Context: an optimization exercise on an open-source flow, tuned for a short achievable clock period and few clock cycles. The choices shown serve that exercise and are no tape-out recipe. Function was checked by simulation only, so behaviour that the tests miss may differ from the original. Some runs may be left out. An edit can pass the tests and still lose a function that they never use.

Run 1, the metal 1 layer:
Drawn at 1 px/micron. Supply wires on this layer in gray. Cells faint in the background.
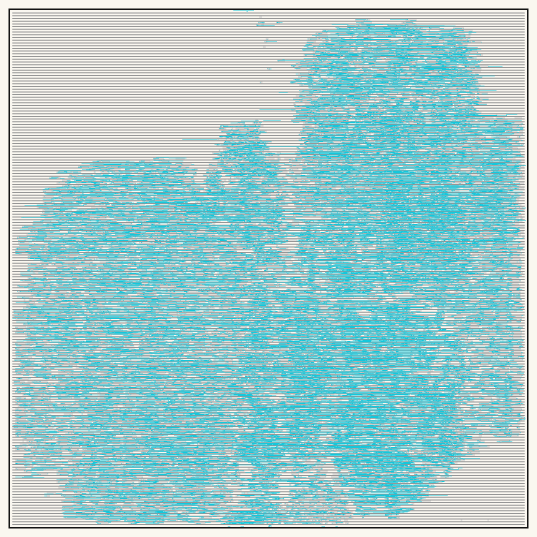
Run 1, metal 2:
Drawn at 1 px/micron.
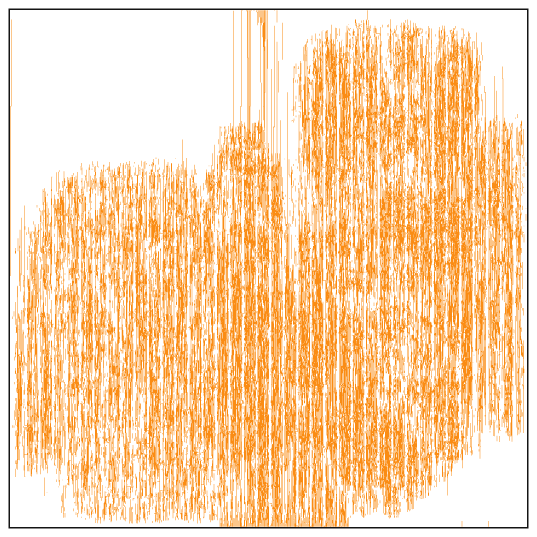
Run 1, M3 wires:
Drawn at 1 px/micron. Cells faint in the background.
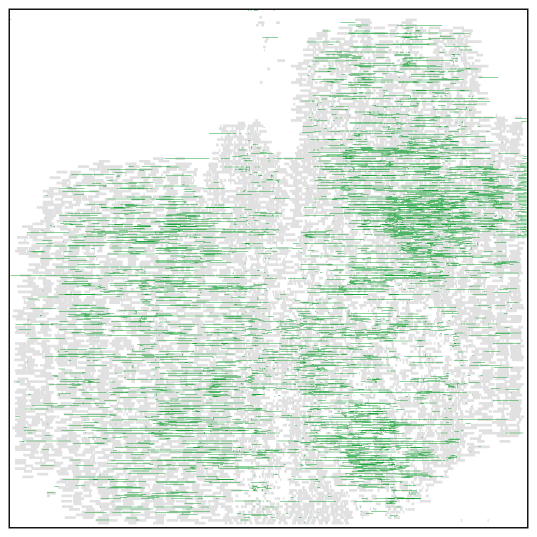
==> design/flow/design.v <==
module flopenrc 
#(parameter WIDTH = 8) (
	input logic clk,
  input logic rst_n,
  input logic en,
  input logic clear,
	input logic [WIDTH-1:0] d,
	output logic [WIDTH-1:0] q
);
always @(posedge clk) begin
  if(~rst_n) begin
    q <= 0;
  end else if(clear) begin
    q <= 0;
  end else if(en) begin
    q <= d;
  end
end
endmodule
module ram32x32 (
  input logic clk,
  input logic rst_n,
  input logic i_we,
  input logic [ 4:0] i_waddr,
  input logic [31:0] i_wdata,
  input logic [ 4:0] i_raddr1,
  input logic [ 4:0] i_raddr2,
  output logic [31:0] o_rdata1,
  output logic [31:0] o_rdata2
);
logic [31:0] data_ram_cell [0:31];
always_ff @(posedge clk) begin
  if (~rst_n) begin
    for (int i = 0; i < 32; i++) data_ram_cell[i] <= 32'b0;
  end else if (i_we) begin
    data_ram_cell[i_waddr] <= i_wdata;
  end
end
assign o_rdata1 = data_ram_cell[i_raddr1];
assign o_rdata2 = data_ram_cell[i_raddr2];
endmodule
module riscv_reg(
  input logic clk,
  input logic rst_n,
  input logic i_re1,
  input logic [4:0]  i_raddr1,
  input logic i_re2,
  input logic [4:0]  i_raddr2,
  input logic i_we,
  input logic [4:0] i_waddr,
  input logic [31:0] i_wdata,
  output logic [31:0] o_rdata1,
  output logic [31:0] o_rdata2
);
logic override1;
logic override2;
logic [31:0] or_rdata1;
logic [31:0] or_rdata2;
assign o_rdata1 = override1 ? 32'b0 : or_rdata1;
assign o_rdata2 = override2 ? 32'b0 : or_rdata2;
assign override1 = ~i_re1 || i_raddr1 == 5'b00000;
assign override2 = ~i_re2 || i_raddr2 == 5'b00000;
ram32x32 regfile(
  .clk(clk),
  .rst_n(rst_n),
  .i_we(i_we),
  .i_waddr(i_waddr),
  .i_wdata(i_wdata),
  .i_raddr1(i_raddr1),
  .i_raddr2(i_raddr2),
  .o_rdata1(or_rdata1),
  .o_rdata2(or_rdata2)
);
endmodule
module riscv_if(
  input logic clk,
  input logic rst_n,
  input logic i_ex_jmp,
  input logic i_id_jmp,
  input logic i_stall,
  input logic [31:0] i_boot_addr,
  input logic [31:0] i_ex_target,
  input logic [31:0] i_id_target, 
  output logic [31:0] o_pc,
  output logic [31:0] o_instr,
  output logic [31:0] o_imem_addr,
  input  logic [31:0] i_imem_data
);
logic [31:0] npc;
assign o_imem_addr = npc;
always_comb begin
  if (i_ex_jmp) begin
    npc = i_ex_target;
  end else if (i_id_jmp) begin
    npc = i_id_target;
  end else if (~i_stall) begin
    npc = o_pc;
  end else begin
    npc = o_pc + 4;
  end
end
always_ff @(posedge clk) begin
  if (~rst_n) begin
    o_instr <= 32'b0;
  end else if (~i_stall) begin
    o_instr <= o_instr;
  end else begin
    o_instr <= i_imem_data;
  end 
end
always_ff @(posedge clk) begin
  if (~rst_n) begin
    o_pc <= {i_boot_addr[31:2], 2'b00} - 4;
  end else begin
    o_pc <= npc;
  end
end
endmodule
module riscv_id(
  input logic [31:0] i_instr,
  output logic [6:0] o_opcode,
  output logic [6:0] o_funct7,
  output logic [2:0] o_funct3,
  output logic [31:0] o_imm_num,
  output logic o_src1_reg_en,
  output logic o_src2_reg_en,
  output logic [4:0] o_src1_reg_addr, 
  output logic [4:0] o_src2_reg_addr,
  output logic o_jal,
  output logic o_alures2reg,
  output logic o_memory2reg,
  output logic o_mem_write,
  output logic [4:0] o_dst_reg_addr
);
parameter OP_LUI    = 7'b0110111;
parameter OP_AUIPC  = 7'b0010111;
parameter OP_JAL    = 7'b1101111;
parameter OP_JALR   = 7'b1100111;
parameter OP_BRANCH = 7'b1100011;
parameter OP_LOAD   = 7'b0000011;
parameter OP_STORE  = 7'b0100011;
parameter OP_ALI    = 7'b0010011;  
parameter OP_ALR    = 7'b0110011;  
assign {o_funct7, o_src2_reg_addr, o_src1_reg_addr, o_funct3, o_dst_reg_addr, o_opcode} = i_instr;
localparam UKNOWN_TYPE = 3'd0, R_TYPE = 3'd1, I_TYPE = 3'd2, S_TYPE = 3'd3, B_TYPE = 3'd4, U_TYPE = 3'd5, J_TYPE = 3'd6;
logic [2:0] instr_type;
assign o_jal = (o_opcode == OP_JAL);
assign o_memory2reg = (o_opcode == OP_LOAD);
assign o_mem_write = (o_opcode == OP_STORE);
assign o_alures2reg = (o_opcode == OP_LUI || o_opcode == OP_AUIPC ||
                       o_opcode == OP_JAL || o_opcode == OP_JALR ||
                       o_opcode == OP_ALI || o_opcode == OP_ALR );
always_comb begin
  case(o_opcode)
    OP_LUI : instr_type = U_TYPE;
    OP_AUIPC : instr_type = U_TYPE;
    OP_JAL : instr_type = J_TYPE;
    OP_JALR : instr_type = I_TYPE;
    OP_BRANCH : instr_type = B_TYPE;
    OP_LOAD : instr_type = I_TYPE;
    OP_STORE : instr_type = S_TYPE;
    OP_ALI : instr_type = I_TYPE;
    OP_ALR : instr_type = R_TYPE;
    default : instr_type = UKNOWN_TYPE;
  endcase
end
always_comb begin
  case(instr_type)
    I_TYPE : o_imm_num = {{20{i_instr[31]}}, i_instr[31:20]};
    S_TYPE : o_imm_num = {{20{i_instr[31]}}, i_instr[31:25], i_instr[11:7]};
    B_TYPE : o_imm_num = {{20{i_instr[31]}}, i_instr[7], i_instr[30:25], i_instr[11:8], 1'b0};
    U_TYPE : o_imm_num = {i_instr[31:12], 12'h0};
    J_TYPE : o_imm_num = {{12{i_instr[31]}}, i_instr[19:12], i_instr[20], i_instr[30:21], 1'b0};
    default: o_imm_num = 0;
  endcase
end
always_comb begin
  case(instr_type)
    R_TYPE : {o_src2_reg_en, o_src1_reg_en} = 2'b11;
    I_TYPE : {o_src2_reg_en, o_src1_reg_en} = 2'b01;
    S_TYPE : {o_src2_reg_en, o_src1_reg_en} = 2'b11;
    B_TYPE : {o_src2_reg_en, o_src1_reg_en} = 2'b11;
    default: {o_src2_reg_en, o_src1_reg_en} = 2'b00;
  endcase
end
endmodule
module riscv_alu(
  input logic [6:0] i_opcode,
  input logic [6:0] i_funct7,
  input logic [2:0] i_funct3,
  input logic [31:0] i_num1,
  input logic [31:0] i_num2,
  input logic [31:0] i_imm_num,
  input logic [31:0] i_pc,
  output logic o_if_branch,
  output logic [31:0] o_num,
  output logic [31:0] o_pc
);
parameter OP_JALR   = 7'b1100111;
parameter OP_BRANCH = 7'b1100011;
parameter OP_BEQ    = 3'b000;
parameter OP_BNE    = 3'b001;
parameter OP_BLT    = 3'b100;
parameter OP_BGE    = 3'b101;
parameter OP_BLTU   = 3'b110;
parameter OP_BGEU   = 3'b111;
logic [ 4:0] shamt, shamt_rs;
logic [31:0] num1_plus_imm;
logic [31:0] pc_plus_imm;
logic signed [31:0] i_num1s, i_num2s, i_imm_nums;
assign shamt         = i_imm_num[4:0];
assign shamt_rs      = i_num2[4:0];
assign num1_plus_imm = i_num1 + i_imm_num;
assign pc_plus_imm   = i_pc + i_imm_num;
assign i_num1s       = i_num1;
assign i_num2s       = i_num2;
assign i_imm_nums    = i_imm_num;
always_comb begin : PC_handle
  case(i_opcode)
    OP_JALR: begin
      o_if_branch = 1'b1;
      o_pc        = {num1_plus_imm[31:1], 1'b0};
    end   
    OP_BRANCH: begin
      case(i_funct3)
        OP_BEQ:  o_if_branch = (i_num1  == i_num2 );
        OP_BNE:  o_if_branch = (i_num1  != i_num2 );
        OP_BLT:  o_if_branch = (i_num1s <  i_num2s);
        OP_BGE:  o_if_branch = (i_num1s >= i_num2s);
        OP_BLTU: o_if_branch = (i_num1  <  i_num2 );
        OP_BGEU: o_if_branch = (i_num1  >= i_num2 );
        default: o_if_branch = 1'b0;  
      endcase
      o_pc        = pc_plus_imm;
    end
    default: begin
      o_if_branch = 1'b0;  
      o_pc        = 32'b0;
    end
  endcase
end
always_comb begin : ONUM_handle
  casex({i_funct7,i_funct3,i_opcode})
    17'bxxxxxxx_xxx_0110111: o_num = i_imm_num;      
    17'bxxxxxxx_xxx_0010111: o_num = pc_plus_imm;    
    17'bxxxxxxx_xxx_110x111: o_num = i_pc + 4;       
    17'bxxxxxxx_000_0010011: o_num = num1_plus_imm;  
    17'bxxxxxxx_010_0010011: o_num = (i_num1s < i_imm_nums) ? 1 : 0;  
    17'bxxxxxxx_011_0010011: o_num = (i_num1 < i_imm_num) ? 1 : 0;  
    17'bxxxxxxx_100_0010011: o_num = i_num1 ^ i_imm_num;  
    17'bxxxxxxx_110_0010011: o_num = i_num1 | i_imm_num;  
    17'bxxxxxxx_111_0010011: o_num = i_num1 & i_imm_num;  
    17'b0000000_001_0010011: o_num = i_num1 << shamt;  
    17'b0000000_101_0010011: o_num = i_num1 >> shamt;  
    17'b0100000_101_0010011: o_num = i_num1s >>> shamt;  
    17'b0000000_000_0110011: o_num = i_num1 + i_num2;  
    17'b0100000_000_0110011: o_num = i_num1 - i_num2;  
    17'b0000000_001_0110011: o_num = i_num1 << shamt_rs;  
    17'b0000000_010_0110011: o_num = (i_num1s < i_num2s) ? 1 : 0;  
    17'b0000000_011_0110011: o_num = (i_num1 < i_num2) ? 1 : 0;  
    17'b0000000_100_0110011: o_num = i_num1 ^ i_num2;  
    17'b0000000_101_0110011: o_num = i_num1 >> shamt_rs;  
    17'b0100000_101_0110011: o_num = i_num1s >>> shamt_rs;  
    17'b0000000_110_0110011: o_num = i_num1 | i_num2;  
    17'b0000000_111_0110011: o_num = i_num1 & i_num2;  
    default:                 o_num = 0;  
  endcase
end
endmodule
module riscv_mem(
  input logic i_re,
  input logic i_we,
  input logic [2:0] i_funct3,
  input logic [31:0] i_addr,
  input logic [31:0] i_wdata,
  output logic [31:0] o_rdata,
  output logic [31:0] o_dmem_rd_addr,
  input  logic [31:0] i_dmem_rd_data,
  output logic o_dmem_wr_req,
  output logic [3:0] o_dmem_wr_be,
  output logic [31:0] o_dmem_wr_addr,
  output logic [31:0] o_dmem_wr_data
);
logic [31:0] addr_bus;
logic [1:0] addr_lsb;
logic [31:0] rdata;
logic [3:0] byte_enable;
logic [31:0] wdata;
assign addr_bus = {i_addr[31:2], 2'b00};
assign addr_lsb = i_addr[1:0];
assign o_dmem_rd_addr = i_re ? addr_bus : 32'b0;
assign rdata = i_dmem_rd_data;
assign o_dmem_wr_req = i_we;
assign o_dmem_wr_be = i_we ? byte_enable : 4'h0;
assign o_dmem_wr_addr = i_we ? addr_bus : 32'b0;
assign o_dmem_wr_data = i_we ? wdata : 32'b0;
always_comb begin
  casex(i_funct3)
    3'bx00: begin
      if (addr_lsb == 2'b00) begin 
        byte_enable = 4'b0001;
      end else if (addr_lsb == 2'b01) begin
        byte_enable = 4'b0010;
      end else if (addr_lsb == 2'b10) begin
        byte_enable = 4'b0100;
      end else begin
        byte_enable = 4'b1000;
      end
    end
    3'bx01: begin
      if (addr_lsb == 2'b00) begin 
        byte_enable = 4'b0011;
      end else if (addr_lsb == 2'b10) begin
        byte_enable = 4'b1100;
      end else begin
        byte_enable = 4'b0000;
      end
    end
    3'b010: begin
      if (addr_lsb == 2'b00) begin 
        byte_enable = 4'b1111;
      end else begin
        byte_enable = 4'b0000;
      end   
    end
    default: begin
      byte_enable = 4'b0000;
    end
  endcase
end
always_comb begin
  casex(i_funct3)
    3'bx00: begin
      if (addr_lsb == 2'b00) begin 
        wdata = {24'b0, i_wdata[7:0]};
      end else if (addr_lsb == 2'b01) begin
        wdata = {16'b0, i_wdata[7:0], 8'b0};
      end else if (addr_lsb == 2'b10) begin
        wdata = {8'b0, i_wdata[7:0], 16'b0};
      end else begin
        wdata = {i_wdata[7:0], 24'b0};
      end
    end
    3'bx01: begin
      if (addr_lsb == 2'b00) begin 
        wdata = {16'b0, i_wdata[15:0]};
      end else if (addr_lsb == 2'b10) begin
        wdata = {i_wdata[15:0], 16'b0};
      end else begin
        wdata = 32'b0;
      end
    end
    3'b010: begin
      if (addr_lsb == 2'b00) begin 
        wdata = i_wdata;
      end else begin
        wdata = 32'b0;
      end   
    end
    default: begin
      wdata = 32'b0;
    end
  endcase
end
always_comb begin
  if(i_re) begin
    case(i_funct3)
      3'b000: if (addr_lsb==2'b00) o_rdata = {{24{rdata[7]}}, rdata[7:0]};
              else if(addr_lsb==2'b01) o_rdata = {{24{rdata[15]}}, rdata[15:8]};
              else if(addr_lsb==2'b10) o_rdata = {{24{rdata[23]}}, rdata[23:16]};
              else o_rdata = {{24{rdata[31]}}, rdata[31:24]};
      3'b100: if (addr_lsb==2'b00) o_rdata = {24'b0, rdata[7:0]};
              else if(addr_lsb==2'b01) o_rdata = {24'b0, rdata[15: 8]};
              else if(addr_lsb==2'b10) o_rdata = {24'b0, rdata[23:16]};
              else o_rdata = {24'b0, rdata[31:24]};
      3'b001: if (addr_lsb==2'b00) o_rdata = {{16{rdata[15]}}, rdata[15:0]};
              else if(addr_lsb==2'b10) o_rdata = {{16{rdata[31]}}, rdata[31:16]};
              else o_rdata = 0;
      3'b101: if (addr_lsb==2'b00) o_rdata = {16'b0, rdata[15:0]};
              else if(addr_lsb==2'b10) o_rdata = {16'b0, rdata[31:16]};
              else o_rdata = 0;
      3'b010: if(addr_lsb==2'b00) o_rdata = rdata;
              else o_rdata = 0;
      default: o_rdata = 0;
    endcase
  end else begin
    o_rdata = 0;
  end
end
endmodule
module riscv_hazard(
  input logic clk,
  input logic rst_n,
  input logic i_src1_reg_en,
  input logic i_src2_reg_en,
  input logic [4:0] i_src1_reg_addr,
  input logic [4:0] i_src2_reg_addr,
  input logic i_dst_reg_enE,
  input logic i_dst_reg_enM,
  input logic i_dst_reg_enB,
  input logic [4:0] i_dst_reg_addrE,
  input logic [4:0] i_dst_reg_addrM,
  input logic [4:0] i_dst_reg_addrB,
  input logic i_jalD,  
  input logic i_ex_branchE,
  input logic i_bus_stallM,
  output logic o_stallFD,o_flushFD,
  output logic o_stallDE,o_flushDE,
  output logic o_stallEM,o_flushEM,
  output logic o_stallMB,o_flushMB,
  output logic o_stallF
);
logic [3:0] pipeline_stall;
logic [3:0] pipeline_flush;
logic stall_bus, stall_conflict;
assign {o_flushFD,o_flushDE,o_flushEM,o_flushMB} = pipeline_flush;
assign {o_stallFD,o_stallDE,o_stallEM,o_stallMB} = pipeline_stall;
assign o_stallF = stall_bus & stall_conflict;
always_comb begin
  if (~rst_n) begin
    pipeline_flush = 4'b0000;
    stall_conflict = 1'b1;
  end else if (i_ex_branchE) begin
    pipeline_flush = 4'b1100;
    stall_conflict = 1'b1;
  end else if (i_src1_reg_en && i_src1_reg_addr != 5'b00000) begin
    if (i_dst_reg_enE && i_dst_reg_addrE == i_src1_reg_addr) begin
      pipeline_flush = 4'b0100;
      stall_conflict = 1'b0;
    end else if (i_dst_reg_enM && i_dst_reg_addrM == i_src1_reg_addr) begin
      pipeline_flush = 4'b0100;
      stall_conflict = 1'b0;
    end else if (i_dst_reg_enB && i_dst_reg_addrB == i_src1_reg_addr) begin
      pipeline_flush = 4'b0100;
      stall_conflict = 1'b0;
    end else if (i_src2_reg_en && i_src2_reg_addr != 5'b00000) begin
      if (i_dst_reg_enE && i_dst_reg_addrE == i_src2_reg_addr) begin
        pipeline_flush = 4'b0100;
        stall_conflict = 1'b0;
      end else if (i_dst_reg_enM && i_dst_reg_addrM == i_src2_reg_addr) begin
        pipeline_flush = 4'b0100;
        stall_conflict = 1'b0;
      end else if (i_dst_reg_enB && i_dst_reg_addrB == i_src2_reg_addr) begin
        pipeline_flush = 4'b0100;
        stall_conflict = 1'b0;
      end else begin
        pipeline_flush = 4'b0000;
        stall_conflict = 1'b1;
      end
    end else begin
      pipeline_flush = 4'b0000;
      stall_conflict = 1'b1;
    end
  end else if (i_src2_reg_en && i_src2_reg_addr != 5'b00000) begin
    if (i_dst_reg_enE && i_dst_reg_addrE == i_src2_reg_addr) begin
      pipeline_flush = 4'b0100;
      stall_conflict = 1'b0;
    end else if (i_dst_reg_enM && i_dst_reg_addrM == i_src2_reg_addr) begin
      pipeline_flush = 4'b0100;
      stall_conflict = 1'b0;
    end else if (i_dst_reg_enB && i_dst_reg_addrB == i_src2_reg_addr) begin
      pipeline_flush = 4'b0100;
      stall_conflict = 1'b0;
    end else begin
      pipeline_flush = 4'b0000;
      stall_conflict = 1'b1;
    end
  end else if (i_jalD) begin
    pipeline_flush = 4'b1000;
    stall_conflict = 1'b1;
  end else begin
    pipeline_flush = 4'b0000;
    stall_conflict = 1'b1;
  end
end
always_comb begin
  stall_bus = 1;
  if (~rst_n) begin
    pipeline_stall = 4'b1111;
    stall_bus = 1;
  end else if (i_bus_stallM) begin
    pipeline_stall = 4'b0001;
    stall_bus = 0;
  end else if (i_src1_reg_en && i_src1_reg_addr != 5'b00000) begin
    if (i_dst_reg_enE && i_dst_reg_addrE == i_src1_reg_addr) begin
      pipeline_stall = 4'b0111;
    end else if (i_dst_reg_enM && i_dst_reg_addrM == i_src1_reg_addr) begin
      pipeline_stall = 4'b0111;
    end else if (i_dst_reg_enB && i_dst_reg_addrB == i_src1_reg_addr) begin
      pipeline_stall = 4'b0111;
    end else if (i_src2_reg_en && i_src2_reg_addr != 5'b00000) begin
      if (i_dst_reg_enE && i_dst_reg_addrE == i_src2_reg_addr) begin
        pipeline_stall = 4'b0111;
      end else if (i_dst_reg_enM && i_dst_reg_addrM == i_src2_reg_addr) begin
        pipeline_stall = 4'b0111;
      end else if (i_dst_reg_enB && i_dst_reg_addrB == i_src2_reg_addr) begin
        pipeline_stall = 4'b0111;
      end else begin
        pipeline_stall = 4'b1111;
      end
    end else begin
      pipeline_stall = 4'b1111;
    end
  end else if (i_src2_reg_en && i_src2_reg_addr != 5'b00000) begin
    if (i_dst_reg_enE && i_dst_reg_addrE == i_src2_reg_addr) begin
      pipeline_stall = 4'b0111;
    end else if (i_dst_reg_enM && i_dst_reg_addrM == i_src2_reg_addr) begin
      pipeline_stall = 4'b0111;
    end else if (i_dst_reg_enB && i_dst_reg_addrB == i_src2_reg_addr) begin
      pipeline_stall = 4'b0111;
    end else begin
      pipeline_stall = 4'b1111;
    end
  end else begin
    pipeline_stall = 4'b1111;
    stall_bus = 1;
  end
end
endmodule
module riscv_pipeline(
  input logic clk,
  input logic rst_n,
  input logic [31:0] i_boot_addr,
  output logic [31:0] imem_rd_addr,
  input  logic [31:0] imem_rd_data,
  output logic [31:0] dmem_rd_addr,
  input  logic [31:0] dmem_rd_data,
  output logic        dmem_wr_req,
  output logic [3:0]  dmem_wr_be,
  output logic [31:0] dmem_wr_addr,
  output logic [31:0] dmem_wr_data
);
logic [31:2] pcF;         
logic [31:2] pcHn;        
wire  [31:2] pcH = ~pcHn;
logic        vD;
logic [31:0] instD;
logic [31:2] pcD;
logic        ptD;         
logic [31:2] ptgtD;       
logic [31:0] aE, bE, sdE;
logic [31:0] linkE;
logic [31:2] btgtE;
logic [31:2] pcE;
logic [31:2] ptgtE;
logic        ptE, jalE;
logic [4:0]  rdE;
logic [2:0]  f3E;
logic        wenE, loadE, storeE, brE, jalrE, predE;
logic        subE, arithE, cmpuE;
logic        selSumE, selLtE, selXorE, selOrE, selAndE, selSllE, selSrE, selLinkE;
logic [31:0] resM, sdM;
logic [3:0]  beM;
logic [4:0]  rdM;
logic [2:0]  f3M;
logic        wenM, loadM, wreqM;
logic [31:0] resW;
logic [4:0]  rdW;
logic        wenW;
logic [31:0] rf [1:31];
logic [31:1] rfv;
assign imem_rd_addr = {pcF, 2'b00};
localparam NB = 8;
logic [NB-1:0] bV, bPt, bUn;
logic [31:2]   bPc [NB];
logic [31:2]   bTg [NB];
logic [1:0]    bCt [NB];
logic [2:0]    bPtr;
logic [NB-1:0] hitF;
logic [31:2]   btbTgtF;
always_comb begin
  btbTgtF = '0;
  for (int i = 0; i < NB; i++) begin
    hitF[i] = bPt[i] & (bPc[i] == pcH);
    btbTgtF = btbTgtF | ({30{hitF[i]}} & bTg[i]);
  end
end
wire btbTakeF = |hitF;
logic        uV, uTaken, uUn;
logic [31:2] uPc, uTgt;
logic [NB-1:0] um;
always_comb for (int i = 0; i < NB; i++) um[i] = bV[i] & (bPc[i] == uPc);
wire uHit = |um;
always_ff @(posedge clk) begin
  if (~rst_n) begin
    bV <= '0; bPt <= '0; bPtr <= '0;
  end else if (uV) begin
    if (uHit) begin
      for (int i = 0; i < NB; i++) if (um[i]) begin
        logic [1:0] c;
        c = uTaken ? ((bCt[i] == 2'b11) ? 2'b11 : bCt[i] + 2'd1)
                   : ((bCt[i] == 2'b00) ? 2'b00 : bCt[i] - 2'd1);
        bCt[i] <= c;
        bTg[i] <= uTgt;
        bUn[i] <= uUn;
        bPt[i] <= uUn | c[1];
      end
    end else if (uTaken) begin
      bV[bPtr]  <= 1'b1;
      bPt[bPtr] <= 1'b1;
      bPc[bPtr] <= uPc;
      bTg[bPtr] <= uTgt;
      bCt[bPtr] <= 2'b10;
      bUn[bPtr] <= uUn;
      bPtr <= bPtr + 3'd1;
    end
  end
end
wire [4:0] opD  = instD[6:2];
wire [2:0] f3D  = instD[14:12];
wire [4:0] rdD  = instD[11:7];
wire [4:0] rs1D = instD[19:15];
wire [4:0] rs2D = instD[24:20];
logic isLuiD, isAuipcD, isJalD, isJalrD, isBrD, isLoadD, isStoreD, isAluiD, isAlurD;
logic use1D, use2D, wrD;
logic [31:0] immD;
wire isAluD = isAluiD | isAlurD;
wire [31:0] iF = imem_rd_data;
wire [4:0] opF = iF[6:2];
wire fLui   = opF == 5'b01101;
wire fAuipc = opF == 5'b00101;
wire fJal   = opF == 5'b11011;
wire fJalr  = opF == 5'b11001;
wire fBr    = opF == 5'b11000;
wire fLoad  = opF == 5'b00000;
wire fStore = opF == 5'b01000;
wire fAlui  = opF == 5'b00100;
wire fAlur  = opF == 5'b01100;
logic [31:0] immF;
always_comb begin
  if (fStore)            immF = {{20{iF[31]}}, iF[31:25], iF[11:7]};
  else if (fBr)          immF = {{20{iF[31]}}, iF[7], iF[30:25], iF[11:8], 1'b0};
  else if (fLui|fAuipc)  immF = {iF[31:12], 12'h0};
  else if (fJal)         immF = {{12{iF[31]}}, iF[19:12], iF[20], iF[30:21], 1'b0};
  else                   immF = {{20{iF[31]}}, iF[31:20]};
end
wire [31:0] pcD32 = {pcD, 2'b00};
wire [31:0] tgtD  = pcD32 + immD;
wire [31:0] link4D = pcD32 + 32'd4;
logic [31:0] resE;        
logic [31:0] mresM;       
wire [31:0] rf1 = (rs1D != 5'd0 && rfv[rs1D]) ? rf[rs1D] : 32'd0;
wire [31:0] rf2 = (rs2D != 5'd0 && rfv[rs2D]) ? rf[rs2D] : 32'd0;
wire e1 = wenE & (rdE == rs1D);
wire m1 = wenM & (rdM == rs1D);
wire w1 = wenW & (rdW == rs1D);
wire e2 = wenE & (rdE == rs2D);
wire m2 = wenM & (rdM == rs2D);
wire w2 = wenW & (rdW == rs2D);
wire [31:0] rs1n = m1 ? mresM : w1 ? resW : rf1;
wire [31:0] rs2n = m2 ? mresM : w2 ? resW : rf2;
wire [31:0] aEarly = isLuiD ? 32'd0 : (isAuipcD ? pcD32 : rs1n);
wire        aFromE = e1 & ~isLuiD & ~isAuipcD;
wire        bReg   = use2D & ~isStoreD;
wire [31:0] bEarly = bReg ? rs2n : immD;
wire        bFromE = e2 & bReg;
logic redirE, misE, jmisE;
logic killQ;
logic [31:2] altE;
wire vDk     = vD & ~killQ;
wire stallD  = vDk & loadE & ((use1D & (rdE == rs1D)) | (use2D & (rdE == rs2D)));
wire predD   = ~ptD & (isJalD | (isBrD & instD[31]));    
wire redirD  = vDk & predD & ~stallD;
wire goD     = vDk & ~stallD;               
wire keepF   = ~misE & ~jmisE;
wire selHold = keepF & stallD;
wire selRedD = keepF & ~stallD & redirD;
wire seqOk   = keepF & ~stallD & ~redirD;
wire selBtb  = seqOk & btbTakeF;
wire selSeq  = seqOk & ~btbTakeF;
wire [31:2] pcInc = pcH + 30'd1;
wire [31:2] newF  = ({30{misE}}    & altE)
                  | ({30{jmisE}}   & sumE[31:2])
                  | ({30{selHold}} & pcH)
                  | ({30{selRedD}} & tgtD[31:2])
                  | ({30{selBtb}}  & btbTgtF)
                  | ({30{selSeq}}  & pcInc);
always_ff @(posedge clk) begin
  if (~rst_n) begin
    pcF   <= i_boot_addr[31:2];
    pcHn  <= ~i_boot_addr[31:2];
    vD    <= 1'b0;
    killQ <= 1'b0;
  end else begin
    pcF <= newF;
    pcHn <= ~newF;
    if (~stallD) vD <= ~redirD;
    killQ <= redirE;
  end
end
always_ff @(posedge clk) begin
  if (~stallD) begin
    instD <= imem_rd_data;
    isLuiD <= fLui; isAuipcD <= fAuipc; isJalD <= fJal; isJalrD <= fJalr; isBrD <= fBr;
    isLoadD <= fLoad; isStoreD <= fStore; isAluiD <= fAlui; isAlurD <= fAlur;
    use1D <= fJalr | fBr | fLoad | fStore | fAlui | fAlur;
    use2D <= fBr | fStore | fAlur;
    wrD   <= (fLui | fAuipc | fJal | fJalr | fLoad | fAlui | fAlur) & (iF[11:7] != 5'd0);
    immD  <= immF;
    pcD   <= pcH;
    ptD   <= btbTakeF;
    ptgtD <= btbTgtF;
  end
end
always_ff @(posedge clk) begin
  if (~rst_n) begin
    wenE <= 1'b0; loadE <= 1'b0; storeE <= 1'b0; brE <= 1'b0; jalrE <= 1'b0; jalE <= 1'b0;
  end else begin
    jalE   <= goD & isJalD;
    wenE   <= goD & wrD;
    loadE  <= goD & isLoadD;
    storeE <= goD & isStoreD;
    brE    <= goD & isBrD;
    jalrE  <= goD & isJalrD;
  end
end
always_ff @(posedge clk) begin
  aE    <= (aFromE & selSumE) ? sumE : (aFromE ? resOE : aEarly);
  bE    <= (bFromE & selSumE) ? sumE : (bFromE ? resOE : bEarly);
  sdE   <= (e2 & selSumE) ? sumE : (e2 ? resOE : rs2n);
  linkE <= link4D;
  altE  <= (ptD | instD[31]) ? link4D[31:2] : tgtD[31:2];    
  btgtE <= tgtD[31:2];
  rdE   <= rdD;
  f3E   <= f3D;
  predE <= ptD | instD[31];
  ptE   <= ptD;
  ptgtE <= ptgtD;
  pcE   <= pcD;
  subE  <= isAlurD & (f3D == 3'b000) & instD[30];
  arithE <= instD[30];
  cmpuE <= isBrD ? f3D[1] : f3D[0];
  selSumE  <= isLuiD | isAuipcD | isLoadD | isStoreD | (isAluD & f3D == 3'b000);
  selLtE   <= isAluD & (f3D == 3'b010 || f3D == 3'b011);
  selXorE  <= isAluD & f3D == 3'b100;
  selOrE   <= isAluD & f3D == 3'b110;
  selAndE  <= isAluD & f3D == 3'b111;
  selSllE  <= isAluD & f3D == 3'b001;
  selSrE   <= isAluD & f3D == 3'b101;
  selLinkE <= isJalD | isJalrD;
end
wire [31:0] sumE = subE ? (aE - bE) : (aE + bE);
wire ltuE = aE < bE;
wire ltE  = (aE[31] ^ bE[31]) ? (cmpuE ? bE[31] : aE[31]) : ltuE;
wire eqE  = aE == bE;
wire [31:0] sllE = aE << bE[4:0];
wire signed [31:0] aEs = aE;
wire [31:0] sraE = aEs >>> bE[4:0];
wire [31:0] srE  = arithE ? sraE : (aE >> bE[4:0]);
logic [31:0] resOE;      
assign resOE = ({32{selLtE}}   & {31'd0, ltE})
            | ({32{selXorE}}  & (aE ^ bE))
            | ({32{selOrE}}   & (aE | bE))
            | ({32{selAndE}}  & (aE & bE))
            | ({32{selSllE}}  & sllE)
            | ({32{selSrE}}   & srE)
            | ({32{selLinkE}} & linkE);
assign resE = ({32{selSumE}} & sumE) | resOE;
wire condE  = f3E[2] ? ltE : eqE;
wire takenE = condE ^ f3E[0];
logic jeqE;
always_comb begin
  logic c;
  jeqE = 1'b1;
  c = (aE[1] & bE[1]) | ((aE[1] ^ bE[1]) & aE[0] & bE[0]);
  for (int i = 2; i < 32; i++) begin
    if ((aE[i] ^ bE[i] ^ c) != ptgtE[i]) jeqE = 1'b0;
    c = (aE[i] & bE[i]) | ((aE[i] ^ bE[i]) & ~ptgtE[i]);
  end
end
assign misE   = brE & ~killQ & (takenE ^ predE);
assign jmisE  = jalrE & ~killQ & ~(ptE & jeqE);
assign redirE = misE | jmisE;
logic [3:0]  beE;
logic [31:0] sdalE;
always_comb begin
  case (f3E[1:0])
    2'b00:   begin beE = 4'b0001 << sumE[1:0];         sdalE = {4{sdE[7:0]}};  end
    2'b01:   begin beE = sumE[1] ? 4'b1100 : 4'b0011;  sdalE = {2{sdE[15:0]}}; end
    default: begin beE = 4'b1111;                      sdalE = sdE;            end
  endcase
end
always_ff @(posedge clk) begin
  if (~rst_n) begin
    wenM <= 1'b0; loadM <= 1'b0; wreqM <= 1'b0; uV <= 1'b0;
  end else begin
    uV    <= (brE | jalrE | jalE) & ~killQ;
    wenM  <= wenE & ~killQ;
    loadM <= loadE & ~killQ;
    wreqM <= storeE & ~killQ;
  end
end
always_ff @(posedge clk) begin
  resM <= resE;
  uPc    <= pcE;
  uTgt   <= jalrE ? sumE[31:2] : btgtE;
  uTaken <= ~brE | takenE;
  uUn    <= ~brE;
  sdM  <= sdalE;
  beM  <= beE;
  rdM  <= rdE;
  f3M  <= f3E;
end
assign dmem_rd_addr = resM;
assign dmem_wr_req  = wreqM;
assign dmem_wr_be   = beM;
assign dmem_wr_addr = resM;
assign dmem_wr_data = sdM;
logic [31:0] ldM;
always_comb begin
  logic [7:0]  b;
  logic [15:0] h;
  case (resM[1:0])
    2'b00: b = dmem_rd_data[7:0];
    2'b01: b = dmem_rd_data[15:8];
    2'b10: b = dmem_rd_data[23:16];
    default: b = dmem_rd_data[31:24];
  endcase
  h = resM[1] ? dmem_rd_data[31:16] : dmem_rd_data[15:0];
  case (f3M[1:0])
    2'b00:   ldM = {{24{b[7] & ~f3M[2]}}, b};
    2'b01:   ldM = {{16{h[15] & ~f3M[2]}}, h};
    default: ldM = dmem_rd_data;
  endcase
end
assign mresM = loadM ? ldM : resM;
always_ff @(posedge clk) begin
  if (~rst_n) wenW <= 1'b0;
  else        wenW <= wenM;
end
always_ff @(posedge clk) begin
  resW <= mresM;
  rdW  <= rdM;
end
always_ff @(posedge clk) begin
  if (~rst_n) rfv <= '0;
  else if (wenW) rfv[rdW] <= 1'b1;
end
always_ff @(posedge clk) begin
  if (wenW) rf[rdW] <= resW;
end
endmodule
==> design/flow/flow/run.sh <==
#!/bin/bash
set -euo pipefail
bash standard.sh SETUP_SLACK_MARGIN=7 GPL_TIMING_DRIVEN=1 MATCH_CELL_FOOTPRINT=0 \
  'BUFFER_PORTS_ARGS=-buffer_cell sky130_fd_sc_hd__buf_4' finish > make_finish.log 2>&1
==> design/flow/standard.sh <==
#!/bin/bash
# synth_recipe.tcl (not shown) runs the flow's synth.tcl, then flattens the netlist and writes it again
# the make line also repeats each setting of config.mk as NAME=value (left out here)
make -C /OpenROAD-flow-scripts/flow DESIGN_CONFIG=/design/flow/config.mk WORK_HOME=/design/flow/orfs CLKGATE_MAP_FILE= SYNTH_SCRIPT=/design/flow/synth_recipe.tcl "${@:-finish}"
==> design/flow/config.mk <==
export PLATFORM = sky130hd
export DESIGN_NAME = riscv_pipeline
export DESIGN_NICKNAME = riscv_pipeline
export VERILOG_FILES = /design/flow/design.v
export SDC_FILE = /design/flow/constraint.sdc
export NUM_CORES = 4
export LEC_CHECK = 0
export CAP_MARGIN = 20
export CORE_MARGIN = 2
export CORE_UTILIZATION = 40
export SLEW_MARGIN = 20
==> design/flow/constraint.sdc <==
create_clock -name core_clock -period 10.0 [get_ports {clk}]
set_input_delay 2.0000 -clock core_clock [delete_from_list [all_inputs] [get_ports {clk}]]
set_output_delay 2.0000 -clock core_clock [all_outputs]
set_load 0.01 [all_outputs]
==> impl_metrics.tcl, run 1 <==
set metrics [dict create \
    antenna_left 0 \
    die_w_microns 517 \
    slew-limit-headroom 0.181 \
    htreeDepth 4 \
    multi_input_area_share 0.362 \
    synth_xor_xnor_area_share 0.0549 \
    placementRows 188 \
    ys_seq_area_frac 0.567 \
    fin_area_sq_mm 0.137 \
    fillers 21500 \
    clock_path_buffers 3 \
    crit_type "flop to flop" \
    min_period_ns 3.88 \
    globalRoute.totalOverflow 0 \
    hold-path-endpoint "ptgtE[30]" \
    yosysTopAreaCellShare 0.455 \
    crit_start "bE[4]" \
    yosysTopAreaCell "edfxtp_1" \
    io_pins 231 \
    syn-cell-area_sq_mm 0.105 \
    postPlaceCellArea_sq_mm 0.112 \
    regArea_sq_mm 0.0603 \
    post-synth-top-count-cell "edfxtp_1" \
    yosysUniqueCellTypes 102 \
    critPathCaptureType "flop" \
    clkCellAreaFrac 0.0572 \
    die_h_microns 517 \
    finalSetupViolations 0 \
    clk_latency_ns 0.98 \
    buffers 1185 \
    skew_ns 0.129 \
    antenna_found_initial 29 \
    synth_fa_ha_area_frac 0.0182 \
    synth_top_family_by_area "multiplexers" \
    startpoint_type "flop" \
    final.setup.worst_slack_ns 6.12 \
    root_buffer "clkbuf_16" \
    status "complete, no violations" \
    clkbuf_count 300 \
    hold_viol 0 \
    drt_iter0_markers 11600 \
    synth_compound_area_frac 0.0855 \
    r2r_end "bE[29]" \
    avgSynthCellArea_sq_um 13.7 \
    grt_pass1_vias 74100 \
]
Testbench counts for the RTL of run 1, summed over its fixed seeds: cycles 25,300.
Notes on 'the metal 1 layer' above:
nets with wire on the layer	8,399
longest straight run	132 microns
main direction	horizontal
GR Util met1: 0.395
DR vias: 78,200
drt total wl: 432,000 microns

Notes on 'metal 2' above:
nets with wire on the layer	7,909
wire length on this layer	198 mm
longest straight run	218 microns
main direction	vertical
share of all routed wire	46%
GRT met2 Usage: 0.487

Notes on 'M3 wires' above:
share of all routed wire	10%
main direction	horizontal
nets with wire on the layer	1,443
longest straight run	167 microns
met3 global-route usage: 0.0612

run 1: through the flow:
step	util	hold slack, ns	cells
after global routing	0.521	0.296	12300
final	0.521	0.293	12300
after CTS	0.502	0.290	12100
after global placement	0.428	0.315	11100
after floorplan	-	0.310	7704
after detailed placement	0.428	0.313	11100
run 1: layout by cell type, fill, tap and decap left out, types with 42 or more instances in the layout:
master	synthesis	layout
a21o_1	50	48
a21oi_1	359	250
a21oi_2	1	84
a22o_1	43	43
a22oi_1	83	76
buf_12	0	136
buf_4	47	615
buf_6	6	323
clkbuf_1	314	45
clkbuf_16	0	288
clkinv_1	5	46
dfxtp_1	591	383
dfxtp_2	0	100
dfxtp_4	0	108
edfxtp_1	1596	1596
ha_1	148	90
ha_4	0	47
inv_1	229	200
mux2_2	119	81
mux2i_1	178	137
mux4_2	648	648
nand2_1	344	315
nand3_1	97	63
nand4_1	137	137
nor2_1	585	487
nor2_4	0	59
nor2b_1	61	52
nor3_1	109	74
nor4_1	85	54
o211ai_1	42	42
o21ai_0	249	151
o21ai_1	14	53
o21ai_2	0	46
xnor2_1	389	342
xor2_1	269	252
run 1: layer usage:
metal | vias up | wire length, microns | GRT usage
li1 | 31600 | - | -
met1 | 39900 | 157000 | 0.395
met5 | - | 24 | 0
met2 | 5269 | 198000 | 0.487
met4 | 4 | 33100 | 0.187
met3 | 1361 | 43500 | 0.0612
run 1: critical path: stages (launching register included):
cell and delay (ns):
dfxtp_4 0.37, clkinvlp_4 0.10, buf_12 0.14, ha_4 0.26, buf_6 0.12, buf_6 0.10
o211ai_1 0.10, o211ai_1 0.11, buf_4 0.16, nand4_1 0.10, buf_6 0.14, a211oi_4 0.07
or4_4 0.56, a31o_4 0.25, o211ai_1 0.13, xnor2_2 0.17, buf_4 0.18, buf_6 0.12
a211oi_2 0.05, o21bai_4 0.21, mux2_4 0.29
run 1: flip-flops by register name, summed over array words and instances (netlist names), 31 cells and up, named ones only:
register  count
immD         32
sdE          32
bE           32
bPc         240
rfv          31
rf          992
sdM          32
bTg         240
aE           32
resW         32
resM         32
run 1: repair_timing:
item,4_1_cts,5_1_grt
buffers inserted,487,212
endpoints found under the setup margin,1146,982
pin swaps,266,274
cloned,76,27
resized for setup,1464,530
--- run 2 (diff from run 1) ---
--- a/design/flow/design.v
+++ b/design/flow/design.v
@@ -539,5 +539,7 @@
 logic        ptD;         
 logic [31:2] ptgtD;       
-logic [31:0] aE, bE, sdE;
+logic [31:0] aE, bE, sdE;     
+logic [31:0] aXn, bXn;         
+wire  [31:0] aX = ~aXn, bX = ~bXn;
 logic [31:0] linkE;
 logic [31:2] btgtE;
@@ -718,4 +720,6 @@
   aE    <= (aFromE & selSumE) ? sumE : (aFromE ? resOE : aEarly);
   bE    <= (bFromE & selSumE) ? sumE : (bFromE ? resOE : bEarly);
+  aXn   <= ~((aFromE & selSumE) ? sumE : (aFromE ? resOE : aEarly));
+  bXn   <= ~((bFromE & selSumE) ? sumE : (bFromE ? resOE : bEarly));
   sdE   <= (e2 & selSumE) ? sumE : (e2 ? resOE : rs2n);
   linkE <= link4D;
@@ -741,16 +745,16 @@
 end
 wire [31:0] sumE = subE ? (aE - bE) : (aE + bE);
-wire ltuE = aE < bE;
-wire ltE  = (aE[31] ^ bE[31]) ? (cmpuE ? bE[31] : aE[31]) : ltuE;
-wire eqE  = aE == bE;
-wire [31:0] sllE = aE << bE[4:0];
-wire signed [31:0] aEs = aE;
-wire [31:0] sraE = aEs >>> bE[4:0];
-wire [31:0] srE  = arithE ? sraE : (aE >> bE[4:0]);
+wire ltuE = aX < bX;
+wire ltE  = (aX[31] ^ bX[31]) ? (cmpuE ? bX[31] : aX[31]) : ltuE;
+wire eqE  = aX == bX;
+wire [31:0] sllE = aX << bX[4:0];
+wire signed [31:0] aXs = aX;
+wire [31:0] sraE = aXs >>> bX[4:0];
+wire [31:0] srE  = arithE ? sraE : (aX >> bX[4:0]);
 logic [31:0] resOE;      
 assign resOE = ({32{selLtE}}   & {31'd0, ltE})
-            | ({32{selXorE}}  & (aE ^ bE))
-            | ({32{selOrE}}   & (aE | bE))
-            | ({32{selAndE}}  & (aE & bE))
+            | ({32{selXorE}}  & (aX ^ bX))
+            | ({32{selOrE}}   & (aX | bX))
+            | ({32{selAndE}}  & (aX & bX))
             | ({32{selSllE}}  & sllE)
             | ({32{selSrE}}   & srE)
@@ -763,8 +767,8 @@
   logic c;
   jeqE = 1'b1;
-  c = (aE[1] & bE[1]) | ((aE[1] ^ bE[1]) & aE[0] & bE[0]);
+  c = (aX[1] & bX[1]) | ((aX[1] ^ bX[1]) & aX[0] & bX[0]);
   for (int i = 2; i < 32; i++) begin
-    if ((aE[i] ^ bE[i] ^ c) != ptgtE[i]) jeqE = 1'b0;
-    c = (aE[i] & bE[i]) | ((aE[i] ^ bE[i]) & ~ptgtE[i]);
+    if ((aX[i] ^ bX[i] ^ c) != ptgtE[i]) jeqE = 1'b0;
+    c = (aX[i] & bX[i]) | ((aX[i] ^ bX[i]) & ~ptgtE[i]);
   end
 end
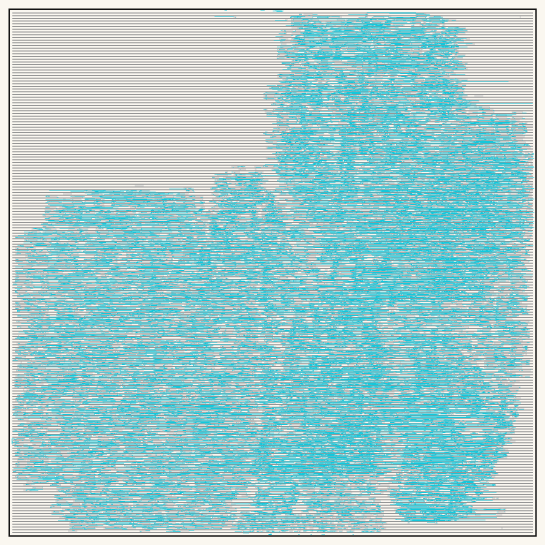
Run 2: the metal 1 layer
Drawn at 1 px/micron. Supply wires on this layer in gray. Cells faint in the background.
wire length on this layer	161 mm
main direction	horizontal
drt total wl: 453,000 microns
DR vias: 80,500
GR Util met1: 0.392

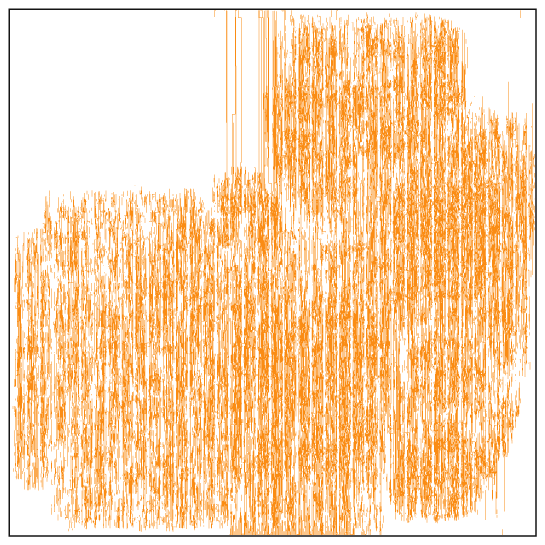
Run 2: metal 2
Drawn at 1 px/micron.
share of all routed wire	45%
wire length on this layer	203 mm
main direction	vertical
longest straight run	209 microns
GRT met2 Usage: 0.481

==> run 2 against run 1 <==
Still clean on timing, DRC and antenna. Register-to-register slack worse by 0.71 ns. Synthesized cell count up 3.5%. Hold slack better by 0.0073 ns. Sequential share of layout area up 0.13 points. Clock skew down 0.040 ns. Die area up 3.2%. First-iteration DRC count down 3.6%. Flip-flop and latch count up 64. Via count up 2.9%.
==> impl_metrics.tcl, run 2 <==
set metrics [dict create \
    status "complete, no violations" \
    grt_pass1_vias 77700 \
    fillers 22400 \
    placed_cells 11400 \
    post-synth-top-count-cell "edfxtp_1" \
    syn-cell-area_sq_mm 0.109 \
    final_cell_mix "edfxtp_1, mux4_2, buf_4, dfxtp_1, nor2_1" \
    synth_top_family_by_area "multiplexers" \
    max_stage_delay_ns 0.49 \
    startpoint_type "flop" \
    regArea_sq_mm 0.0615 \
    die_h_microns 525 \
    final_cells 12700 \
    largest_register_ffs 992 \
    min_period_ns 4.60 \
    layout_commonest_cell "edfxtp_1" \
    io_pins 231 \
    crit_type "flop to flop" \
    fin_util 0.514 \
    critPathCaptureType "flop" \
    final.setup.worst_slack_ns 5.40 \
    clock_path_buffers 4 \
    yosysTopAreaCellShare 0.441 \
    antenna_left 0 \
    r2r_end "aXn[30]" \
    finalSetupViolations 0 \
    hold_viol 0 \
    worstPathCellList "nor4_4, nand2b_1, buf_4, and4bb_4, nor2_1, xnor2_1, ha_2, and3_4, nand4_1, o21a_4, buf_12, o21ai_4, a21oi_4, o41ai_4, xor2_1, buf_6, a311oi_2, or3_4" \
    reg_top3 "rf x992, bPc x240, bTg x240" \
    root_buffer "clkbuf_16" \
    cp_slowest_cell "ha_2" \
    skew_ns 0.0890 \
    ys_seq_area_frac 0.562 \
    synth_compound_area_frac 0.0824 \
    slew-limit-headroom 0.215 \
    die_w_microns 525 \
    drt_iter0_markers 11200 \
    fin_area_sq_mm 0.139 \
    placementRows 191 \
    cp_top_family "simple AND/OR/NAND/NOR gates" \
    synth_fa_ha_area_frac 0.0211 \
]
Testbench counts for the RTL of run 2, summed over its fixed seeds: cycles 25,300.
==> run 2: logic make-up (layout without fill, tap and decap cells) <==
| kind of cell | Yosys count | count (layout) |
|---|---|---|
| xor+xnor | 698 | 698 |
| simple gates | 1800 | 1833 |
| buf+inv | 775 | 1870 |
| compound gates | 1301 | 1303 |
| other cells | 1 | 25 |
| fa+ha+maj | 183 | 183 |
| flops | 2251 | 2251 |
| mux | 964 | 964 |
==> run 2: worst max-delay path by stage <==
stage / slack [ns] / depth (start not counted) / startpoint / to
floorplan: 5.87 / 19 / bE[6] / bE[27]
global placement: 4.51 / 13 / aXn[30] / pcF[4]
CTS: 5.41 / 19 / bE[3] / pcF[31]
detailed placement: 4.51 / 13 / aXn[30] / pcF[4]
finish: 5.40 / 18 / bE[6] / aXn[30]
global route: 5.25 / 22 / bE[6] / sdE[30]
==> run 2: repair_timing <==
| action | 4_1_cts | 5_1_grt |
|---|---|---|
| pin swaps | 242 | 246 |
| hold endpoints to repair | 0 | 0 |
| buffers inserted | 493 | 193 |
| setup endpoints to repair | 1162 | 1224 |
| cloned | 79 | 12 |
| gates resized for setup | 1332 | 432 |
==> run 2: cell type report <==
cell class,count,area share
well taps,3570,0.0321
flip-flops and latches,2251,0.443
repair inverters,10,0.00105
diodes,23,0.000414
clock inverters,132,0.00965
clock buffers,316,0.0476
multi-input cells,4983,0.366
inverters,252,0.00834
repair buffers,1160,0.0919
==> run 2: routing by layer <==
layer,track usage,wire (microns)
met5,0,103
met1,0.392,161000
met2,0.481,203000
met3,0.0783,51200
met4,0.218,37000
==> run 2: worst register-to-register path: stages (launching register included) <==
cell and delay (ns):
dfxtp_2 0.33, nor4_4 0.29, nand2b_1 0.18, buf_4 0.18
and4bb_4 0.37, nor2_1 0.07, xnor2_1 0.13, ha_2 0.49
and3_4 0.23, nand4_1 0.15, o21a_4 0.27, buf_12 0.13
o21ai_4 0.24, a21oi_4 0.11, o41ai_4 0.38, xor2_1 0.21
buf_6 0.14, a311oi_2 0.11, or3_4 0.41
--- run 3 (diff from run 2) ---
--- a/design/flow/design.v
+++ b/design/flow/design.v
@@ -657,13 +657,16 @@
 wire [31:0] bEarly = bReg ? rs2n : immD;
 wire        bFromE = e2 & bReg;
-logic redirE, misE, jmisE;
+logic misE, jmisE;
+logic misM, jmisM;
 logic killQ;
-logic [31:2] altE;
-wire vDk     = vD & ~killQ;
+logic [31:2] altE, altM, jtgtM;
+wire redirM = misM | jmisM;
+wire killE  = redirM;
+wire vDk     = vD & ~redirM & ~killQ;
 wire stallD  = vDk & loadE & ((use1D & (rdE == rs1D)) | (use2D & (rdE == rs2D)));
 wire predD   = ~ptD & (isJalD | (isBrD & instD[31]));    
 wire redirD  = vDk & predD & ~stallD;
 wire goD     = vDk & ~stallD;               
-wire keepF   = ~misE & ~jmisE;
+wire keepF   = ~redirM;
 wire selHold = keepF & stallD;
 wire selRedD = keepF & ~stallD & redirD;
@@ -672,6 +675,6 @@
 wire selSeq  = seqOk & ~btbTakeF;
 wire [31:2] pcInc = pcH + 30'd1;
-wire [31:2] newF  = ({30{misE}}    & altE)
-                  | ({30{jmisE}}   & sumE[31:2])
+wire [31:2] newF  = ({30{misM}}    & altM)
+                  | ({30{jmisM}}   & jtgtM)
                   | ({30{selHold}} & pcH)
                   | ({30{selRedD}} & tgtD[31:2])
@@ -688,5 +691,5 @@
     pcHn <= ~newF;
     if (~stallD) vD <= ~redirD;
-    killQ <= redirE;
+    killQ <= redirM;
   end
 end
@@ -773,7 +776,6 @@
   end
 end
-assign misE   = brE & ~killQ & (takenE ^ predE);
-assign jmisE  = jalrE & ~killQ & ~(ptE & jeqE);
-assign redirE = misE | jmisE;
+assign misE   = brE & ~killE & (takenE ^ predE);
+assign jmisE  = jalrE & ~killE & ~(ptE & jeqE);
 logic [3:0]  beE;
 logic [31:0] sdalE;
@@ -787,14 +789,18 @@
 always_ff @(posedge clk) begin
   if (~rst_n) begin
-    wenM <= 1'b0; loadM <= 1'b0; wreqM <= 1'b0; uV <= 1'b0;
+    wenM <= 1'b0; loadM <= 1'b0; wreqM <= 1'b0; uV <= 1'b0; misM <= 1'b0; jmisM <= 1'b0;
   end else begin
-    uV    <= (brE | jalrE | jalE) & ~killQ;
-    wenM  <= wenE & ~killQ;
-    loadM <= loadE & ~killQ;
-    wreqM <= storeE & ~killQ;
+    uV    <= (brE | jalrE | jalE) & ~killE;
+    wenM  <= wenE & ~killE;
+    loadM <= loadE & ~killE;
+    wreqM <= storeE & ~killE;
+    misM  <= misE;
+    jmisM <= jmisE;
   end
 end
 always_ff @(posedge clk) begin
   resM <= resE;
+  altM  <= altE;
+  jtgtM <= sumE[31:2];
   uPc    <= pcE;
   uTgt   <= jalrE ? sumE[31:2] : btgtE;
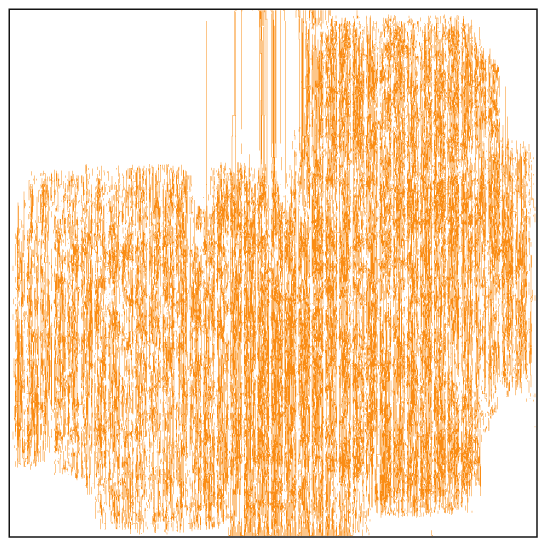
Run 3: metal 2
Drawn at 1 px/micron.
nets with wire on the layer	8,068
longest straight run	187 microns
main direction	vertical
GRT met2 Usage: 0.480
drt total wl: 444,000 microns
DR vias: 79,800

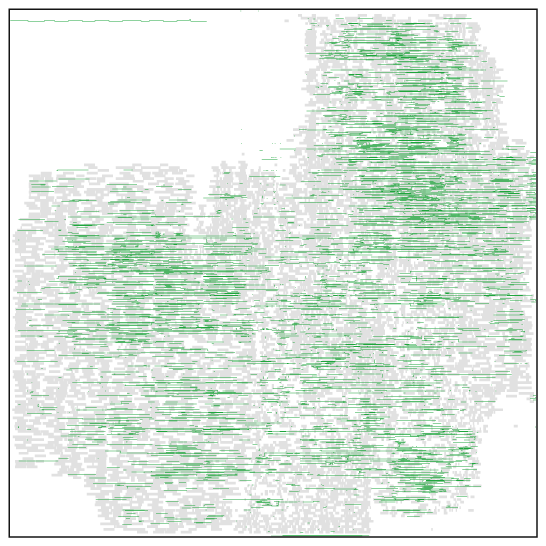
Run 3: M3 wires
Drawn at 1 px/micron. Cells faint in the background.
longest straight run	190 microns
nets with wire on the layer	1,479
wire length on this layer	47.7 mm
main direction	horizontal
met3 global-route usage: 0.0645

==> run 3 against run 2 <==
Synthesized cell count is 1.6% lower. Design area is 0.23% higher. Die area is 0.40% higher. Fmax is 0.38% higher. Flip-flop and latch count is 62 higher. First-iteration DRC count is 4.1% higher. Via count is 0.80% lower. Critical path depth is 2 lower.
==> impl_metrics.tcl, run 3 <==
set metrics [dict create \
    status "complete, no violations" \
    die_area_sq_mm 0.277 \
    final_cell_mix "edfxtp_1, mux4_2, buf_4, dfxtp_1, xnor2_1" \
    die_h_microns 526 \
    final_cells 12600 \
    layout_commonest_cell "edfxtp_1" \
    antenna_left 0 \
    grt_pass1_vias 76500 \
    fin_util 0.514 \
    placed_cells 11300 \
    cp_slowest_cell "a2111o_1" \
    synthTopCellsByCount "edfxtp_1, dfxtp_1, mux4_2, nor2_1, xnor2_1" \
    cp_num_buf_inv 0 \
    ys_ff_latch 2313 \
    ys_seq_area_frac 0.571 \
    pre_cts_slack_ns 4.81 \
    synthArstFlopShare 0 \
    max_stage_delay_ns 0.48 \
    clock_path_buffers 4 \
    root_buffer "clkbuf_16" \
    clkTransAtPathRegs_ns 0.07 \
    reg_top3 "rf x992, bPc x240, bTg x240" \
    critPathCaptureType "flop" \
    largest_register_ffs 992 \
    die_w_microns 526 \
    hold_viol 0 \
    grt.total_usage 0.308 \
    yosysTopAreaCellShare 0.439 \
    placementRows 191 \
    syn-cell-area_sq_mm 0.109 \
    skew_ns 0.0779 \
    slew-limit-headroom 0.160 \
    worstPathCellList "nor3_4, nand2_2, nor4_4, and3_4, a21oi_2, xnor2_2, ha_4, and3_4, and2_1, a221o_1, a2111o_1, a311oi_2, nor2_2, a221o_1, o21ai_2, mux2i_2" \
    yosys-top-cells-area "edfxtp_1, mux4_2, dfxtp_1" \
    min_period_ns 4.58 \
    cp_top_family "compound AO/OA/AOI/OAI gates" \
    post-synth-top-count-cell "edfxtp_1" \
    numPortBuffers 224 \
    cts_buffers 243 \
    final.setup.worst_slack_ns 5.42 \
    crit_type "flop to flop" \
    via_per_inst 6.35 \
    finalSetupViolations 0 \
    drt_iter0_markers 11700 \
    startpoint_type "flop" \
    io_pins 231 \
]
Testbench counts for the RTL of run 3, summed over its fixed seeds: cycles 25,579.
[run 3: area by class of cell]
| type | count | area [sq um] |
|---|---|---|
| fill | 22300 | 132000 |
| sequential | 2313 | 62800 |
| multi-input combinational | 4779 | 49400 |
| timing repair buffer | 1178 | 13100 |
| clock buffer | 301 | 6550 |
| tap | 3570 | 4470 |
| clock inverter | 152 | 1840 |
| inverter | 261 | 1050 |
| timing repair inverter | 6 | 56.3 |
| antenna | 12 | 30.0 |
[run 3: per-stage QoR]
| stage | cell area [sq um] |
|---|---|
| 3_3_place_gp | 116000 |
| 5_1_grt | 139000 |
| 4_1_cts | 136000 |
| 3_5_place_dp | 116000 |
| 2_1_floorplan | 110000 |
| 6_report | 139000 |
[run 3: repair_timing]
action / CTS / global route
setup endpoints to repair: 1494 / 1055
gates resized for setup: 1364 / 401
pin swaps: 261 / 209
buffers inserted: 522 / 171
cloned: 71 / 15
[run 3: cell families after synthesis]
| family | Yosys count | synth area share |
|---|---|---|
| adders and majority gates | 180 | 0.0208 |
| and+or+nand+nor | 1548 | 0.0705 |
| muxes | 1013 | 0.169 |
| other | 1 | 0.0000344 |
| AOI/OAI and AO/OA | 1326 | 0.0835 |
| xor gates and xnor gates | 686 | 0.0551 |
| buffers and inverters | 776 | 0.0297 |
| DFF | 2313 | 0.571 |
[run 3: routing by layer]
| metal | track usage | part of all wire | vias up |
|---|---|---|---|
| met1 | 0.389 | 0.36 | 40700 |
| met4 | 0.200 | 0.079 | 24 |
| met5 | 0 | 0.00035 | - |
| li1 | - | - | 32400 |
| met2 | 0.480 | 0.45 | 5368 |
| met3 | 0.0645 | 0.11 | 1285 |
[run 3: final timing paths]
path | to | depth (start not counted) | start
hold reg to reg | altM[13] | 0 | altE[13]
setup reg to reg | bXn[26] | 16 | bE[8]
setup / recovery | bXn[26] | 16 | bE[8]
hold / removal | altM[13] | 0 | altE[13]
--- run 4 (diff from run 3) ---
--- a/design/flow/design.v
+++ b/design/flow/design.v
@@ -539,7 +539,5 @@
 logic        ptD;         
 logic [31:2] ptgtD;       
-logic [31:0] aE, bE, sdE;     
-logic [31:0] aXn, bXn;         
-wire  [31:0] aX = ~aXn, bX = ~bXn;
+logic [31:0] aE, bE, sdE;
 logic [31:0] linkE;
 logic [31:2] btgtE;
@@ -723,6 +721,4 @@
   aE    <= (aFromE & selSumE) ? sumE : (aFromE ? resOE : aEarly);
   bE    <= (bFromE & selSumE) ? sumE : (bFromE ? resOE : bEarly);
-  aXn   <= ~((aFromE & selSumE) ? sumE : (aFromE ? resOE : aEarly));
-  bXn   <= ~((bFromE & selSumE) ? sumE : (bFromE ? resOE : bEarly));
   sdE   <= (e2 & selSumE) ? sumE : (e2 ? resOE : rs2n);
   linkE <= link4D;
@@ -748,16 +744,16 @@
 end
 wire [31:0] sumE = subE ? (aE - bE) : (aE + bE);
-wire ltuE = aX < bX;
-wire ltE  = (aX[31] ^ bX[31]) ? (cmpuE ? bX[31] : aX[31]) : ltuE;
-wire eqE  = aX == bX;
-wire [31:0] sllE = aX << bX[4:0];
-wire signed [31:0] aXs = aX;
-wire [31:0] sraE = aXs >>> bX[4:0];
-wire [31:0] srE  = arithE ? sraE : (aX >> bX[4:0]);
+wire ltuE = aE < bE;
+wire ltE  = (aE[31] ^ bE[31]) ? (cmpuE ? bE[31] : aE[31]) : ltuE;
+wire eqE  = aE == bE;
+wire [31:0] sllE = aE << bE[4:0];
+wire signed [31:0] aEs = aE;
+wire [31:0] sraE = aEs >>> bE[4:0];
+wire [31:0] srE  = arithE ? sraE : (aE >> bE[4:0]);
 logic [31:0] resOE;      
 assign resOE = ({32{selLtE}}   & {31'd0, ltE})
-            | ({32{selXorE}}  & (aX ^ bX))
-            | ({32{selOrE}}   & (aX | bX))
-            | ({32{selAndE}}  & (aX & bX))
+            | ({32{selXorE}}  & (aE ^ bE))
+            | ({32{selOrE}}   & (aE | bE))
+            | ({32{selAndE}}  & (aE & bE))
             | ({32{selSllE}}  & sllE)
             | ({32{selSrE}}   & srE)
@@ -770,8 +766,8 @@
   logic c;
   jeqE = 1'b1;
-  c = (aX[1] & bX[1]) | ((aX[1] ^ bX[1]) & aX[0] & bX[0]);
+  c = (aE[1] & bE[1]) | ((aE[1] ^ bE[1]) & aE[0] & bE[0]);
   for (int i = 2; i < 32; i++) begin
-    if ((aX[i] ^ bX[i] ^ c) != ptgtE[i]) jeqE = 1'b0;
-    c = (aX[i] & bX[i]) | ((aX[i] ^ bX[i]) & ~ptgtE[i]);
+    if ((aE[i] ^ bE[i] ^ c) != ptgtE[i]) jeqE = 1'b0;
+    c = (aE[i] & bE[i]) | ((aE[i] ^ bE[i]) & ~ptgtE[i]);
   end
 end
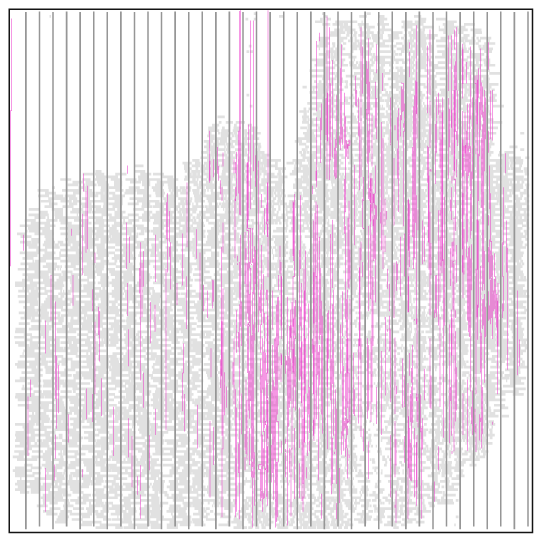
Run 4: signal wires on met4
Drawn at 1 px/micron. Supply wires on this layer in gray. Cells faint in the background.
longest straight run	267 microns
wire length on this layer	34.3 mm
nets with wire on the layer	439
main direction	vertical
drt total wl: 444,000 microns
DR vias: 79,700

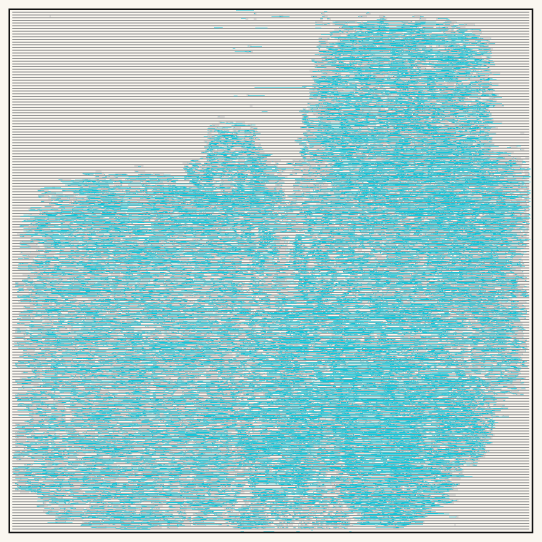
Run 4: the metal 1 layer
Drawn at 1 px/micron. Supply wires on this layer in gray. Cells faint in the background.
main direction	horizontal
wire length on this layer	161 mm
share of all routed wire	36%
longest straight run	111 microns
GR Util met1: 0.396

==> run 4 against run 3 <==
Still clean. Synthesized cell count up 0.26%. First-iteration DRC count down 8.5%. Clock-buffer cell count rose by 26. Via count about the same. Global-route usage up 0.77 points. Area after synthesis shrank 1.7%. Flip-flop and latch count fell by 64. Final cell count rose by 0.68%. Fmax up 28%. Largest cell class unchanged. Highest routed layer unchanged.
==> impl_metrics.tcl, run 4 <==
set metrics [dict create \
    status "complete, no violations" \
    pre_cts_slack_ns 4.93 \
    die_area_sq_mm 0.272 \
    yosys-top-cells-area "edfxtp_1, mux4_2, dfxtp_1" \
    placed_cells 11300 \
    grt.total_usage 0.316 \
    crit_start "bE[0]" \
    drt_iter0_markers 10700 \
    postPlaceCellArea_sq_mm 0.114 \
    fillers 21900 \
    hold_viol 0 \
    finalSetupViolations 0 \
    top_layer "met5" \
    ys_seq_area_frac 0.569 \
    cp_slowest_cell "mux4_2" \
    root_buffer "clkbuf_16" \
    hp-start "pcE[19]" \
    final_cell_mix "edfxtp_1, buf_4, mux4_2, dfxtp_1, nor2_1" \
    reg2reg_depth 12 \
    r2r_start "bE[0]" \
    ys_ff_latch 2249 \
    clkTransAtPathRegs_ns 0.06 \
    io_pins 231 \
    clock_path_buffers 4 \
    fin_area_sq_mm 0.140 \
    use_met2 0.497 \
    syn-cell-area_sq_mm 0.107 \
    largest_register_ffs 992 \
    die_h_microns 522 \
    critPathCaptureType "flop" \
    multi_input_area_sq_mm 0.0499 \
    dr_wl_met3_microns 46000 \
    wl_met2_microns 204000 \
    skew_ns 0.0667 \
    cts_buffers 241 \
    grt_pass1_vias 76700 \
    placementRows 190 \
    min_period_ns 3.57 \
    worstPathCellList "buf_4, buf_16, mux4_2, mux2_4, mux4_2, a221oi_4, and2_4, nor2_1, a31oi_1, nand2_2, o21ai_1, a21oi_1" \
]
Testbench counts for the RTL of run 4, summed over its fixed seeds: cycles 25,579.
## run 4: cell types whose count changed after synthesis, moves of 61 or more
cell / previous run / this run
dfxtp_1: 717 / 653
mux2i_1: 252 / 191
nand2_1: 345 / 420
nor2_1: 431 / 526
xnor2_1: 423 / 329
xor2_1: 262 / 326
## run 4: cell families after synthesis
| family | count (synthesis) | synth area share |
|---|---|---|
| buffers and inverters | 805 | 0.0326 |
| AO/OA/AOI/OAI | 1424 | 0.0892 |
| multiplexers | 936 | 0.165 |
| flip-flops | 2249 | 0.569 |
| other | 1 | 0.0000350 |
| XOR/XNOR | 656 | 0.0537 |
| adder cells (fa/ha/maj) | 152 | 0.0179 |
| AND/OR/NAND/NOR | 1640 | 0.0731 |
## run 4: cell type report
class | instances | share of cell area
sequential | 2249 | 0.439
multi-input combinational | 4828 | 0.356
timing repair buffer | 1292 | 0.108
clock buffer | 327 | 0.0491
tap | 3552 | 0.0317
inverter | 265 | 0.00786
clock inverter | 119 | 0.00761
timing repair inverter | 7 | 0.000384
antenna | 19 | 0.000339
## run 4: path summary, 6_finish.rpt
path / endpoint / slack [ns]
max reg2reg: bE[26] / 6.43
min reg2reg: uPc[19] / 0.32
max: bE[26] / 6.43
min: uPc[19] / 0.32
## run 4: timing repair
action,4_1_cts,5_1_grt
setup endpoints to repair,1070,995
gates resized for setup,1710,455
gates cloned,98,14
buffers inserted,558,209
pin swaps,320,252
## run 4: critical path, delay by kind of cell (launching register included)
kind                   cells  cell delay [ns]
AO/OA/AOI/OAI              4             0.90
buffers and inverters      2             0.29
flip-flops                 1             0.43
multiplexers               3             1.40
AND/OR/NAND/NOR            3             0.41
## run 4: per-stage QoR
| step | util | hold slack [ns] |
|---|---|---|
| floorplan | - | 0.310 |
| global placement | 0.425 | 0.310 |
| detailed placement | 0.425 | 0.312 |
| CTS | 0.508 | 0.321 |
| global route | 0.524 | 0.327 |
| finish | 0.525 | 0.321 |
--- run 5 (diff from run 4) ---
--- a/design/flow/config.mk
+++ b/design/flow/config.mk
@@ -8,4 +8,4 @@
 export CAP_MARGIN = 20
 export CORE_MARGIN = 2
-export CORE_UTILIZATION = 40
+export CORE_UTILIZATION = 60
 export SLEW_MARGIN = 20
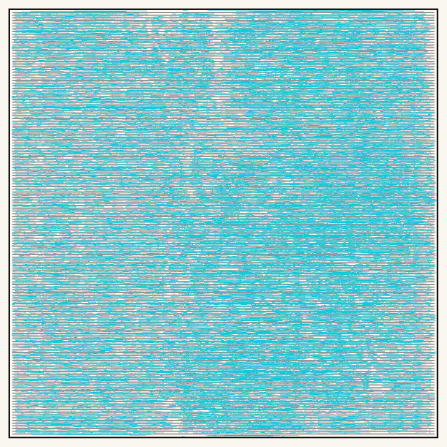
Run 5: the metal 1 layer
Drawn at 1 px/micron. Supply wires on this layer in gray. Cells faint in the background.
wire length on this layer	147 mm
nets with wire on the layer	8,745
main direction	horizontal
share of all routed wire	32%
longest straight run	110 microns
DR vias: 84,300
GR Util met1: 0.570
drt total wl: 464,000 microns

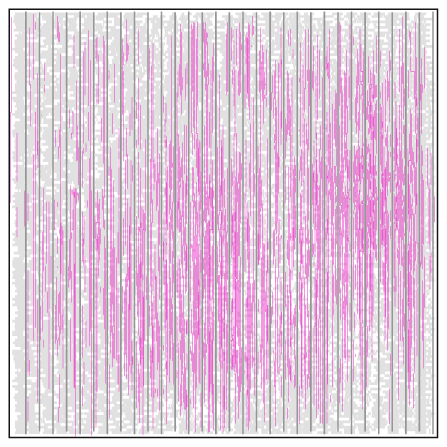
Run 5: signal wires on met4
Drawn at 1 px/micron. Supply wires on this layer in gray. Cells faint in the background.
main direction	vertical
wire length on this layer	51.9 mm
nets with wire on the layer	707

==> run 5 against run 4 <==
Still clean. Design area is 1.3% lower. Critical path depth is 1 lower.
==> impl_metrics.tcl, run 5 <==
set metrics [dict create \
    clock_path_buffers 3 \
    die_h_microns 427 \
    min_period_ns 3.84 \
    skew_ns 0.0685 \
    die_area_sq_mm 0.182 \
    grt.total_usage 0.486 \
    placementRows 155 \
    io_pins 231 \
    use_met2 0.704 \
    final_cell_mix "edfxtp_1, buf_4, mux4_2, dfxtp_1, nor2_1" \
    ys_seq_area_frac 0.569 \
    fin_util 0.777 \
    pre_cts_slack_ns 4.62 \
    root_buffer "clkbuf_16" \
    hold_viol 0 \
    status "complete, no violations" \
    yosys-top-cells-area "edfxtp_1, mux4_2, dfxtp_1" \
    ys_ff_latch 2249 \
    grtUsageMet3 0.182 \
    clkTransAtPathRegs_ns 0.06 \
    firstDrtPassIters 15 \
    syn-cell-area_sq_mm 0.107 \
    drt_iter0_markers 14000 \
    cts_buffers 220 \
    regMostFlops "rf" \
]
-- run 5: logic make-up after synthesis --
family,Yosys count,synth area share
buf+inv,805,0.0326
flops,2249,0.569
compound gates,1424,0.0892
other cells,1,0.0000350
simple gates,1640,0.0731
fa+ha+maj,152,0.0179
xor+xnor,656,0.0537
mux,936,0.165
-- run 5: layout make-up --
type / count / area [sq um]
Sequential cell: 2249 / 61500
Multi-Input combinational cell: 4828 / 50000
Fill cell: 10100 / 39700
Timing Repair Buffer: 1348 / 15400
Clock buffer: 312 / 6370
Tap cell: 2355 / 2950
Inverter: 265 / 1100
Clock inverter: 105 / 971
Antenna cell: 25 / 62.6
Timing Repair inverter: 7 / 53.8
-- run 5: what timing repair did --
item                       in CTS  in global routing
setup endpoints to repair    1218                960
pin swaps                     341                290
setup buffers                 557                266
gates resized for setup      1606                536
cloned                         78                 21
hold endpoints to repair        0                  0
-- run 5: path summary, 6_finish.rpt --
path         slack, ns  endpoint             start  cells after the start
min reg2reg       0.31   uPc[17]           pcE[17]                      0
max               6.16    bE[13]  dmem_rd_data[31]                     11
min               0.31   uPc[17]           pcE[17]                      0
max reg2reg       6.19  pcHn[13]          pcHn[17]                     13
-- run 5: through the flow --
stage / cell area, sq um / std cells / hold slack [ns]
3_3_place_gp: 112000 / 10100 / 0.310
6_report: 138000 / 11500 / 0.309
3_5_place_dp: 112000 / 10100 / 0.312
5_1_grt: 138000 / 11500 / 0.322
2_1_floorplan: 108000 / 7864 / 0.310
4_1_cts: 133000 / 11200 / 0.318
-- run 5: worst max-delay path, cell delays in order --
cell and delay [ns]:
buf_8 0.10, mux4_2 0.49, nand2_2 0.11, nor2_4 0.06
a21oi_2 0.10, o211ai_1 0.13, o21ai_4 0.24, inv_2 0.07
o211ai_1 0.80, o31ai_2 0.19, mux2_4 0.31
-- run 5: metal layers --
metal	share of wire	vias to the layer above
met5	0.00092	-
met4	0.11	32
met3	0.14	2338
met2	0.43	7646
met1	0.32	41800
li1	-	32400
--- run 6 (diff from run 5) ---
--- a/design/flow/design.v
+++ b/design/flow/design.v
@@ -540,4 +540,5 @@
 logic [31:2] ptgtD;       
 logic [31:0] aE, bE, sdE;
+logic        sdFwdE;       
 logic [31:0] linkE;
 logic [31:2] btgtE;
@@ -577,9 +578,10 @@
 end
 wire btbTakeF = |hitF;
-logic        uV, uTaken, uUn;
+logic        uV, uTaken, uUn, uJalr;
 logic [31:2] uPc, uTgt;
 logic [NB-1:0] um;
 always_comb for (int i = 0; i < NB; i++) um[i] = bV[i] & (bPc[i] == uPc);
 wire uHit = |um;
+wire [31:2] uTgtX = uJalr ? jtgtM : uTgt;
 always_ff @(posedge clk) begin
   if (~rst_n) begin
@@ -592,5 +594,5 @@
                    : ((bCt[i] == 2'b00) ? 2'b00 : bCt[i] - 2'd1);
         bCt[i] <= c;
-        bTg[i] <= uTgt;
+        bTg[i] <= uTgtX;
         bUn[i] <= uUn;
         bPt[i] <= uUn | c[1];
@@ -600,5 +602,5 @@
       bPt[bPtr] <= 1'b1;
       bPc[bPtr] <= uPc;
-      bTg[bPtr] <= uTgt;
+      bTg[bPtr] <= uTgtX;
       bCt[bPtr] <= 2'b10;
       bUn[bPtr] <= uUn;
@@ -662,5 +664,5 @@
 wire killE  = redirM;
 wire vDk     = vD & ~redirM & ~killQ;
-wire stallD  = vDk & loadE & ((use1D & (rdE == rs1D)) | (use2D & (rdE == rs2D)));
+wire stallD  = vDk & loadE & ((use1D & (rdE == rs1D)) | (use2D & ~isStoreD & (rdE == rs2D)));
 wire predD   = ~ptD & (isJalD | (isBrD & instD[31]));    
 wire redirD  = vDk & predD & ~stallD;
@@ -721,5 +723,6 @@
   aE    <= (aFromE & selSumE) ? sumE : (aFromE ? resOE : aEarly);
   bE    <= (bFromE & selSumE) ? sumE : (bFromE ? resOE : bEarly);
-  sdE   <= (e2 & selSumE) ? sumE : (e2 ? resOE : rs2n);
+  sdE   <= rs2n;
+  sdFwdE <= e2;
   linkE <= link4D;
   altE  <= (ptD | instD[31]) ? link4D[31:2] : tgtD[31:2];    
@@ -743,5 +746,5 @@
   selLinkE <= isJalD | isJalrD;
 end
-wire [31:0] sumE = subE ? (aE - bE) : (aE + bE);
+wire [31:0] sumE = aE + (bE ^ {32{subE}}) + {31'd0, subE};
 wire ltuE = aE < bE;
 wire ltE  = (aE[31] ^ bE[31]) ? (cmpuE ? bE[31] : aE[31]) : ltuE;
@@ -776,9 +779,10 @@
 logic [3:0]  beE;
 logic [31:0] sdalE;
+wire  [31:0] sdv = sdFwdE ? mresM : sdE;
 always_comb begin
   case (f3E[1:0])
-    2'b00:   begin beE = 4'b0001 << sumE[1:0];         sdalE = {4{sdE[7:0]}};  end
-    2'b01:   begin beE = sumE[1] ? 4'b1100 : 4'b0011;  sdalE = {2{sdE[15:0]}}; end
-    default: begin beE = 4'b1111;                      sdalE = sdE;            end
+    2'b00:   begin beE = 4'b0001 << sumE[1:0];         sdalE = {4{sdv[7:0]}};  end
+    2'b01:   begin beE = sumE[1] ? 4'b1100 : 4'b0011;  sdalE = {2{sdv[15:0]}}; end
+    default: begin beE = 4'b1111;                      sdalE = sdv;            end
   endcase
 end
@@ -800,5 +804,6 @@
   jtgtM <= sumE[31:2];
   uPc    <= pcE;
-  uTgt   <= jalrE ? sumE[31:2] : btgtE;
+  uTgt   <= btgtE;
+  uJalr  <= jalrE;
   uTaken <= ~brE | takenE;
   uUn    <= ~brE;
--- a/design/flow/config.mk
+++ b/design/flow/config.mk
@@ -8,4 +8,4 @@
 export CAP_MARGIN = 20
 export CORE_MARGIN = 2
-export CORE_UTILIZATION = 60
+export CORE_UTILIZATION = 40
 export SLEW_MARGIN = 20
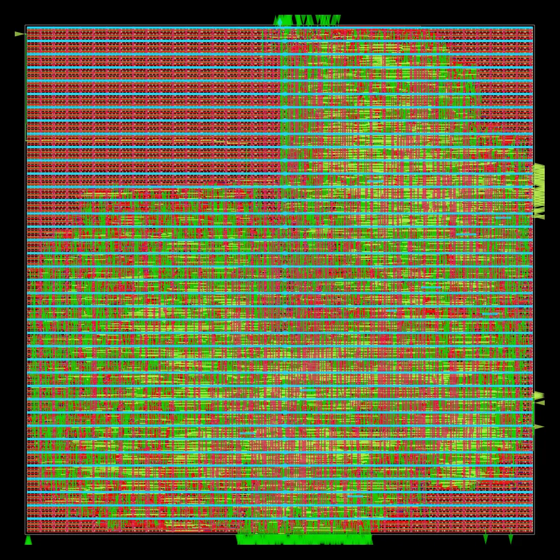
Run 6: finished layout with every layer on
Util after Layout: 0.516
drt total wl: 447,000 microns
Finished Cell Area: 0.138 sq mm
# rows: 190

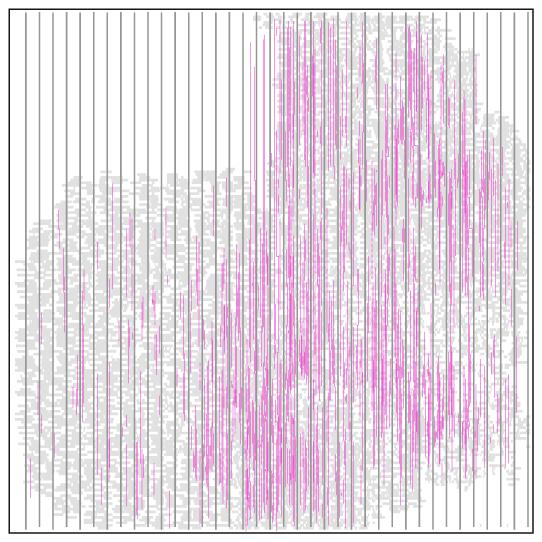
Run 6: signal wires on met4
Drawn at 1 px/micron. Supply wires on this layer in gray. Cells faint in the background.
wire length on this layer	36.6 mm
share of all routed wire	8.2%
longest straight run	324 microns
DR vias: 80,600

==> run 6 against run 5 <==
Global-route usage fell by 17 points. Critical path depth unchanged. Core utilization fell by 26 points. Non-clock buffer count down 95. Wire length decreased by 3.7%. Critical endpoint is now aE[9].
==> impl_metrics.tcl, run 6 <==
set metrics [dict create \
    io_pins 231 \
    root_buffer "clkbuf_16" \
    grt_setup_unrepaired "true" \
    maxSlewViolCount 0 \
    crit_top_cell "o211ai_1" \
    synth_xor_xnor_area_share 0.0562 \
    die_h_microns 522 \
    ys_ff_latch 2251 \
    grt.total_usage 0.313 \
    clock_path_buffers 4 \
    reg2reg_depth 15 \
    yosys.area_share.simple 0.0702 \
    hold-path-endpoint "uPc[6]" \
    finalSetupViolations 0 \
    skew_ns 0.116 \
    min_period_ns 3.57 \
    max_stage_delay_ns 0.51 \
    use_met2 0.477 \
    r2r_end "bE[20]" \
    hold_viol 0 \
    synth_top_family_by_area "multiplexers" \
    r2r_start "instD[20]" \
    worstPathCellList "buf_6, mux4_2, a21oi_4, buf_4, nand2_1, o211ai_1, o21ai_2, a22oi_1, o211ai_1, a22oi_2, nor2_1" \
    status "complete, no violations" \
    reg2reg_slack_ns 6.46 \
    synth_compound_area_frac 0.0944 \
    clkTransAtPathRegs_ns 0.07 \
    cp_top_family "compound AO/OA/AOI/OAI gates" \
    yosys-top-cells-area "edfxtp_1, dfxtp_1, mux4_2" \
    drt_iter0_markers 11900 \
    pre_cts_slack_ns 4.54 \
    cp_num_buf_inv 2 \
    muxShareOfSynthArea 0.160 \
    fmax_ghz 0.280 \
    syn-cell-area_sq_mm 0.107 \
    holdPathStages 0 \
    grt_use_met1 0.400 \
    ys_seq_area_frac 0.568 \
    synth_fa_ha_area_frac 0.0209 \
    regMostFlops "rf" \
    cp_slowest_cell "mux4_2" \
    final_cell_mix "edfxtp_1, buf_4, mux4_2, dfxtp_1, nand2_1" \
    hp-start "pcE[6]" \
]
Testbench counts for the RTL of run 6, summed over its fixed seeds: cycles 25,510.
## run 6: cell count changes after synthesis, sizes merged, moves of 25 or more
| cell | previous run | this run |
|---|---|---|
| or3 | 52 | 24 |
| mux2i | 191 | 282 |
| a22o | 71 | 19 |
| buf | 273 | 208 |
| nor2 | 526 | 467 |
| a211oi | 48 | 94 |
| clkbuf | 267 | 323 |
| o21ai | 256 | 217 |
| o221ai | 14 | 39 |
| xnor2 | 329 | 302 |
| ha | 146 | 176 |
| mux4 | 653 | 582 |
| xor2 | 327 | 387 |
| a21oi | 391 | 351 |
## run 6: worst max path at each step
stage                                start               to  cells after the start
after floorplan                      rst_n        bTg[7][0]                      5
after global placement               rst_n       bTg[7][27]                      6
after detailed placement             rst_n       bTg[7][24]                      6
after CTS                          resM[1]  dmem_rd_addr[1]                      2
after global routing               resM[1]  dmem_rd_addr[1]                      2
final                     dmem_rd_data[15]            aE[9]                     11
## run 6: stage by stage
stage	cells	hold slack (ns)	area, sq um
final	12700	0.297	138000
after CTS	12400	0.308	133000
after global routing	12700	0.322	138000
after global placement	11400	0.310	114000
after detailed placement	11400	0.312	114000
after floorplan	7917	0.310	108000
## run 6: metal layers
layer	wire, microns	up-vias
met5	128	-
met4	36600	18
li1	-	32600
met2	198000	5435
met1	163000	41100
met3	49900	1401
## run 6: final cells by class
type	instances	area, sq um	share of cell area
flip-flops and latches	2251	61500	0.445
multi-input cells	4896	49200	0.356
well taps	3552	4440	0.0322
diodes	39	97.6	0.000707
clock inverters	128	1190	0.00863
clock buffers	309	6460	0.0468
repair inverters	1	7.51	0.0000544
inverters	257	1050	0.00760
repair buffers	1253	14100	0.102
## run 6: repair_timing
item,4_1_cts,5_1_grt
hold endpoints to repair,0,0
endpoints found under the setup margin,1135,860
pin swaps,275,269
buffers inserted,503,237
cloned,58,19
gates resized for setup,1462,433
--- run 7 (diff from run 6) ---
--- a/design/flow/design.v
+++ b/design/flow/design.v
@@ -545,5 +545,5 @@
 logic [31:2] pcE;
 logic [31:2] ptgtE;
-logic        ptE, jalE;
+logic        ptE, jalE, ncE;    
 logic [4:0]  rdE;
 logic [2:0]  f3E;
@@ -564,5 +564,6 @@
 localparam NB = 8;
 logic [NB-1:0] bV, bPt, bUn;
-logic [31:2]   bPc [NB];
+localparam TB = 11;              
+logic [TB:2]   bPc [NB];
 logic [31:2]   bTg [NB];
 logic [1:0]    bCt [NB];
@@ -573,5 +574,5 @@
   btbTgtF = '0;
   for (int i = 0; i < NB; i++) begin
-    hitF[i] = bPt[i] & (bPc[i] == pcH);
+    hitF[i] = bPt[i] & (bPc[i] == pcH[TB:2]);
     btbTgtF = btbTgtF | ({30{hitF[i]}} & bTg[i]);
   end
@@ -581,5 +582,5 @@
 logic [31:2] uPc, uTgt;
 logic [NB-1:0] um;
-always_comb for (int i = 0; i < NB; i++) um[i] = bV[i] & (bPc[i] == uPc);
+always_comb for (int i = 0; i < NB; i++) um[i] = bV[i] & (bPc[i] == uPc[TB:2]);
 wire uHit = |um;
 wire [31:2] uTgtX = uJalr ? jtgtM : uTgt;
@@ -601,5 +602,5 @@
       bV[bPtr]  <= 1'b1;
       bPt[bPtr] <= 1'b1;
-      bPc[bPtr] <= uPc;
+      bPc[bPtr] <= uPc[TB:2];
       bTg[bPtr] <= uTgtX;
       bCt[bPtr] <= 2'b10;
@@ -660,5 +661,5 @@
 logic misM, jmisM;
 logic killQ;
-logic [31:2] altE, altM, jtgtM;
+logic [31:2] altM, jtgtM;
 wire redirM = misM | jmisM;
 wire killE  = redirM;
@@ -710,7 +711,8 @@
 always_ff @(posedge clk) begin
   if (~rst_n) begin
-    wenE <= 1'b0; loadE <= 1'b0; storeE <= 1'b0; brE <= 1'b0; jalrE <= 1'b0; jalE <= 1'b0;
+    wenE <= 1'b0; loadE <= 1'b0; storeE <= 1'b0; brE <= 1'b0; jalrE <= 1'b0; jalE <= 1'b0; ncE <= 1'b0;
   end else begin
     jalE   <= goD & isJalD;
+    ncE    <= goD & ~isJalD & ~isJalrD & ~isBrD;
     wenE   <= goD & wrD;
     loadE  <= goD & isLoadD;
@@ -726,5 +728,4 @@
   sdFwdE <= e2;
   linkE <= link4D;
-  altE  <= (ptD | instD[31]) ? link4D[31:2] : tgtD[31:2];    
   btgtE <= tgtD[31:2];
   rdE   <= rdD;
@@ -775,5 +776,8 @@
   end
 end
-assign misE   = brE & ~killE & (takenE ^ predE);
+wire tgtOkE = ptgtE == btgtE;
+assign misE   = ~killE & ((brE & ((takenE ^ predE) | (takenE & ptE & ~tgtOkE)))
+                        | (jalE & ptE & ~tgtOkE)
+                        | (ncE & ptE));
 assign jmisE  = jalrE & ~killE & ~(ptE & jeqE);
 logic [3:0]  beE;
@@ -801,5 +805,5 @@
 always_ff @(posedge clk) begin
   resM <= resE;
-  altM  <= altE;
+  altM  <= (jalE | (brE & takenE)) ? btgtE : linkE[31:2];    
   jtgtM <= sumE[31:2];
   uPc    <= pcE;
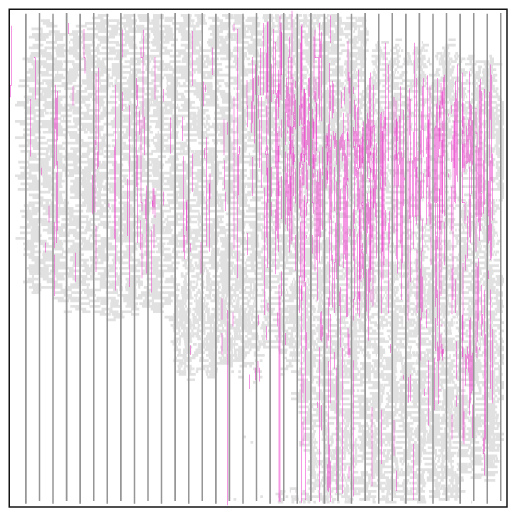
Run 7: signal wires on met4
Drawn at 1 px/micron. Supply wires on this layer in gray. Cells faint in the background.
wire length on this layer	28.6 mm
longest straight run	249 microns
main direction	vertical
nets with wire on the layer	392
share of all routed wire	7.4%
drt total wl: 389,000 microns
DR vias: 71,100

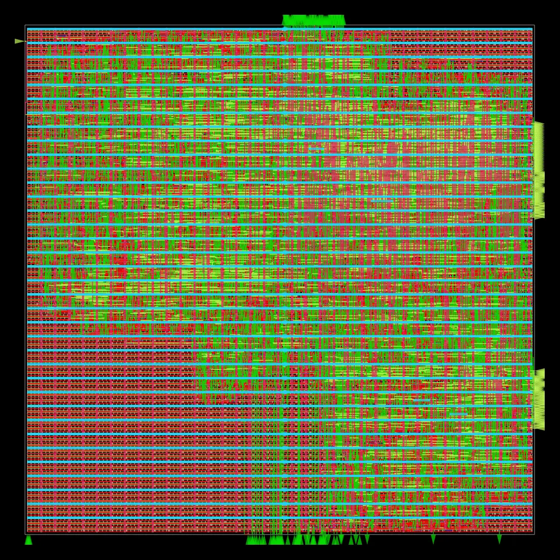
Run 7: finished layout with every layer on
Die Ht: 496 microns
boundary pin count: 231
Finished Layout Cells: 11,100

==> run 7 against run 6 <==
Fmax up 0.16%. First-iteration DRC count down 11%. Final cell count down 12%. Critical path type unchanged. Critical endpoint is now bE[5].
==> impl_metrics.tcl, run 7 <==
set metrics [dict create \
    crit_start "dmem_rd_data[29]" \
    hp-start "pcE[7]" \
    status "complete, no violations" \
    regMostFlops "rf" \
    reg2reg_depth 15 \
    pre_cts_slack_ns 5.14 \
    drt_iter0_markers 10600 \
    postPlaceCellArea_sq_mm 0.103 \
    placementRows 180 \
    fmax_ghz 0.281 \
    holdPathStages 0 \
    clkTransAtPathRegs_ns 0.06 \
    skew_ns 0.103 \
    r2r_end "altM[25]" \
    hold_viol 0 \
    cp_slowest_cell "a222oi_1" \
    final_cell_mix "edfxtp_1, mux4_2, buf_4, dfxtp_1, nand2_1" \
    placed_cells 10200 \
    min_period_ns 3.56 \
    fin_area_sq_mm 0.121 \
    grt.total_usage 0.305 \
    grt_setup_unrepaired "true" \
    crit_top_cell "buf_6" \
]
Testbench counts for the RTL of run 7, summed over its fixed seeds: cycles 25,510.
==> run 7: timing repair <==
action | in CTS | in global routing
resized for setup | 1152 | 374
buffers inserted | 370 | 148
pin swaps | 216 | 220
setup endpoints to repair | 1146 | 565
gates cloned | 35 | 11
==> run 7: logic make-up (layout without fill, tap and decap cells) <==
| family | count (synthesis) | after routing | share of synthesized area |
|---|---|---|---|
| muxes | 952 | 952 | 0.178 |
| AOI/OAI and AO/OA | 1401 | 1402 | 0.0964 |
| other | 1 | 17 | 0.0000387 |
| and+or+nand+nor | 1388 | 1399 | 0.0675 |
| adders and majority gates | 179 | 179 | 0.0233 |
| xor gates and xnor gates | 407 | 407 | 0.0370 |
| buffers and inverters | 702 | 1576 | 0.0318 |
| DFF | 2022 | 2022 | 0.566 |
==> run 7: cell type report <==
type                            count  area [sq um]  area share
Inverter                          224           915     0.00754
Antenna cell                       15          37.5    0.000310
Timing Repair Buffer              954          9830      0.0811
Clock inverter                    133          1330      0.0110
Clock buffer                      264          5730      0.0472
Tap cell                         3185          3990      0.0329
Sequential cell                  2022         55300       0.456
Timing Repair inverter              1          7.51   0.0000619
Multi-Input combinational cell   4341         44100       0.364
==> run 7: layer usage <==
layer / vias to the layer above / track usage / wire [microns]
li1: 28900 / - / -
met1: 36400 / 0.383 / 141000
met2: 4561 / 0.478 / 177000
met3: 1204 / 0.0756 / 41400
met4: 8 / 0.179 / 28600
met5: - / 0 / 61
==> run 7: how the worst max path moves through the flow <==
stage,endpoint,slack [ns]
after floorplan,aE[17],6.19
after global placement,aE[9],5.17
after detailed placement,aE[9],5.14
after CTS,dmem_rd_addr[0],6.46
after global routing,aE[17],6.46
final,bE[5],6.44
==> run 7: worst max-delay path, delay by kind of cell <==
family | cells | cell delay [ns]
AO/OA/AOI/OAI | 5 | 1.73
buffers and inverters | 2 | 0.29
multiplexers | 1 | 0.26
--- run 8 (diff from run 7) ---
--- a/design/flow/design.v
+++ b/design/flow/design.v
@@ -643,4 +643,5 @@
 logic [31:0] resE;        
 logic [31:0] mresM;       
+logic [31:0] ldM;         
 wire [31:0] rf1 = (rs1D != 5'd0 && rfv[rs1D]) ? rf[rs1D] : 32'd0;
 wire [31:0] rf2 = (rs2D != 5'd0 && rfv[rs2D]) ? rf[rs2D] : 32'd0;
@@ -651,11 +652,20 @@
 wire m2 = wenM & (rdM == rs2D);
 wire w2 = wenW & (rdW == rs2D);
-wire [31:0] rs1n = m1 ? mresM : w1 ? resW : rf1;
-wire [31:0] rs2n = m2 ? mresM : w2 ? resW : rf2;
-wire [31:0] aEarly = isLuiD ? 32'd0 : (isAuipcD ? pcD32 : rs1n);
+wire [31:0] rs1q = (m1 & ~loadM) ? resM : w1 ? resW : rf1;
+wire [31:0] rs2q = (m2 & ~loadM) ? resM : w2 ? resW : rf2;
 wire        aFromE = e1 & ~isLuiD & ~isAuipcD;
-wire        bReg   = use2D & ~isStoreD;
-wire [31:0] bEarly = bReg ? rs2n : immD;
-wire        bFromE = e2 & bReg;
+wire        aSelSum = aFromE & selSumE;
+wire        aSelOth = aFromE & ~selSumE;
+wire        aSelLd  = ~e1 & m1 & loadM & ~isLuiD & ~isAuipcD;
+wire        aSelQ   = ~aFromE & ~aSelLd;
+wire [31:0] aQ      = isLuiD ? 32'd0 : (isAuipcD ? pcD32 : rs1q);
+wire        bReg    = use2D & ~isStoreD;
+wire        bFromE  = e2 & bReg;
+wire        bSelSum = bFromE & selSumE;
+wire        bSelOth = bFromE & ~selSumE;
+wire        bSelLd  = bReg & ~e2 & m2 & loadM;
+wire        bSelQ   = ~bFromE & ~bSelLd;
+wire [31:0] bQ      = bReg ? rs2q : immD;
+wire        sdSelLd = m2 & loadM;
 logic misE, jmisE;
 logic misM, jmisM;
@@ -723,7 +733,7 @@
 end
 always_ff @(posedge clk) begin
-  aE    <= (aFromE & selSumE) ? sumE : (aFromE ? resOE : aEarly);
-  bE    <= (bFromE & selSumE) ? sumE : (bFromE ? resOE : bEarly);
-  sdE   <= rs2n;
+  aE    <= ({32{aSelSum}} & sumE) | ({32{aSelOth}} & resOE) | ({32{aSelLd}} & ldM) | ({32{aSelQ}} & aQ);
+  bE    <= ({32{bSelSum}} & sumE) | ({32{bSelOth}} & resOE) | ({32{bSelLd}} & ldM) | ({32{bSelQ}} & bQ);
+  sdE   <= sdSelLd ? ldM : rs2q;
   sdFwdE <= e2;
   linkE <= link4D;
@@ -822,21 +832,29 @@
 assign dmem_wr_addr = resM;
 assign dmem_wr_data = sdM;
-logic [31:0] ldM;
-always_comb begin
-  logic [7:0]  b;
-  logic [15:0] h;
-  case (resM[1:0])
-    2'b00: b = dmem_rd_data[7:0];
-    2'b01: b = dmem_rd_data[15:8];
-    2'b10: b = dmem_rd_data[23:16];
-    default: b = dmem_rd_data[31:24];
-  endcase
-  h = resM[1] ? dmem_rd_data[31:16] : dmem_rd_data[15:0];
-  case (f3M[1:0])
-    2'b00:   ldM = {{24{b[7] & ~f3M[2]}}, b};
-    2'b01:   ldM = {{16{h[15] & ~f3M[2]}}, h};
-    default: ldM = dmem_rd_data;
-  endcase
-end
+logic [3:0]  lbSelM;             
+logic        hi1M, hi3M;         
+logic        ldWM;               
+logic [3:0]  sxBM;               
+logic        sxH1M, sxH3M;       
+wire  [1:0]  aoE = sumE[1:0];
+always_ff @(posedge clk) begin
+  lbSelM[0] <= (f3E[1:0] == 2'b00 & aoE == 2'd0) | (f3E[1:0] == 2'b01 & ~aoE[1]) | f3E[1];
+  lbSelM[1] <= (f3E[1:0] == 2'b00 & aoE == 2'd1);
+  lbSelM[2] <= (f3E[1:0] == 2'b00 & aoE == 2'd2) | (f3E[1:0] == 2'b01 & aoE[1]);
+  lbSelM[3] <= (f3E[1:0] == 2'b00 & aoE == 2'd3);
+  hi1M      <= (f3E[1:0] == 2'b01 & ~aoE[1]) | f3E[1];
+  hi3M      <= (f3E[1:0] == 2'b01 & aoE[1]);
+  ldWM      <= f3E[1];
+  for (int k = 0; k < 4; k++) sxBM[k] <= (f3E == 3'b000) & (aoE == 2'(k));
+  sxH1M     <= (f3E == 3'b001) & ~aoE[1];
+  sxH3M     <= (f3E == 3'b001) & aoE[1];
+end
+wire [7:0] ln0 = dmem_rd_data[7:0],   ln1 = dmem_rd_data[15:8];
+wire [7:0] ln2 = dmem_rd_data[23:16], ln3 = dmem_rd_data[31:24];
+wire extB = (sxBM[0] & ln0[7]) | (sxBM[1] & ln1[7]) | (sxBM[2] & ln2[7]) | (sxBM[3] & ln3[7]);
+wire extH = (sxH1M & ln1[7]) | (sxH3M & ln3[7]);
+assign ldM[7:0]   = ({8{lbSelM[0]}} & ln0) | ({8{lbSelM[1]}} & ln1) | ({8{lbSelM[2]}} & ln2) | ({8{lbSelM[3]}} & ln3);
+assign ldM[15:8]  = ({8{hi1M}} & ln1) | ({8{hi3M}} & ln3) | {8{extB}};
+assign ldM[31:16] = ldWM ? {ln3, ln2} : {16{extB | extH}};
 assign mresM = loadM ? ldM : resM;
 always_ff @(posedge clk) begin
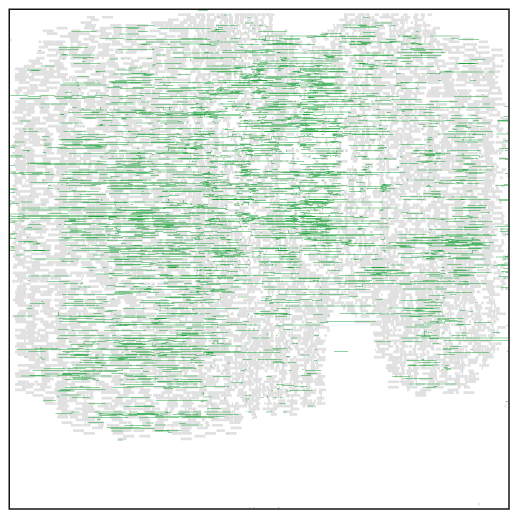
Run 8: M3 wires
Drawn at 1 px/micron. Cells faint in the background.
main direction	horizontal
nets with wire on the layer	1,306
drt total wl: 385,000 microns
DR vias: 71,600

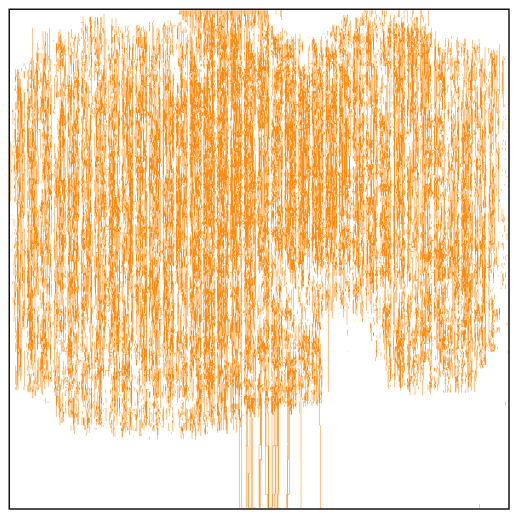
Run 8: metal 2
Drawn at 1 px/micron.
wire length on this layer	176 mm
main direction	vertical
nets with wire on the layer	7,203
GRT met2 Usage: 0.464

==> run 8 against run 7 <==
Still clean. Design area increased by 2.8%. Core utilization increased by 0.93 points. Clock-buffer cell count increased by 7. Global-route usage decreased by 0.44 points. Flip-flop and latch count increased by 10. Fmax decreased by 0.19%. First-iteration DRC count decreased by 7.7%. Largest cell class unchanged.
==> impl_metrics.tcl, run 8 <==
set metrics [dict create \
    placed_cells 10200 \
    drt_iter0_markers 9798 \
    die_h_microns 498 \
    grt_setup_unrepaired "true" \
    status "complete, no violations" \
    regMostFlops "rf" \
    grt.total_usage 0.300 \
    hp-start "pcE[9]" \
    placementRows 181 \
    clkTransAtPathRegs_ns 0.06 \
    skew_ns 0.0593 \
    crit_start "resM[7]" \
    cp_top_family "flip-flops" \
    final_cell_mix "edfxtp_1, mux4_2, buf_4, nor2_1, dfxtp_1" \
    cp_slowest_cell "dfxtp_4" \
    multi_input_area_sq_mm 0.0459 \
    min_period_ns 3.57 \
    fmax_ghz 0.280 \
    cp_num_buf_inv 1 \
]
Testbench counts for the RTL of run 8, summed over its fixed seeds: cycles 25,510.
-- run 8: metal layers --
layer  GRT usage  vias up  wire length [microns]
met5           0        -                     73
met1       0.383    36700                 141000
met3      0.0681     1014                  39900
li1            -    29400                      -
met4       0.189       10                  28500
met2       0.464     4453                 176000
-- run 8: logic make-up after synthesis --
logic type | after synthesis | share of synthesized area
AOI/OAI and AO/OA | 1401 | 0.0955
xor gates and xnor gates | 405 | 0.0363
adders and majority gates | 186 | 0.0238
buffers and inverters | 702 | 0.0308
DFF | 2032 | 0.563
muxes | 944 | 0.180
other | 1 | 0.0000384
and+or+nand+nor | 1449 | 0.0698
-- run 8: worst paths after layout --
kind | to | slack (ns) | cells past startpoint
worst min-delay path | uPc[9] | 0.31 | 0
worst max register to register | aE[23] | 6.53 | 8
worst max-delay path | dmem_wr_addr[7] | 6.43 | 1
worst min register to register | uPc[9] | 0.31 | 0
-- run 8: through the flow --
stage | worst slack (ns) | util | hold slack (ns) | area [sq um]
finish | 6.43 | 0.513 | 0.309 | 125000
global route | 6.41 | 0.513 | 0.328 | 125000
CTS | 6.49 | 0.495 | 0.318 | 120000
detailed placement | 4.80 | 0.425 | 0.312 | 103000
global placement | 4.90 | 0.425 | 0.311 | 103000
floorplan | 6.38 | - | 0.310 | 98500
-- run 8: repair_timing --
| action | in CTS | in global routing |
|---|---|---|
| setup buffers | 412 | 217 |
| resized for setup | 1322 | 491 |
| cloned | 51 | 8 |
| endpoints found under the hold margin | 0 | 0 |
| pin swaps | 236 | 272 |
| setup endpoints to repair | 983 | 727 |
-- run 8: final cells by class --
class / count / share of cell area
Sequential cell: 2032 / 0.446
Clock buffer: 271 / 0.0456
Timing Repair inverter: 3 / 0.000171
Timing Repair Buffer: 1034 / 0.0876
Antenna cell: 22 / 0.000442
Tap cell: 3202 / 0.0321
Multi-Input combinational cell: 4400 / 0.368
Clock inverter: 123 / 0.0121
Inverter: 217 / 0.00739
--- run 9 (diff from run 8) ---
--- a/design/flow/design.v
+++ b/design/flow/design.v
@@ -549,7 +549,11 @@
 logic [2:0]  f3E;
 logic        wenE, loadE, storeE, brE, jalrE, predE;
+logic        eqBrE;         
+logic [31:2] altE;          
 logic        subE, arithE, cmpuE;
 logic        selSumE, selLtE, selXorE, selOrE, selAndE, selSllE, selSrE, selLinkE;
 logic [31:0] resM, sdM;
+logic [31:0] rdAddrM;          
+logic [31:0] wrAddrM;          
 logic [3:0]  beM;
 logic [4:0]  rdM;
@@ -673,6 +677,7 @@
 logic [31:2] altM, jtgtM;
 wire redirM = misM | jmisM;
-wire killE  = redirM;
-wire vDk     = vD & ~redirM & ~killQ;
+logic fmisE, zQ;
+wire killE  = redirM | zQ;
+wire vDk     = vD & ~redirM & ~killQ & ~zQ;
 wire stallD  = vDk & loadE & ((use1D & (rdE == rs1D)) | (use2D & ~isStoreD & (rdE == rs2D)));
 wire predD   = ~ptD & (isJalD | (isBrD & instD[31]));    
@@ -686,5 +691,5 @@
 wire selSeq  = seqOk & ~btbTakeF;
 wire [31:2] pcInc = pcH + 30'd1;
-wire [31:2] newF  = ({30{misM}}    & altM)
+wire [31:2] newR  = ({30{misM}}    & altM)
                   | ({30{jmisM}}   & jtgtM)
                   | ({30{selHold}} & pcH)
@@ -692,4 +697,5 @@
                   | ({30{selBtb}}  & btbTgtF)
                   | ({30{selSeq}}  & pcInc);
+wire [31:2] newF  = fmisE ? altE : newR;
 always_ff @(posedge clk) begin
   if (~rst_n) begin
@@ -698,5 +704,7 @@
     vD    <= 1'b0;
     killQ <= 1'b0;
+    zQ    <= 1'b0;
   end else begin
+    zQ    <= fmisE;
     pcF <= newF;
     pcHn <= ~newF;
@@ -722,4 +730,5 @@
   if (~rst_n) begin
     wenE <= 1'b0; loadE <= 1'b0; storeE <= 1'b0; brE <= 1'b0; jalrE <= 1'b0; jalE <= 1'b0; ncE <= 1'b0;
+    eqBrE <= 1'b0;
   end else begin
     jalE   <= goD & isJalD;
@@ -729,4 +738,5 @@
     storeE <= goD & isStoreD;
     brE    <= goD & isBrD;
+    eqBrE  <= goD & isBrD & ~f3D[2];
     jalrE  <= goD & isJalrD;
   end
@@ -742,4 +752,5 @@
   f3E   <= f3D;
   predE <= ptD | instD[31];
+  altE  <= (ptD | instD[31]) ? link4D[31:2] : tgtD[31:2];
   ptE   <= ptD;
   ptgtE <= ptgtD;
@@ -787,5 +798,7 @@
 end
 wire tgtOkE = ptgtE == btgtE;
-assign misE   = ~killE & ((brE & ((takenE ^ predE) | (takenE & ptE & ~tgtOkE)))
+assign fmisE  = eqBrE & ~killE & (eqE ^ f3E[0] ^ predE);
+assign misE   = ~killE & ((brE & ~eqBrE & (takenE ^ predE))
+                        | (brE & takenE & predE & ptE & ~tgtOkE)
                         | (jalE & ptE & ~tgtOkE)
                         | (ncE & ptE));
@@ -815,4 +828,6 @@
 always_ff @(posedge clk) begin
   resM <= resE;
+  rdAddrM <= {32{loadE}} & sumE;
+  wrAddrM <= {32{storeE}} & sumE;
   altM  <= (jalE | (brE & takenE)) ? btgtE : linkE[31:2];    
   jtgtM <= sumE[31:2];
@@ -827,8 +842,8 @@
   f3M  <= f3E;
 end
-assign dmem_rd_addr = resM;
+assign dmem_rd_addr = rdAddrM;
 assign dmem_wr_req  = wreqM;
 assign dmem_wr_be   = beM;
-assign dmem_wr_addr = resM;
+assign dmem_wr_addr = wrAddrM;
 assign dmem_wr_data = sdM;
 logic [3:0]  lbSelM;             
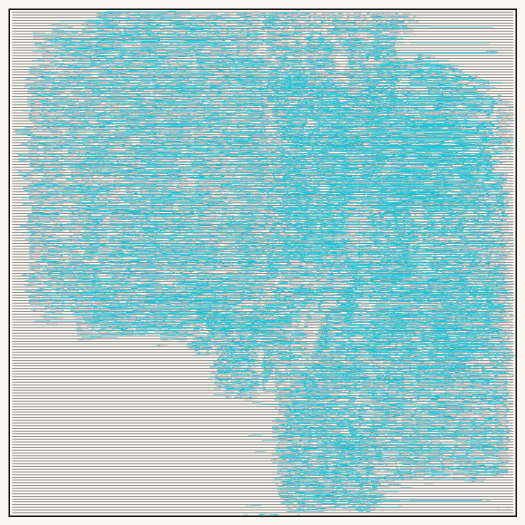
Run 9: the metal 1 layer
Drawn at 1 px/micron. Supply wires on this layer in gray. Cells faint in the background.
main direction	horizontal
longest straight run	130 microns
share of all routed wire	37%
drt total wl: 399,000 microns
DR vias: 73,900
GR Util met1: 0.380

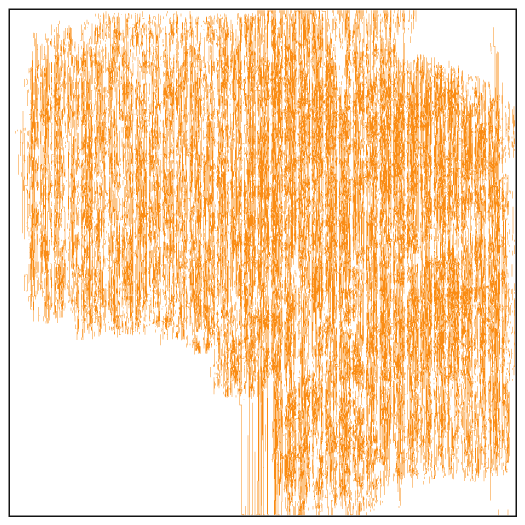
Run 9: metal 2
Drawn at 1 px/micron.
longest straight run	166 microns
share of all routed wire	46%
nets with wire on the layer	7,459
wire length on this layer	184 mm
main direction	vertical
GRT met2 Usage: 0.475

==> run 9 against run 8 <==
Fmax shrank 0.74%. Core utilization shrank 0.19 points. Via count grew 3.2%. Die area grew 2.9%. Non-clock buffer count shrank 59. Largest cell class unchanged. Still clean on timing, DRC and antenna. Critical endpoint is now pcF[16]. Highest routed layer unchanged. Critical path type is now flop to flop. Design area grew 2.8%. Clock-buffer cell count grew 30. Critical path depth grew 10.
==> impl_metrics.tcl, run 9 <==
set metrics [dict create \
    status "complete, no violations" \
    grt_max_degree 71 \
    cp_slowest_cell "or4_4" \
    drc 0 \
    cts_resized 1279 \
    globalRoute.totalOverflow 0 \
    cp_num_buf_inv 3 \
    maxSlewViolCount 0 \
    via_per_inst 6.29 \
    htreeDepth 4 \
    grt_pass1_wl_microns 547000 \
    drt_iter0_markers 10100 \
    hold_ws_ns 0.293 \
    clkTransAtPathRegs_ns 0.06 \
    skew_ns 0.106 \
    cap_violations 0 \
    grt_setup_unrepaired "true" \
    pre_cts_slack_ns 4.87 \
    grt.total_usage 0.301 \
    synthArstFlopShare 0 \
    final_cell_mix "edfxtp_1, mux4_2, buf_4, nor2_1, dfxtp_1" \
    syn-cell-area_sq_mm 0.101 \
    placed_cells 10700 \
    hp-start "ptgtD[10]" \
    cp_top_family "simple AND/OR/NAND/NOR gates" \
    largest_register_ffs 992 \
    syn_inst 7429 \
    placementRows 184 \
    cts_hold_buffers 0 \
    die_h_microns 505 \
    fmax_ghz 0.278 \
    final.setup.worst_slack_ns 6.40 \
    numPortBuffers 224 \
    cts_setup_buffers 372 \
    fin_util 0.511 \
    min_period_ns 3.60 \
    crit_start "bE[1]" \
    ys_seq_area_frac 0.566 \
    area.growth.synth_to_final_pct 27.4 \
    regMostFlops "rf" \
]
Testbench counts for the RTL of run 9, summed over its fixed seeds: cycles 25,327.
[run 9: cell count changes in the layout (fill, tap and decap cells not counted), sizes merged, moves of 20 or more]
cell and delta:
a21oi -41, nor3 +34, nor2 +117, clkbuf +30
buf -59, dfxtp +96, o211ai -20, mux2i +23
and2 +56
[run 9: layout make-up]
type                       instances  area, sq um  area share
inverter                         224          938     0.00733
timing repair inverter             3         22.5    0.000176
timing repair buffer             975        10500      0.0822
tap                             3348         4190      0.0327
antenna                           14         35.0    0.000273
multi-input combinational       4626        47300       0.369
clock buffer                     301         6290      0.0491
sequential                      2128        57400       0.448
clock inverter                   121         1420      0.0111
[run 9: per-stage QoR]
step                instance area (sq um)
floorplan                          102000
global placement                   107000
detailed placement                 107000
CTS                                125000
global route                       128000
finish                             128000
[run 9: worst paths after layout]
path         depth (start not counted)  slack [ns]         to
max                                 11        6.40    pcF[16]
min                                  0        0.29  ptgtE[10]
max reg2reg                         11        6.40    pcF[16]
min reg2reg                          0        0.29  ptgtE[10]
[run 9: cell families (layout without fill, tap and decap cells)]
family,after synthesis,count (layout),synth area share
other,1,16,0.0000373
AO/OA/AOI/OAI,1389,1391,0.0926
multiplexers,989,989,0.180
buffers and inverters,691,1624,0.0273
XOR/XNOR,397,397,0.0346
flip-flops,2128,2128,0.566
AND/OR/NAND/NOR,1653,1666,0.0761
adder cells (fa/ha/maj),181,181,0.0226
[run 9: per-layer routing]
metal	routed length, microns	track usage	vias to the layer above
met5	109	0	-
met4	30200	0.184	16
met3	39100	0.0645	1089
met2	184000	0.475	4510
met1	146000	0.380	37900
li1	-	-	30300
[run 9: worst register-to-register path: cells and delay by family (launching register included)]
| family | cells | cell delay [ns] |
|---|---|---|
| muxes | 1 | 0.29 |
| buffers and inverters | 3 | 0.39 |
| DFF | 1 | 0.36 |
| adders and majority gates | 1 | 0.22 |
| and+or+nand+nor | 3 | 1.28 |
| AOI/OAI and AO/OA | 3 | 0.95 |
--- run 10 (diff from run 9) ---
--- a/design/flow/design.v
+++ b/design/flow/design.v
@@ -553,7 +553,7 @@
 logic        subE, arithE, cmpuE;
 logic        selSumE, selLtE, selXorE, selOrE, selAndE, selSllE, selSrE, selLinkE;
-logic [31:0] resM, sdM;
-logic [31:0] rdAddrM;          
-logic [31:0] wrAddrM;          
+logic [31:0] resM, sdM;        
+logic [31:0] resMn;            
+wire  [31:0] resMi = ~resMn;
 logic [3:0]  beM;
 logic [4:0]  rdM;
@@ -656,6 +656,6 @@
 wire m2 = wenM & (rdM == rs2D);
 wire w2 = wenW & (rdW == rs2D);
-wire [31:0] rs1q = (m1 & ~loadM) ? resM : w1 ? resW : rf1;
-wire [31:0] rs2q = (m2 & ~loadM) ? resM : w2 ? resW : rf2;
+wire [31:0] rs1q = (m1 & ~loadM) ? resMi : w1 ? resW : rf1;
+wire [31:0] rs2q = (m2 & ~loadM) ? resMi : w2 ? resW : rf2;
 wire        aFromE = e1 & ~isLuiD & ~isAuipcD;
 wire        aSelSum = aFromE & selSumE;
@@ -828,6 +828,5 @@
 always_ff @(posedge clk) begin
   resM <= resE;
-  rdAddrM <= {32{loadE}} & sumE;
-  wrAddrM <= {32{storeE}} & sumE;
+  resMn <= ~resE;
   altM  <= (jalE | (brE & takenE)) ? btgtE : linkE[31:2];    
   jtgtM <= sumE[31:2];
@@ -842,8 +841,8 @@
   f3M  <= f3E;
 end
-assign dmem_rd_addr = rdAddrM;
+assign dmem_rd_addr = resM;
 assign dmem_wr_req  = wreqM;
 assign dmem_wr_be   = beM;
-assign dmem_wr_addr = wrAddrM;
+assign dmem_wr_addr = resM;
 assign dmem_wr_data = sdM;
 logic [3:0]  lbSelM;             
@@ -872,5 +871,5 @@
 assign ldM[15:8]  = ({8{hi1M}} & ln1) | ({8{hi3M}} & ln3) | {8{extB}};
 assign ldM[31:16] = ldWM ? {ln3, ln2} : {16{extB | extH}};
-assign mresM = loadM ? ldM : resM;
+assign mresM = loadM ? ldM : resMi;
 always_ff @(posedge clk) begin
   if (~rst_n) wenW <= 1'b0;
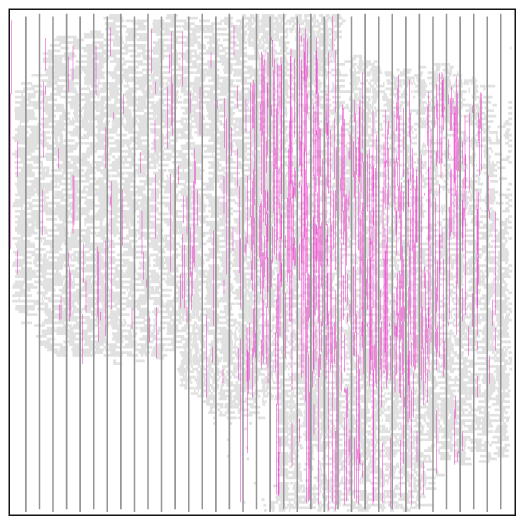
Run 10: signal wires on met4
Drawn at 1 px/micron. Supply wires on this layer in gray. Cells faint in the background.
wire length on this layer	31.8 mm
longest straight run	284 microns
main direction	vertical
DR vias: 74,100
drt total wl: 408,000 microns

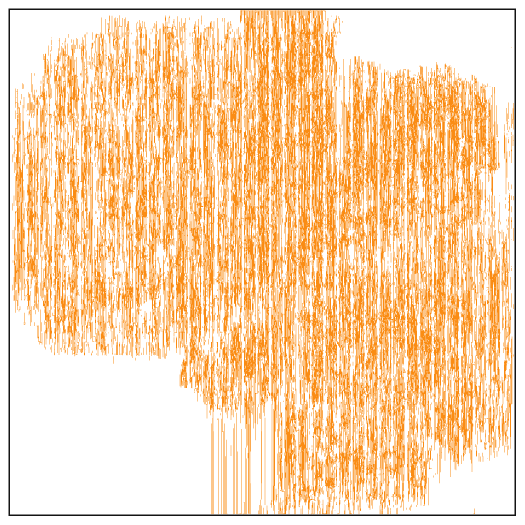
Run 10: metal 2
Drawn at 1 px/micron.
main direction	vertical
nets with wire on the layer	7,530
wire length on this layer	185 mm
longest straight run	158 microns
share of all routed wire	45%
GRT met2 Usage: 0.478

==> run 10 against run 9 <==
Still clean. Hold slack better by 0.034 ns. Core utilization is 0.37 points higher. Sequential share of layout area is 0.49 points lower. Non-clock buffer count is 71 higher. Fmax is 5.0% higher. Critical path depth is 10 lower. Design area hardly changed.
==> impl_metrics.tcl, run 10 <==
set metrics [dict create \
    htreeDepth 4 \
    reg2reg_slack_ns 6.62 \
    final_cell_mix "edfxtp_1, mux4_2, buf_4, nor2_1, dfxtp_1" \
    numPortBuffers 224 \
    cts_hold_buffers 0 \
    drc 0 \
    cp_slowest_cell "dfxtp_4" \
    clkTransAtPathRegs_ns 0.07 \
    status "complete, no violations" \
    die_h_microns 505 \
    drt_iter0_markers 10300 \
    skew_ns 0.0771 \
    tightestPinTransition_ns 1.21 \
    via_per_inst 6.32 \
    largest_register_ffs 992 \
    grt_setup_unrepaired "true" \
    area.growth.synth_to_final_pct 27.8 \
    ys_seq_area_frac 0.562 \
    regArea_sq_mm 0.0568 \
    syn-cell-area_sq_mm 0.100 \
    placementRows 183 \
    reg2reg_depth 13 \
    cp_num_buf_inv 1 \
    maxSlewViolCount 0 \
    fin_util 0.515 \
    multi_input_area_sq_mm 0.0473 \
    place_hpwl_microns 252000 \
    synthArstFlopShare 0 \
    hp-start "pcE[0]" \
    globalRoute.totalOverflow 0 \
    min_period_ns 3.42 \
    fmax_ghz 0.292 \
    hold-path-endpoint "uPc[0]" \
    grt_max_degree 66 \
    holdPathStages 0 \
]
Testbench counts for the RTL of run 10, summed over its fixed seeds: cycles 25,327.
-- run 10: cell type report --
cell class                      count  share of cell area
Sequential cell                  2096               0.443
Multi-Input combinational cell   4595               0.369
Timing Repair Buffer             1046              0.0894
Clock buffer                      286              0.0476
Tap cell                         3330              0.0325
Clock inverter                    112              0.0104
Inverter                          246             0.00772
Timing Repair inverter              2            0.000176
Antenna cell                        6            0.000117
-- run 10: through the flow --
stage | area [sq um] | setup slack [ns] | hold WS [ns] | cells
global placement | 106000 | 4.75 | 0.313 | 10700
detailed placement | 106000 | 4.75 | 0.312 | 10700
global route | 128000 | 6.54 | 0.331 | 11700
floorplan | 101000 | 6.50 | 0.310 | 7420
CTS | 124000 | 6.53 | 0.325 | 11500
finish | 128000 | 6.58 | 0.327 | 11700
-- run 10: worst max-delay path by stage --
stage / startpoint / depth (start not counted) / endpoint / slack [ns]
finish: pcF[26] / 1 / imem_rd_addr[26] / 6.58
global route: instD[15] / 13 / aE[18] / 6.54
CTS: pcF[27] / 1 / imem_rd_addr[27] / 6.53
detailed placement: bE[23] / 12 / pcHn[4] / 4.75
global placement: bE[23] / 12 / pcHn[4] / 4.75
floorplan: dmem_rd_data[23] / 9 / bE[22] / 6.50
-- run 10: metal layers --
layer	GRT usage	wire, microns	up-vias
li1	-	-	30300
met1	0.400	151000	38100
met2	0.478	185000	4607
met3	0.0595	40500	1031
met4	0.195	31800	8
met5	0	57	-
-- run 10: logic make-up after synthesis --
group | count (synthesis) | synth area share
flops | 2096 | 0.562
simple gates | 1554 | 0.0709
compound gates | 1441 | 0.0971
mux | 987 | 0.179
buf+inv | 741 | 0.0315
xor+xnor | 419 | 0.0366
fa+ha+maj | 180 | 0.0226
other cells | 1 | 0.0000374
-- run 10: repair_timing --
action	CTS	global route
setup endpoints to repair	1053	627
gates cloned	53	7
buffers inserted	398	199
resized for setup	1392	539
pin swaps	241	269

==> gallery <==
M3 wires.
Drawn at 1 px/micron. Cells faint in the background.
Plate I
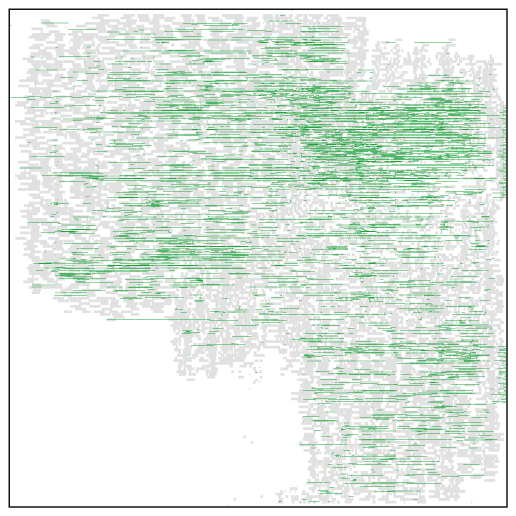
Plate II
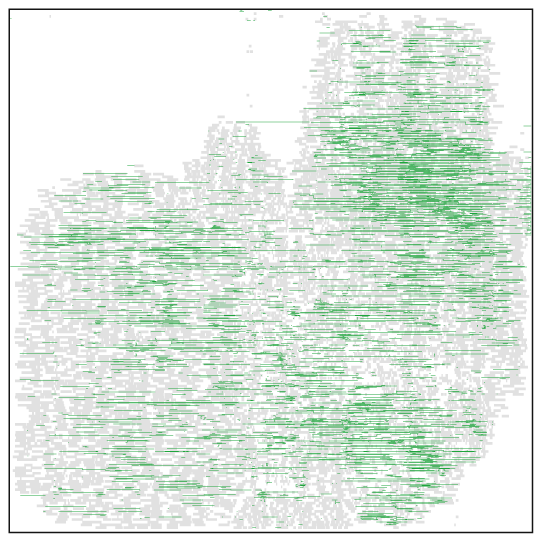
Plate III
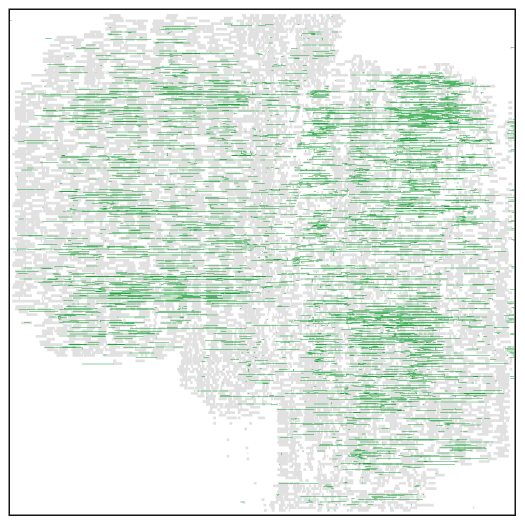
Plate IV
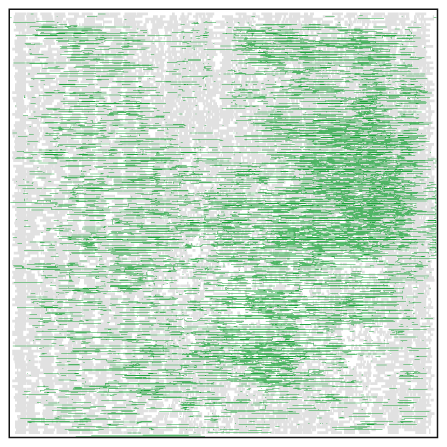
run 5: Plate IV
run 7: Plate I
run 10: Plate III
run 4: Plate II
The one with the smallest die is Plate IV.

Key to Plate I:
main direction	horizontal
wire length on this layer	41.4 mm
longest straight run	251 microns
nets with wire on the layer	1,337
share of all routed wire	11%


==> layout pictures side by side <==
Finished layout with every layer on.
picture 1
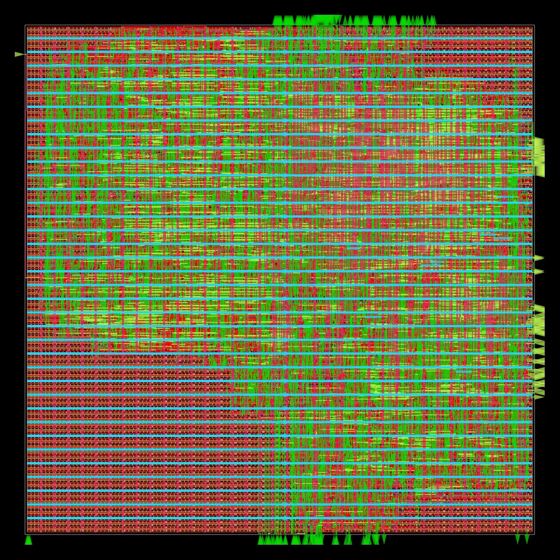
picture 2
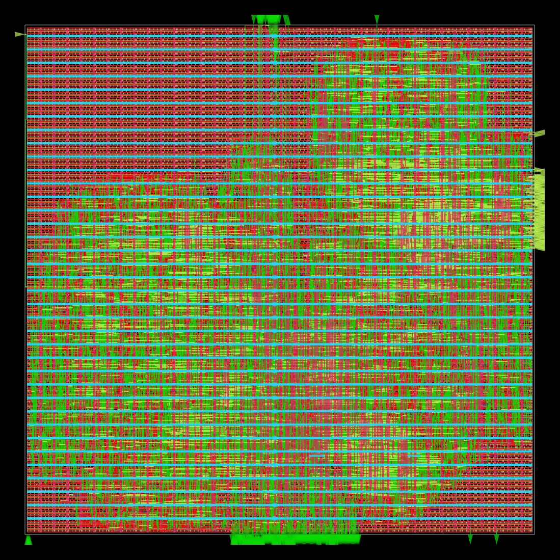
picture 3
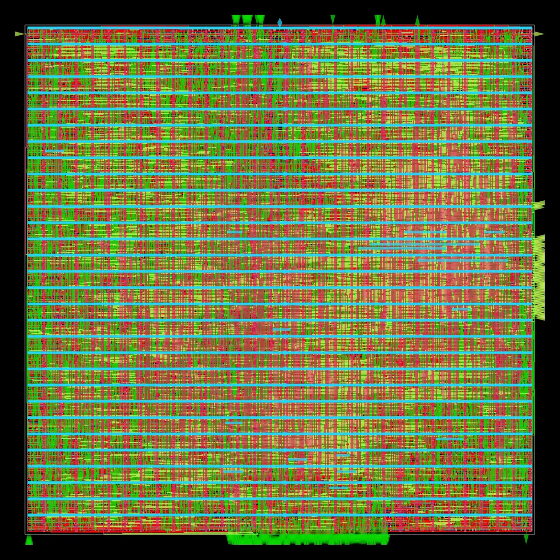
picture 4
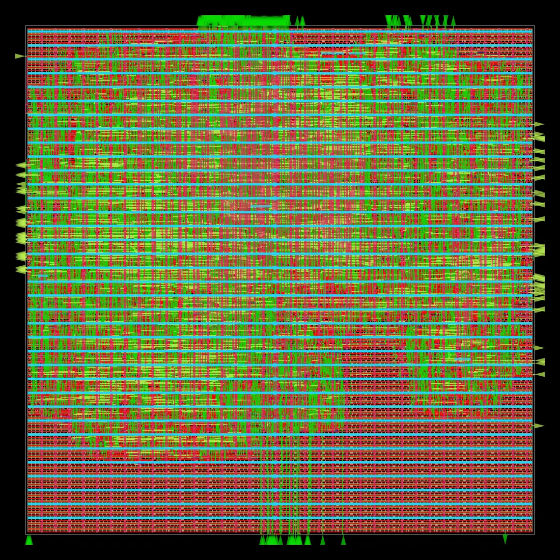
Of these, highest utilization: picture 3
For run 9, see picture 1.
For run 5, see picture 3.
For run 8, see picture 4.
For run 1, see picture 2.

[separate check: timing with driven ports]
In the flow no input, the clock included, has a driving cell. The finished layouts below were timed again as built, in two steps. Step 1: set_driving_cell puts a clkbuf_16 on clk and a buf_2 on each other input, an assumption about the parent block. Step 2 also shifts input and output timing later by t, the mid clock arrival at the registers, as if the neighbouring blocks saw the same clock. Slacks: ideal ports / drivers / drivers and shift; pairs: ideal ports / drivers.
| run | t (ns) | slack for setup (ns) | hold slack, ns | worst setup path after step 2 | latest minus earliest clock arrival (ns) |
|---|---|---|---|---|---|
| run 1 | 0.994 | 6.118 / 6.118 / 5.561 | 0.293 / 0.293 / 0.293 | input to register | 0.144 / 0.144 |
| run 2 | 0.998 | 5.404 / 5.404 / 5.404 | 0.300 / 0.300 / 0.300 | register to register | 0.116 / 0.116 |
| run 3 | 1.010 | 5.421 / 5.421 / 5.183 | 0.300 / 0.300 / 0.300 | input to register | 0.078 / 0.078 |
| run 4 | 0.986 | 6.428 / 6.387 / 5.623 | 0.321 / 0.321 / 0.321 | input to register | 0.084 / 0.083 |
| run 5 | 0.993 | 6.158 / 6.189 / 5.202 | 0.309 / 0.309 / 0.309 | input to register | 0.072 / 0.072 |
| run 6 | 1.016 | 6.432 / 6.362 / 5.454 | 0.297 / 0.297 / 0.297 | input to register | 0.132 / 0.132 |
| run 7 | 0.962 | 6.438 / 6.369 / 5.550 | 0.314 / 0.314 / 0.314 | input to register | 0.121 / 0.121 |
| run 8 | 0.961 | 6.431 / 6.333 / 5.889 | 0.309 / 0.309 / 0.309 | input to register | 0.061 / 0.061 |
| run 9 | 0.960 | 6.404 / 6.404 / 5.779 | 0.293 / 0.293 / 0.293 | input to register | 0.115 / 0.115 |
| run 10 | 0.956 | 6.575 / 6.485 / 5.817 | 0.327 / 0.327 / 0.327 | input to register | 0.079 / 0.079 |
After both steps every run listed still meets setup and hold. For run 6, which loses most, drivers alone change the setup slack by -0.070 ns; drivers and shift together by -0.978 ns.
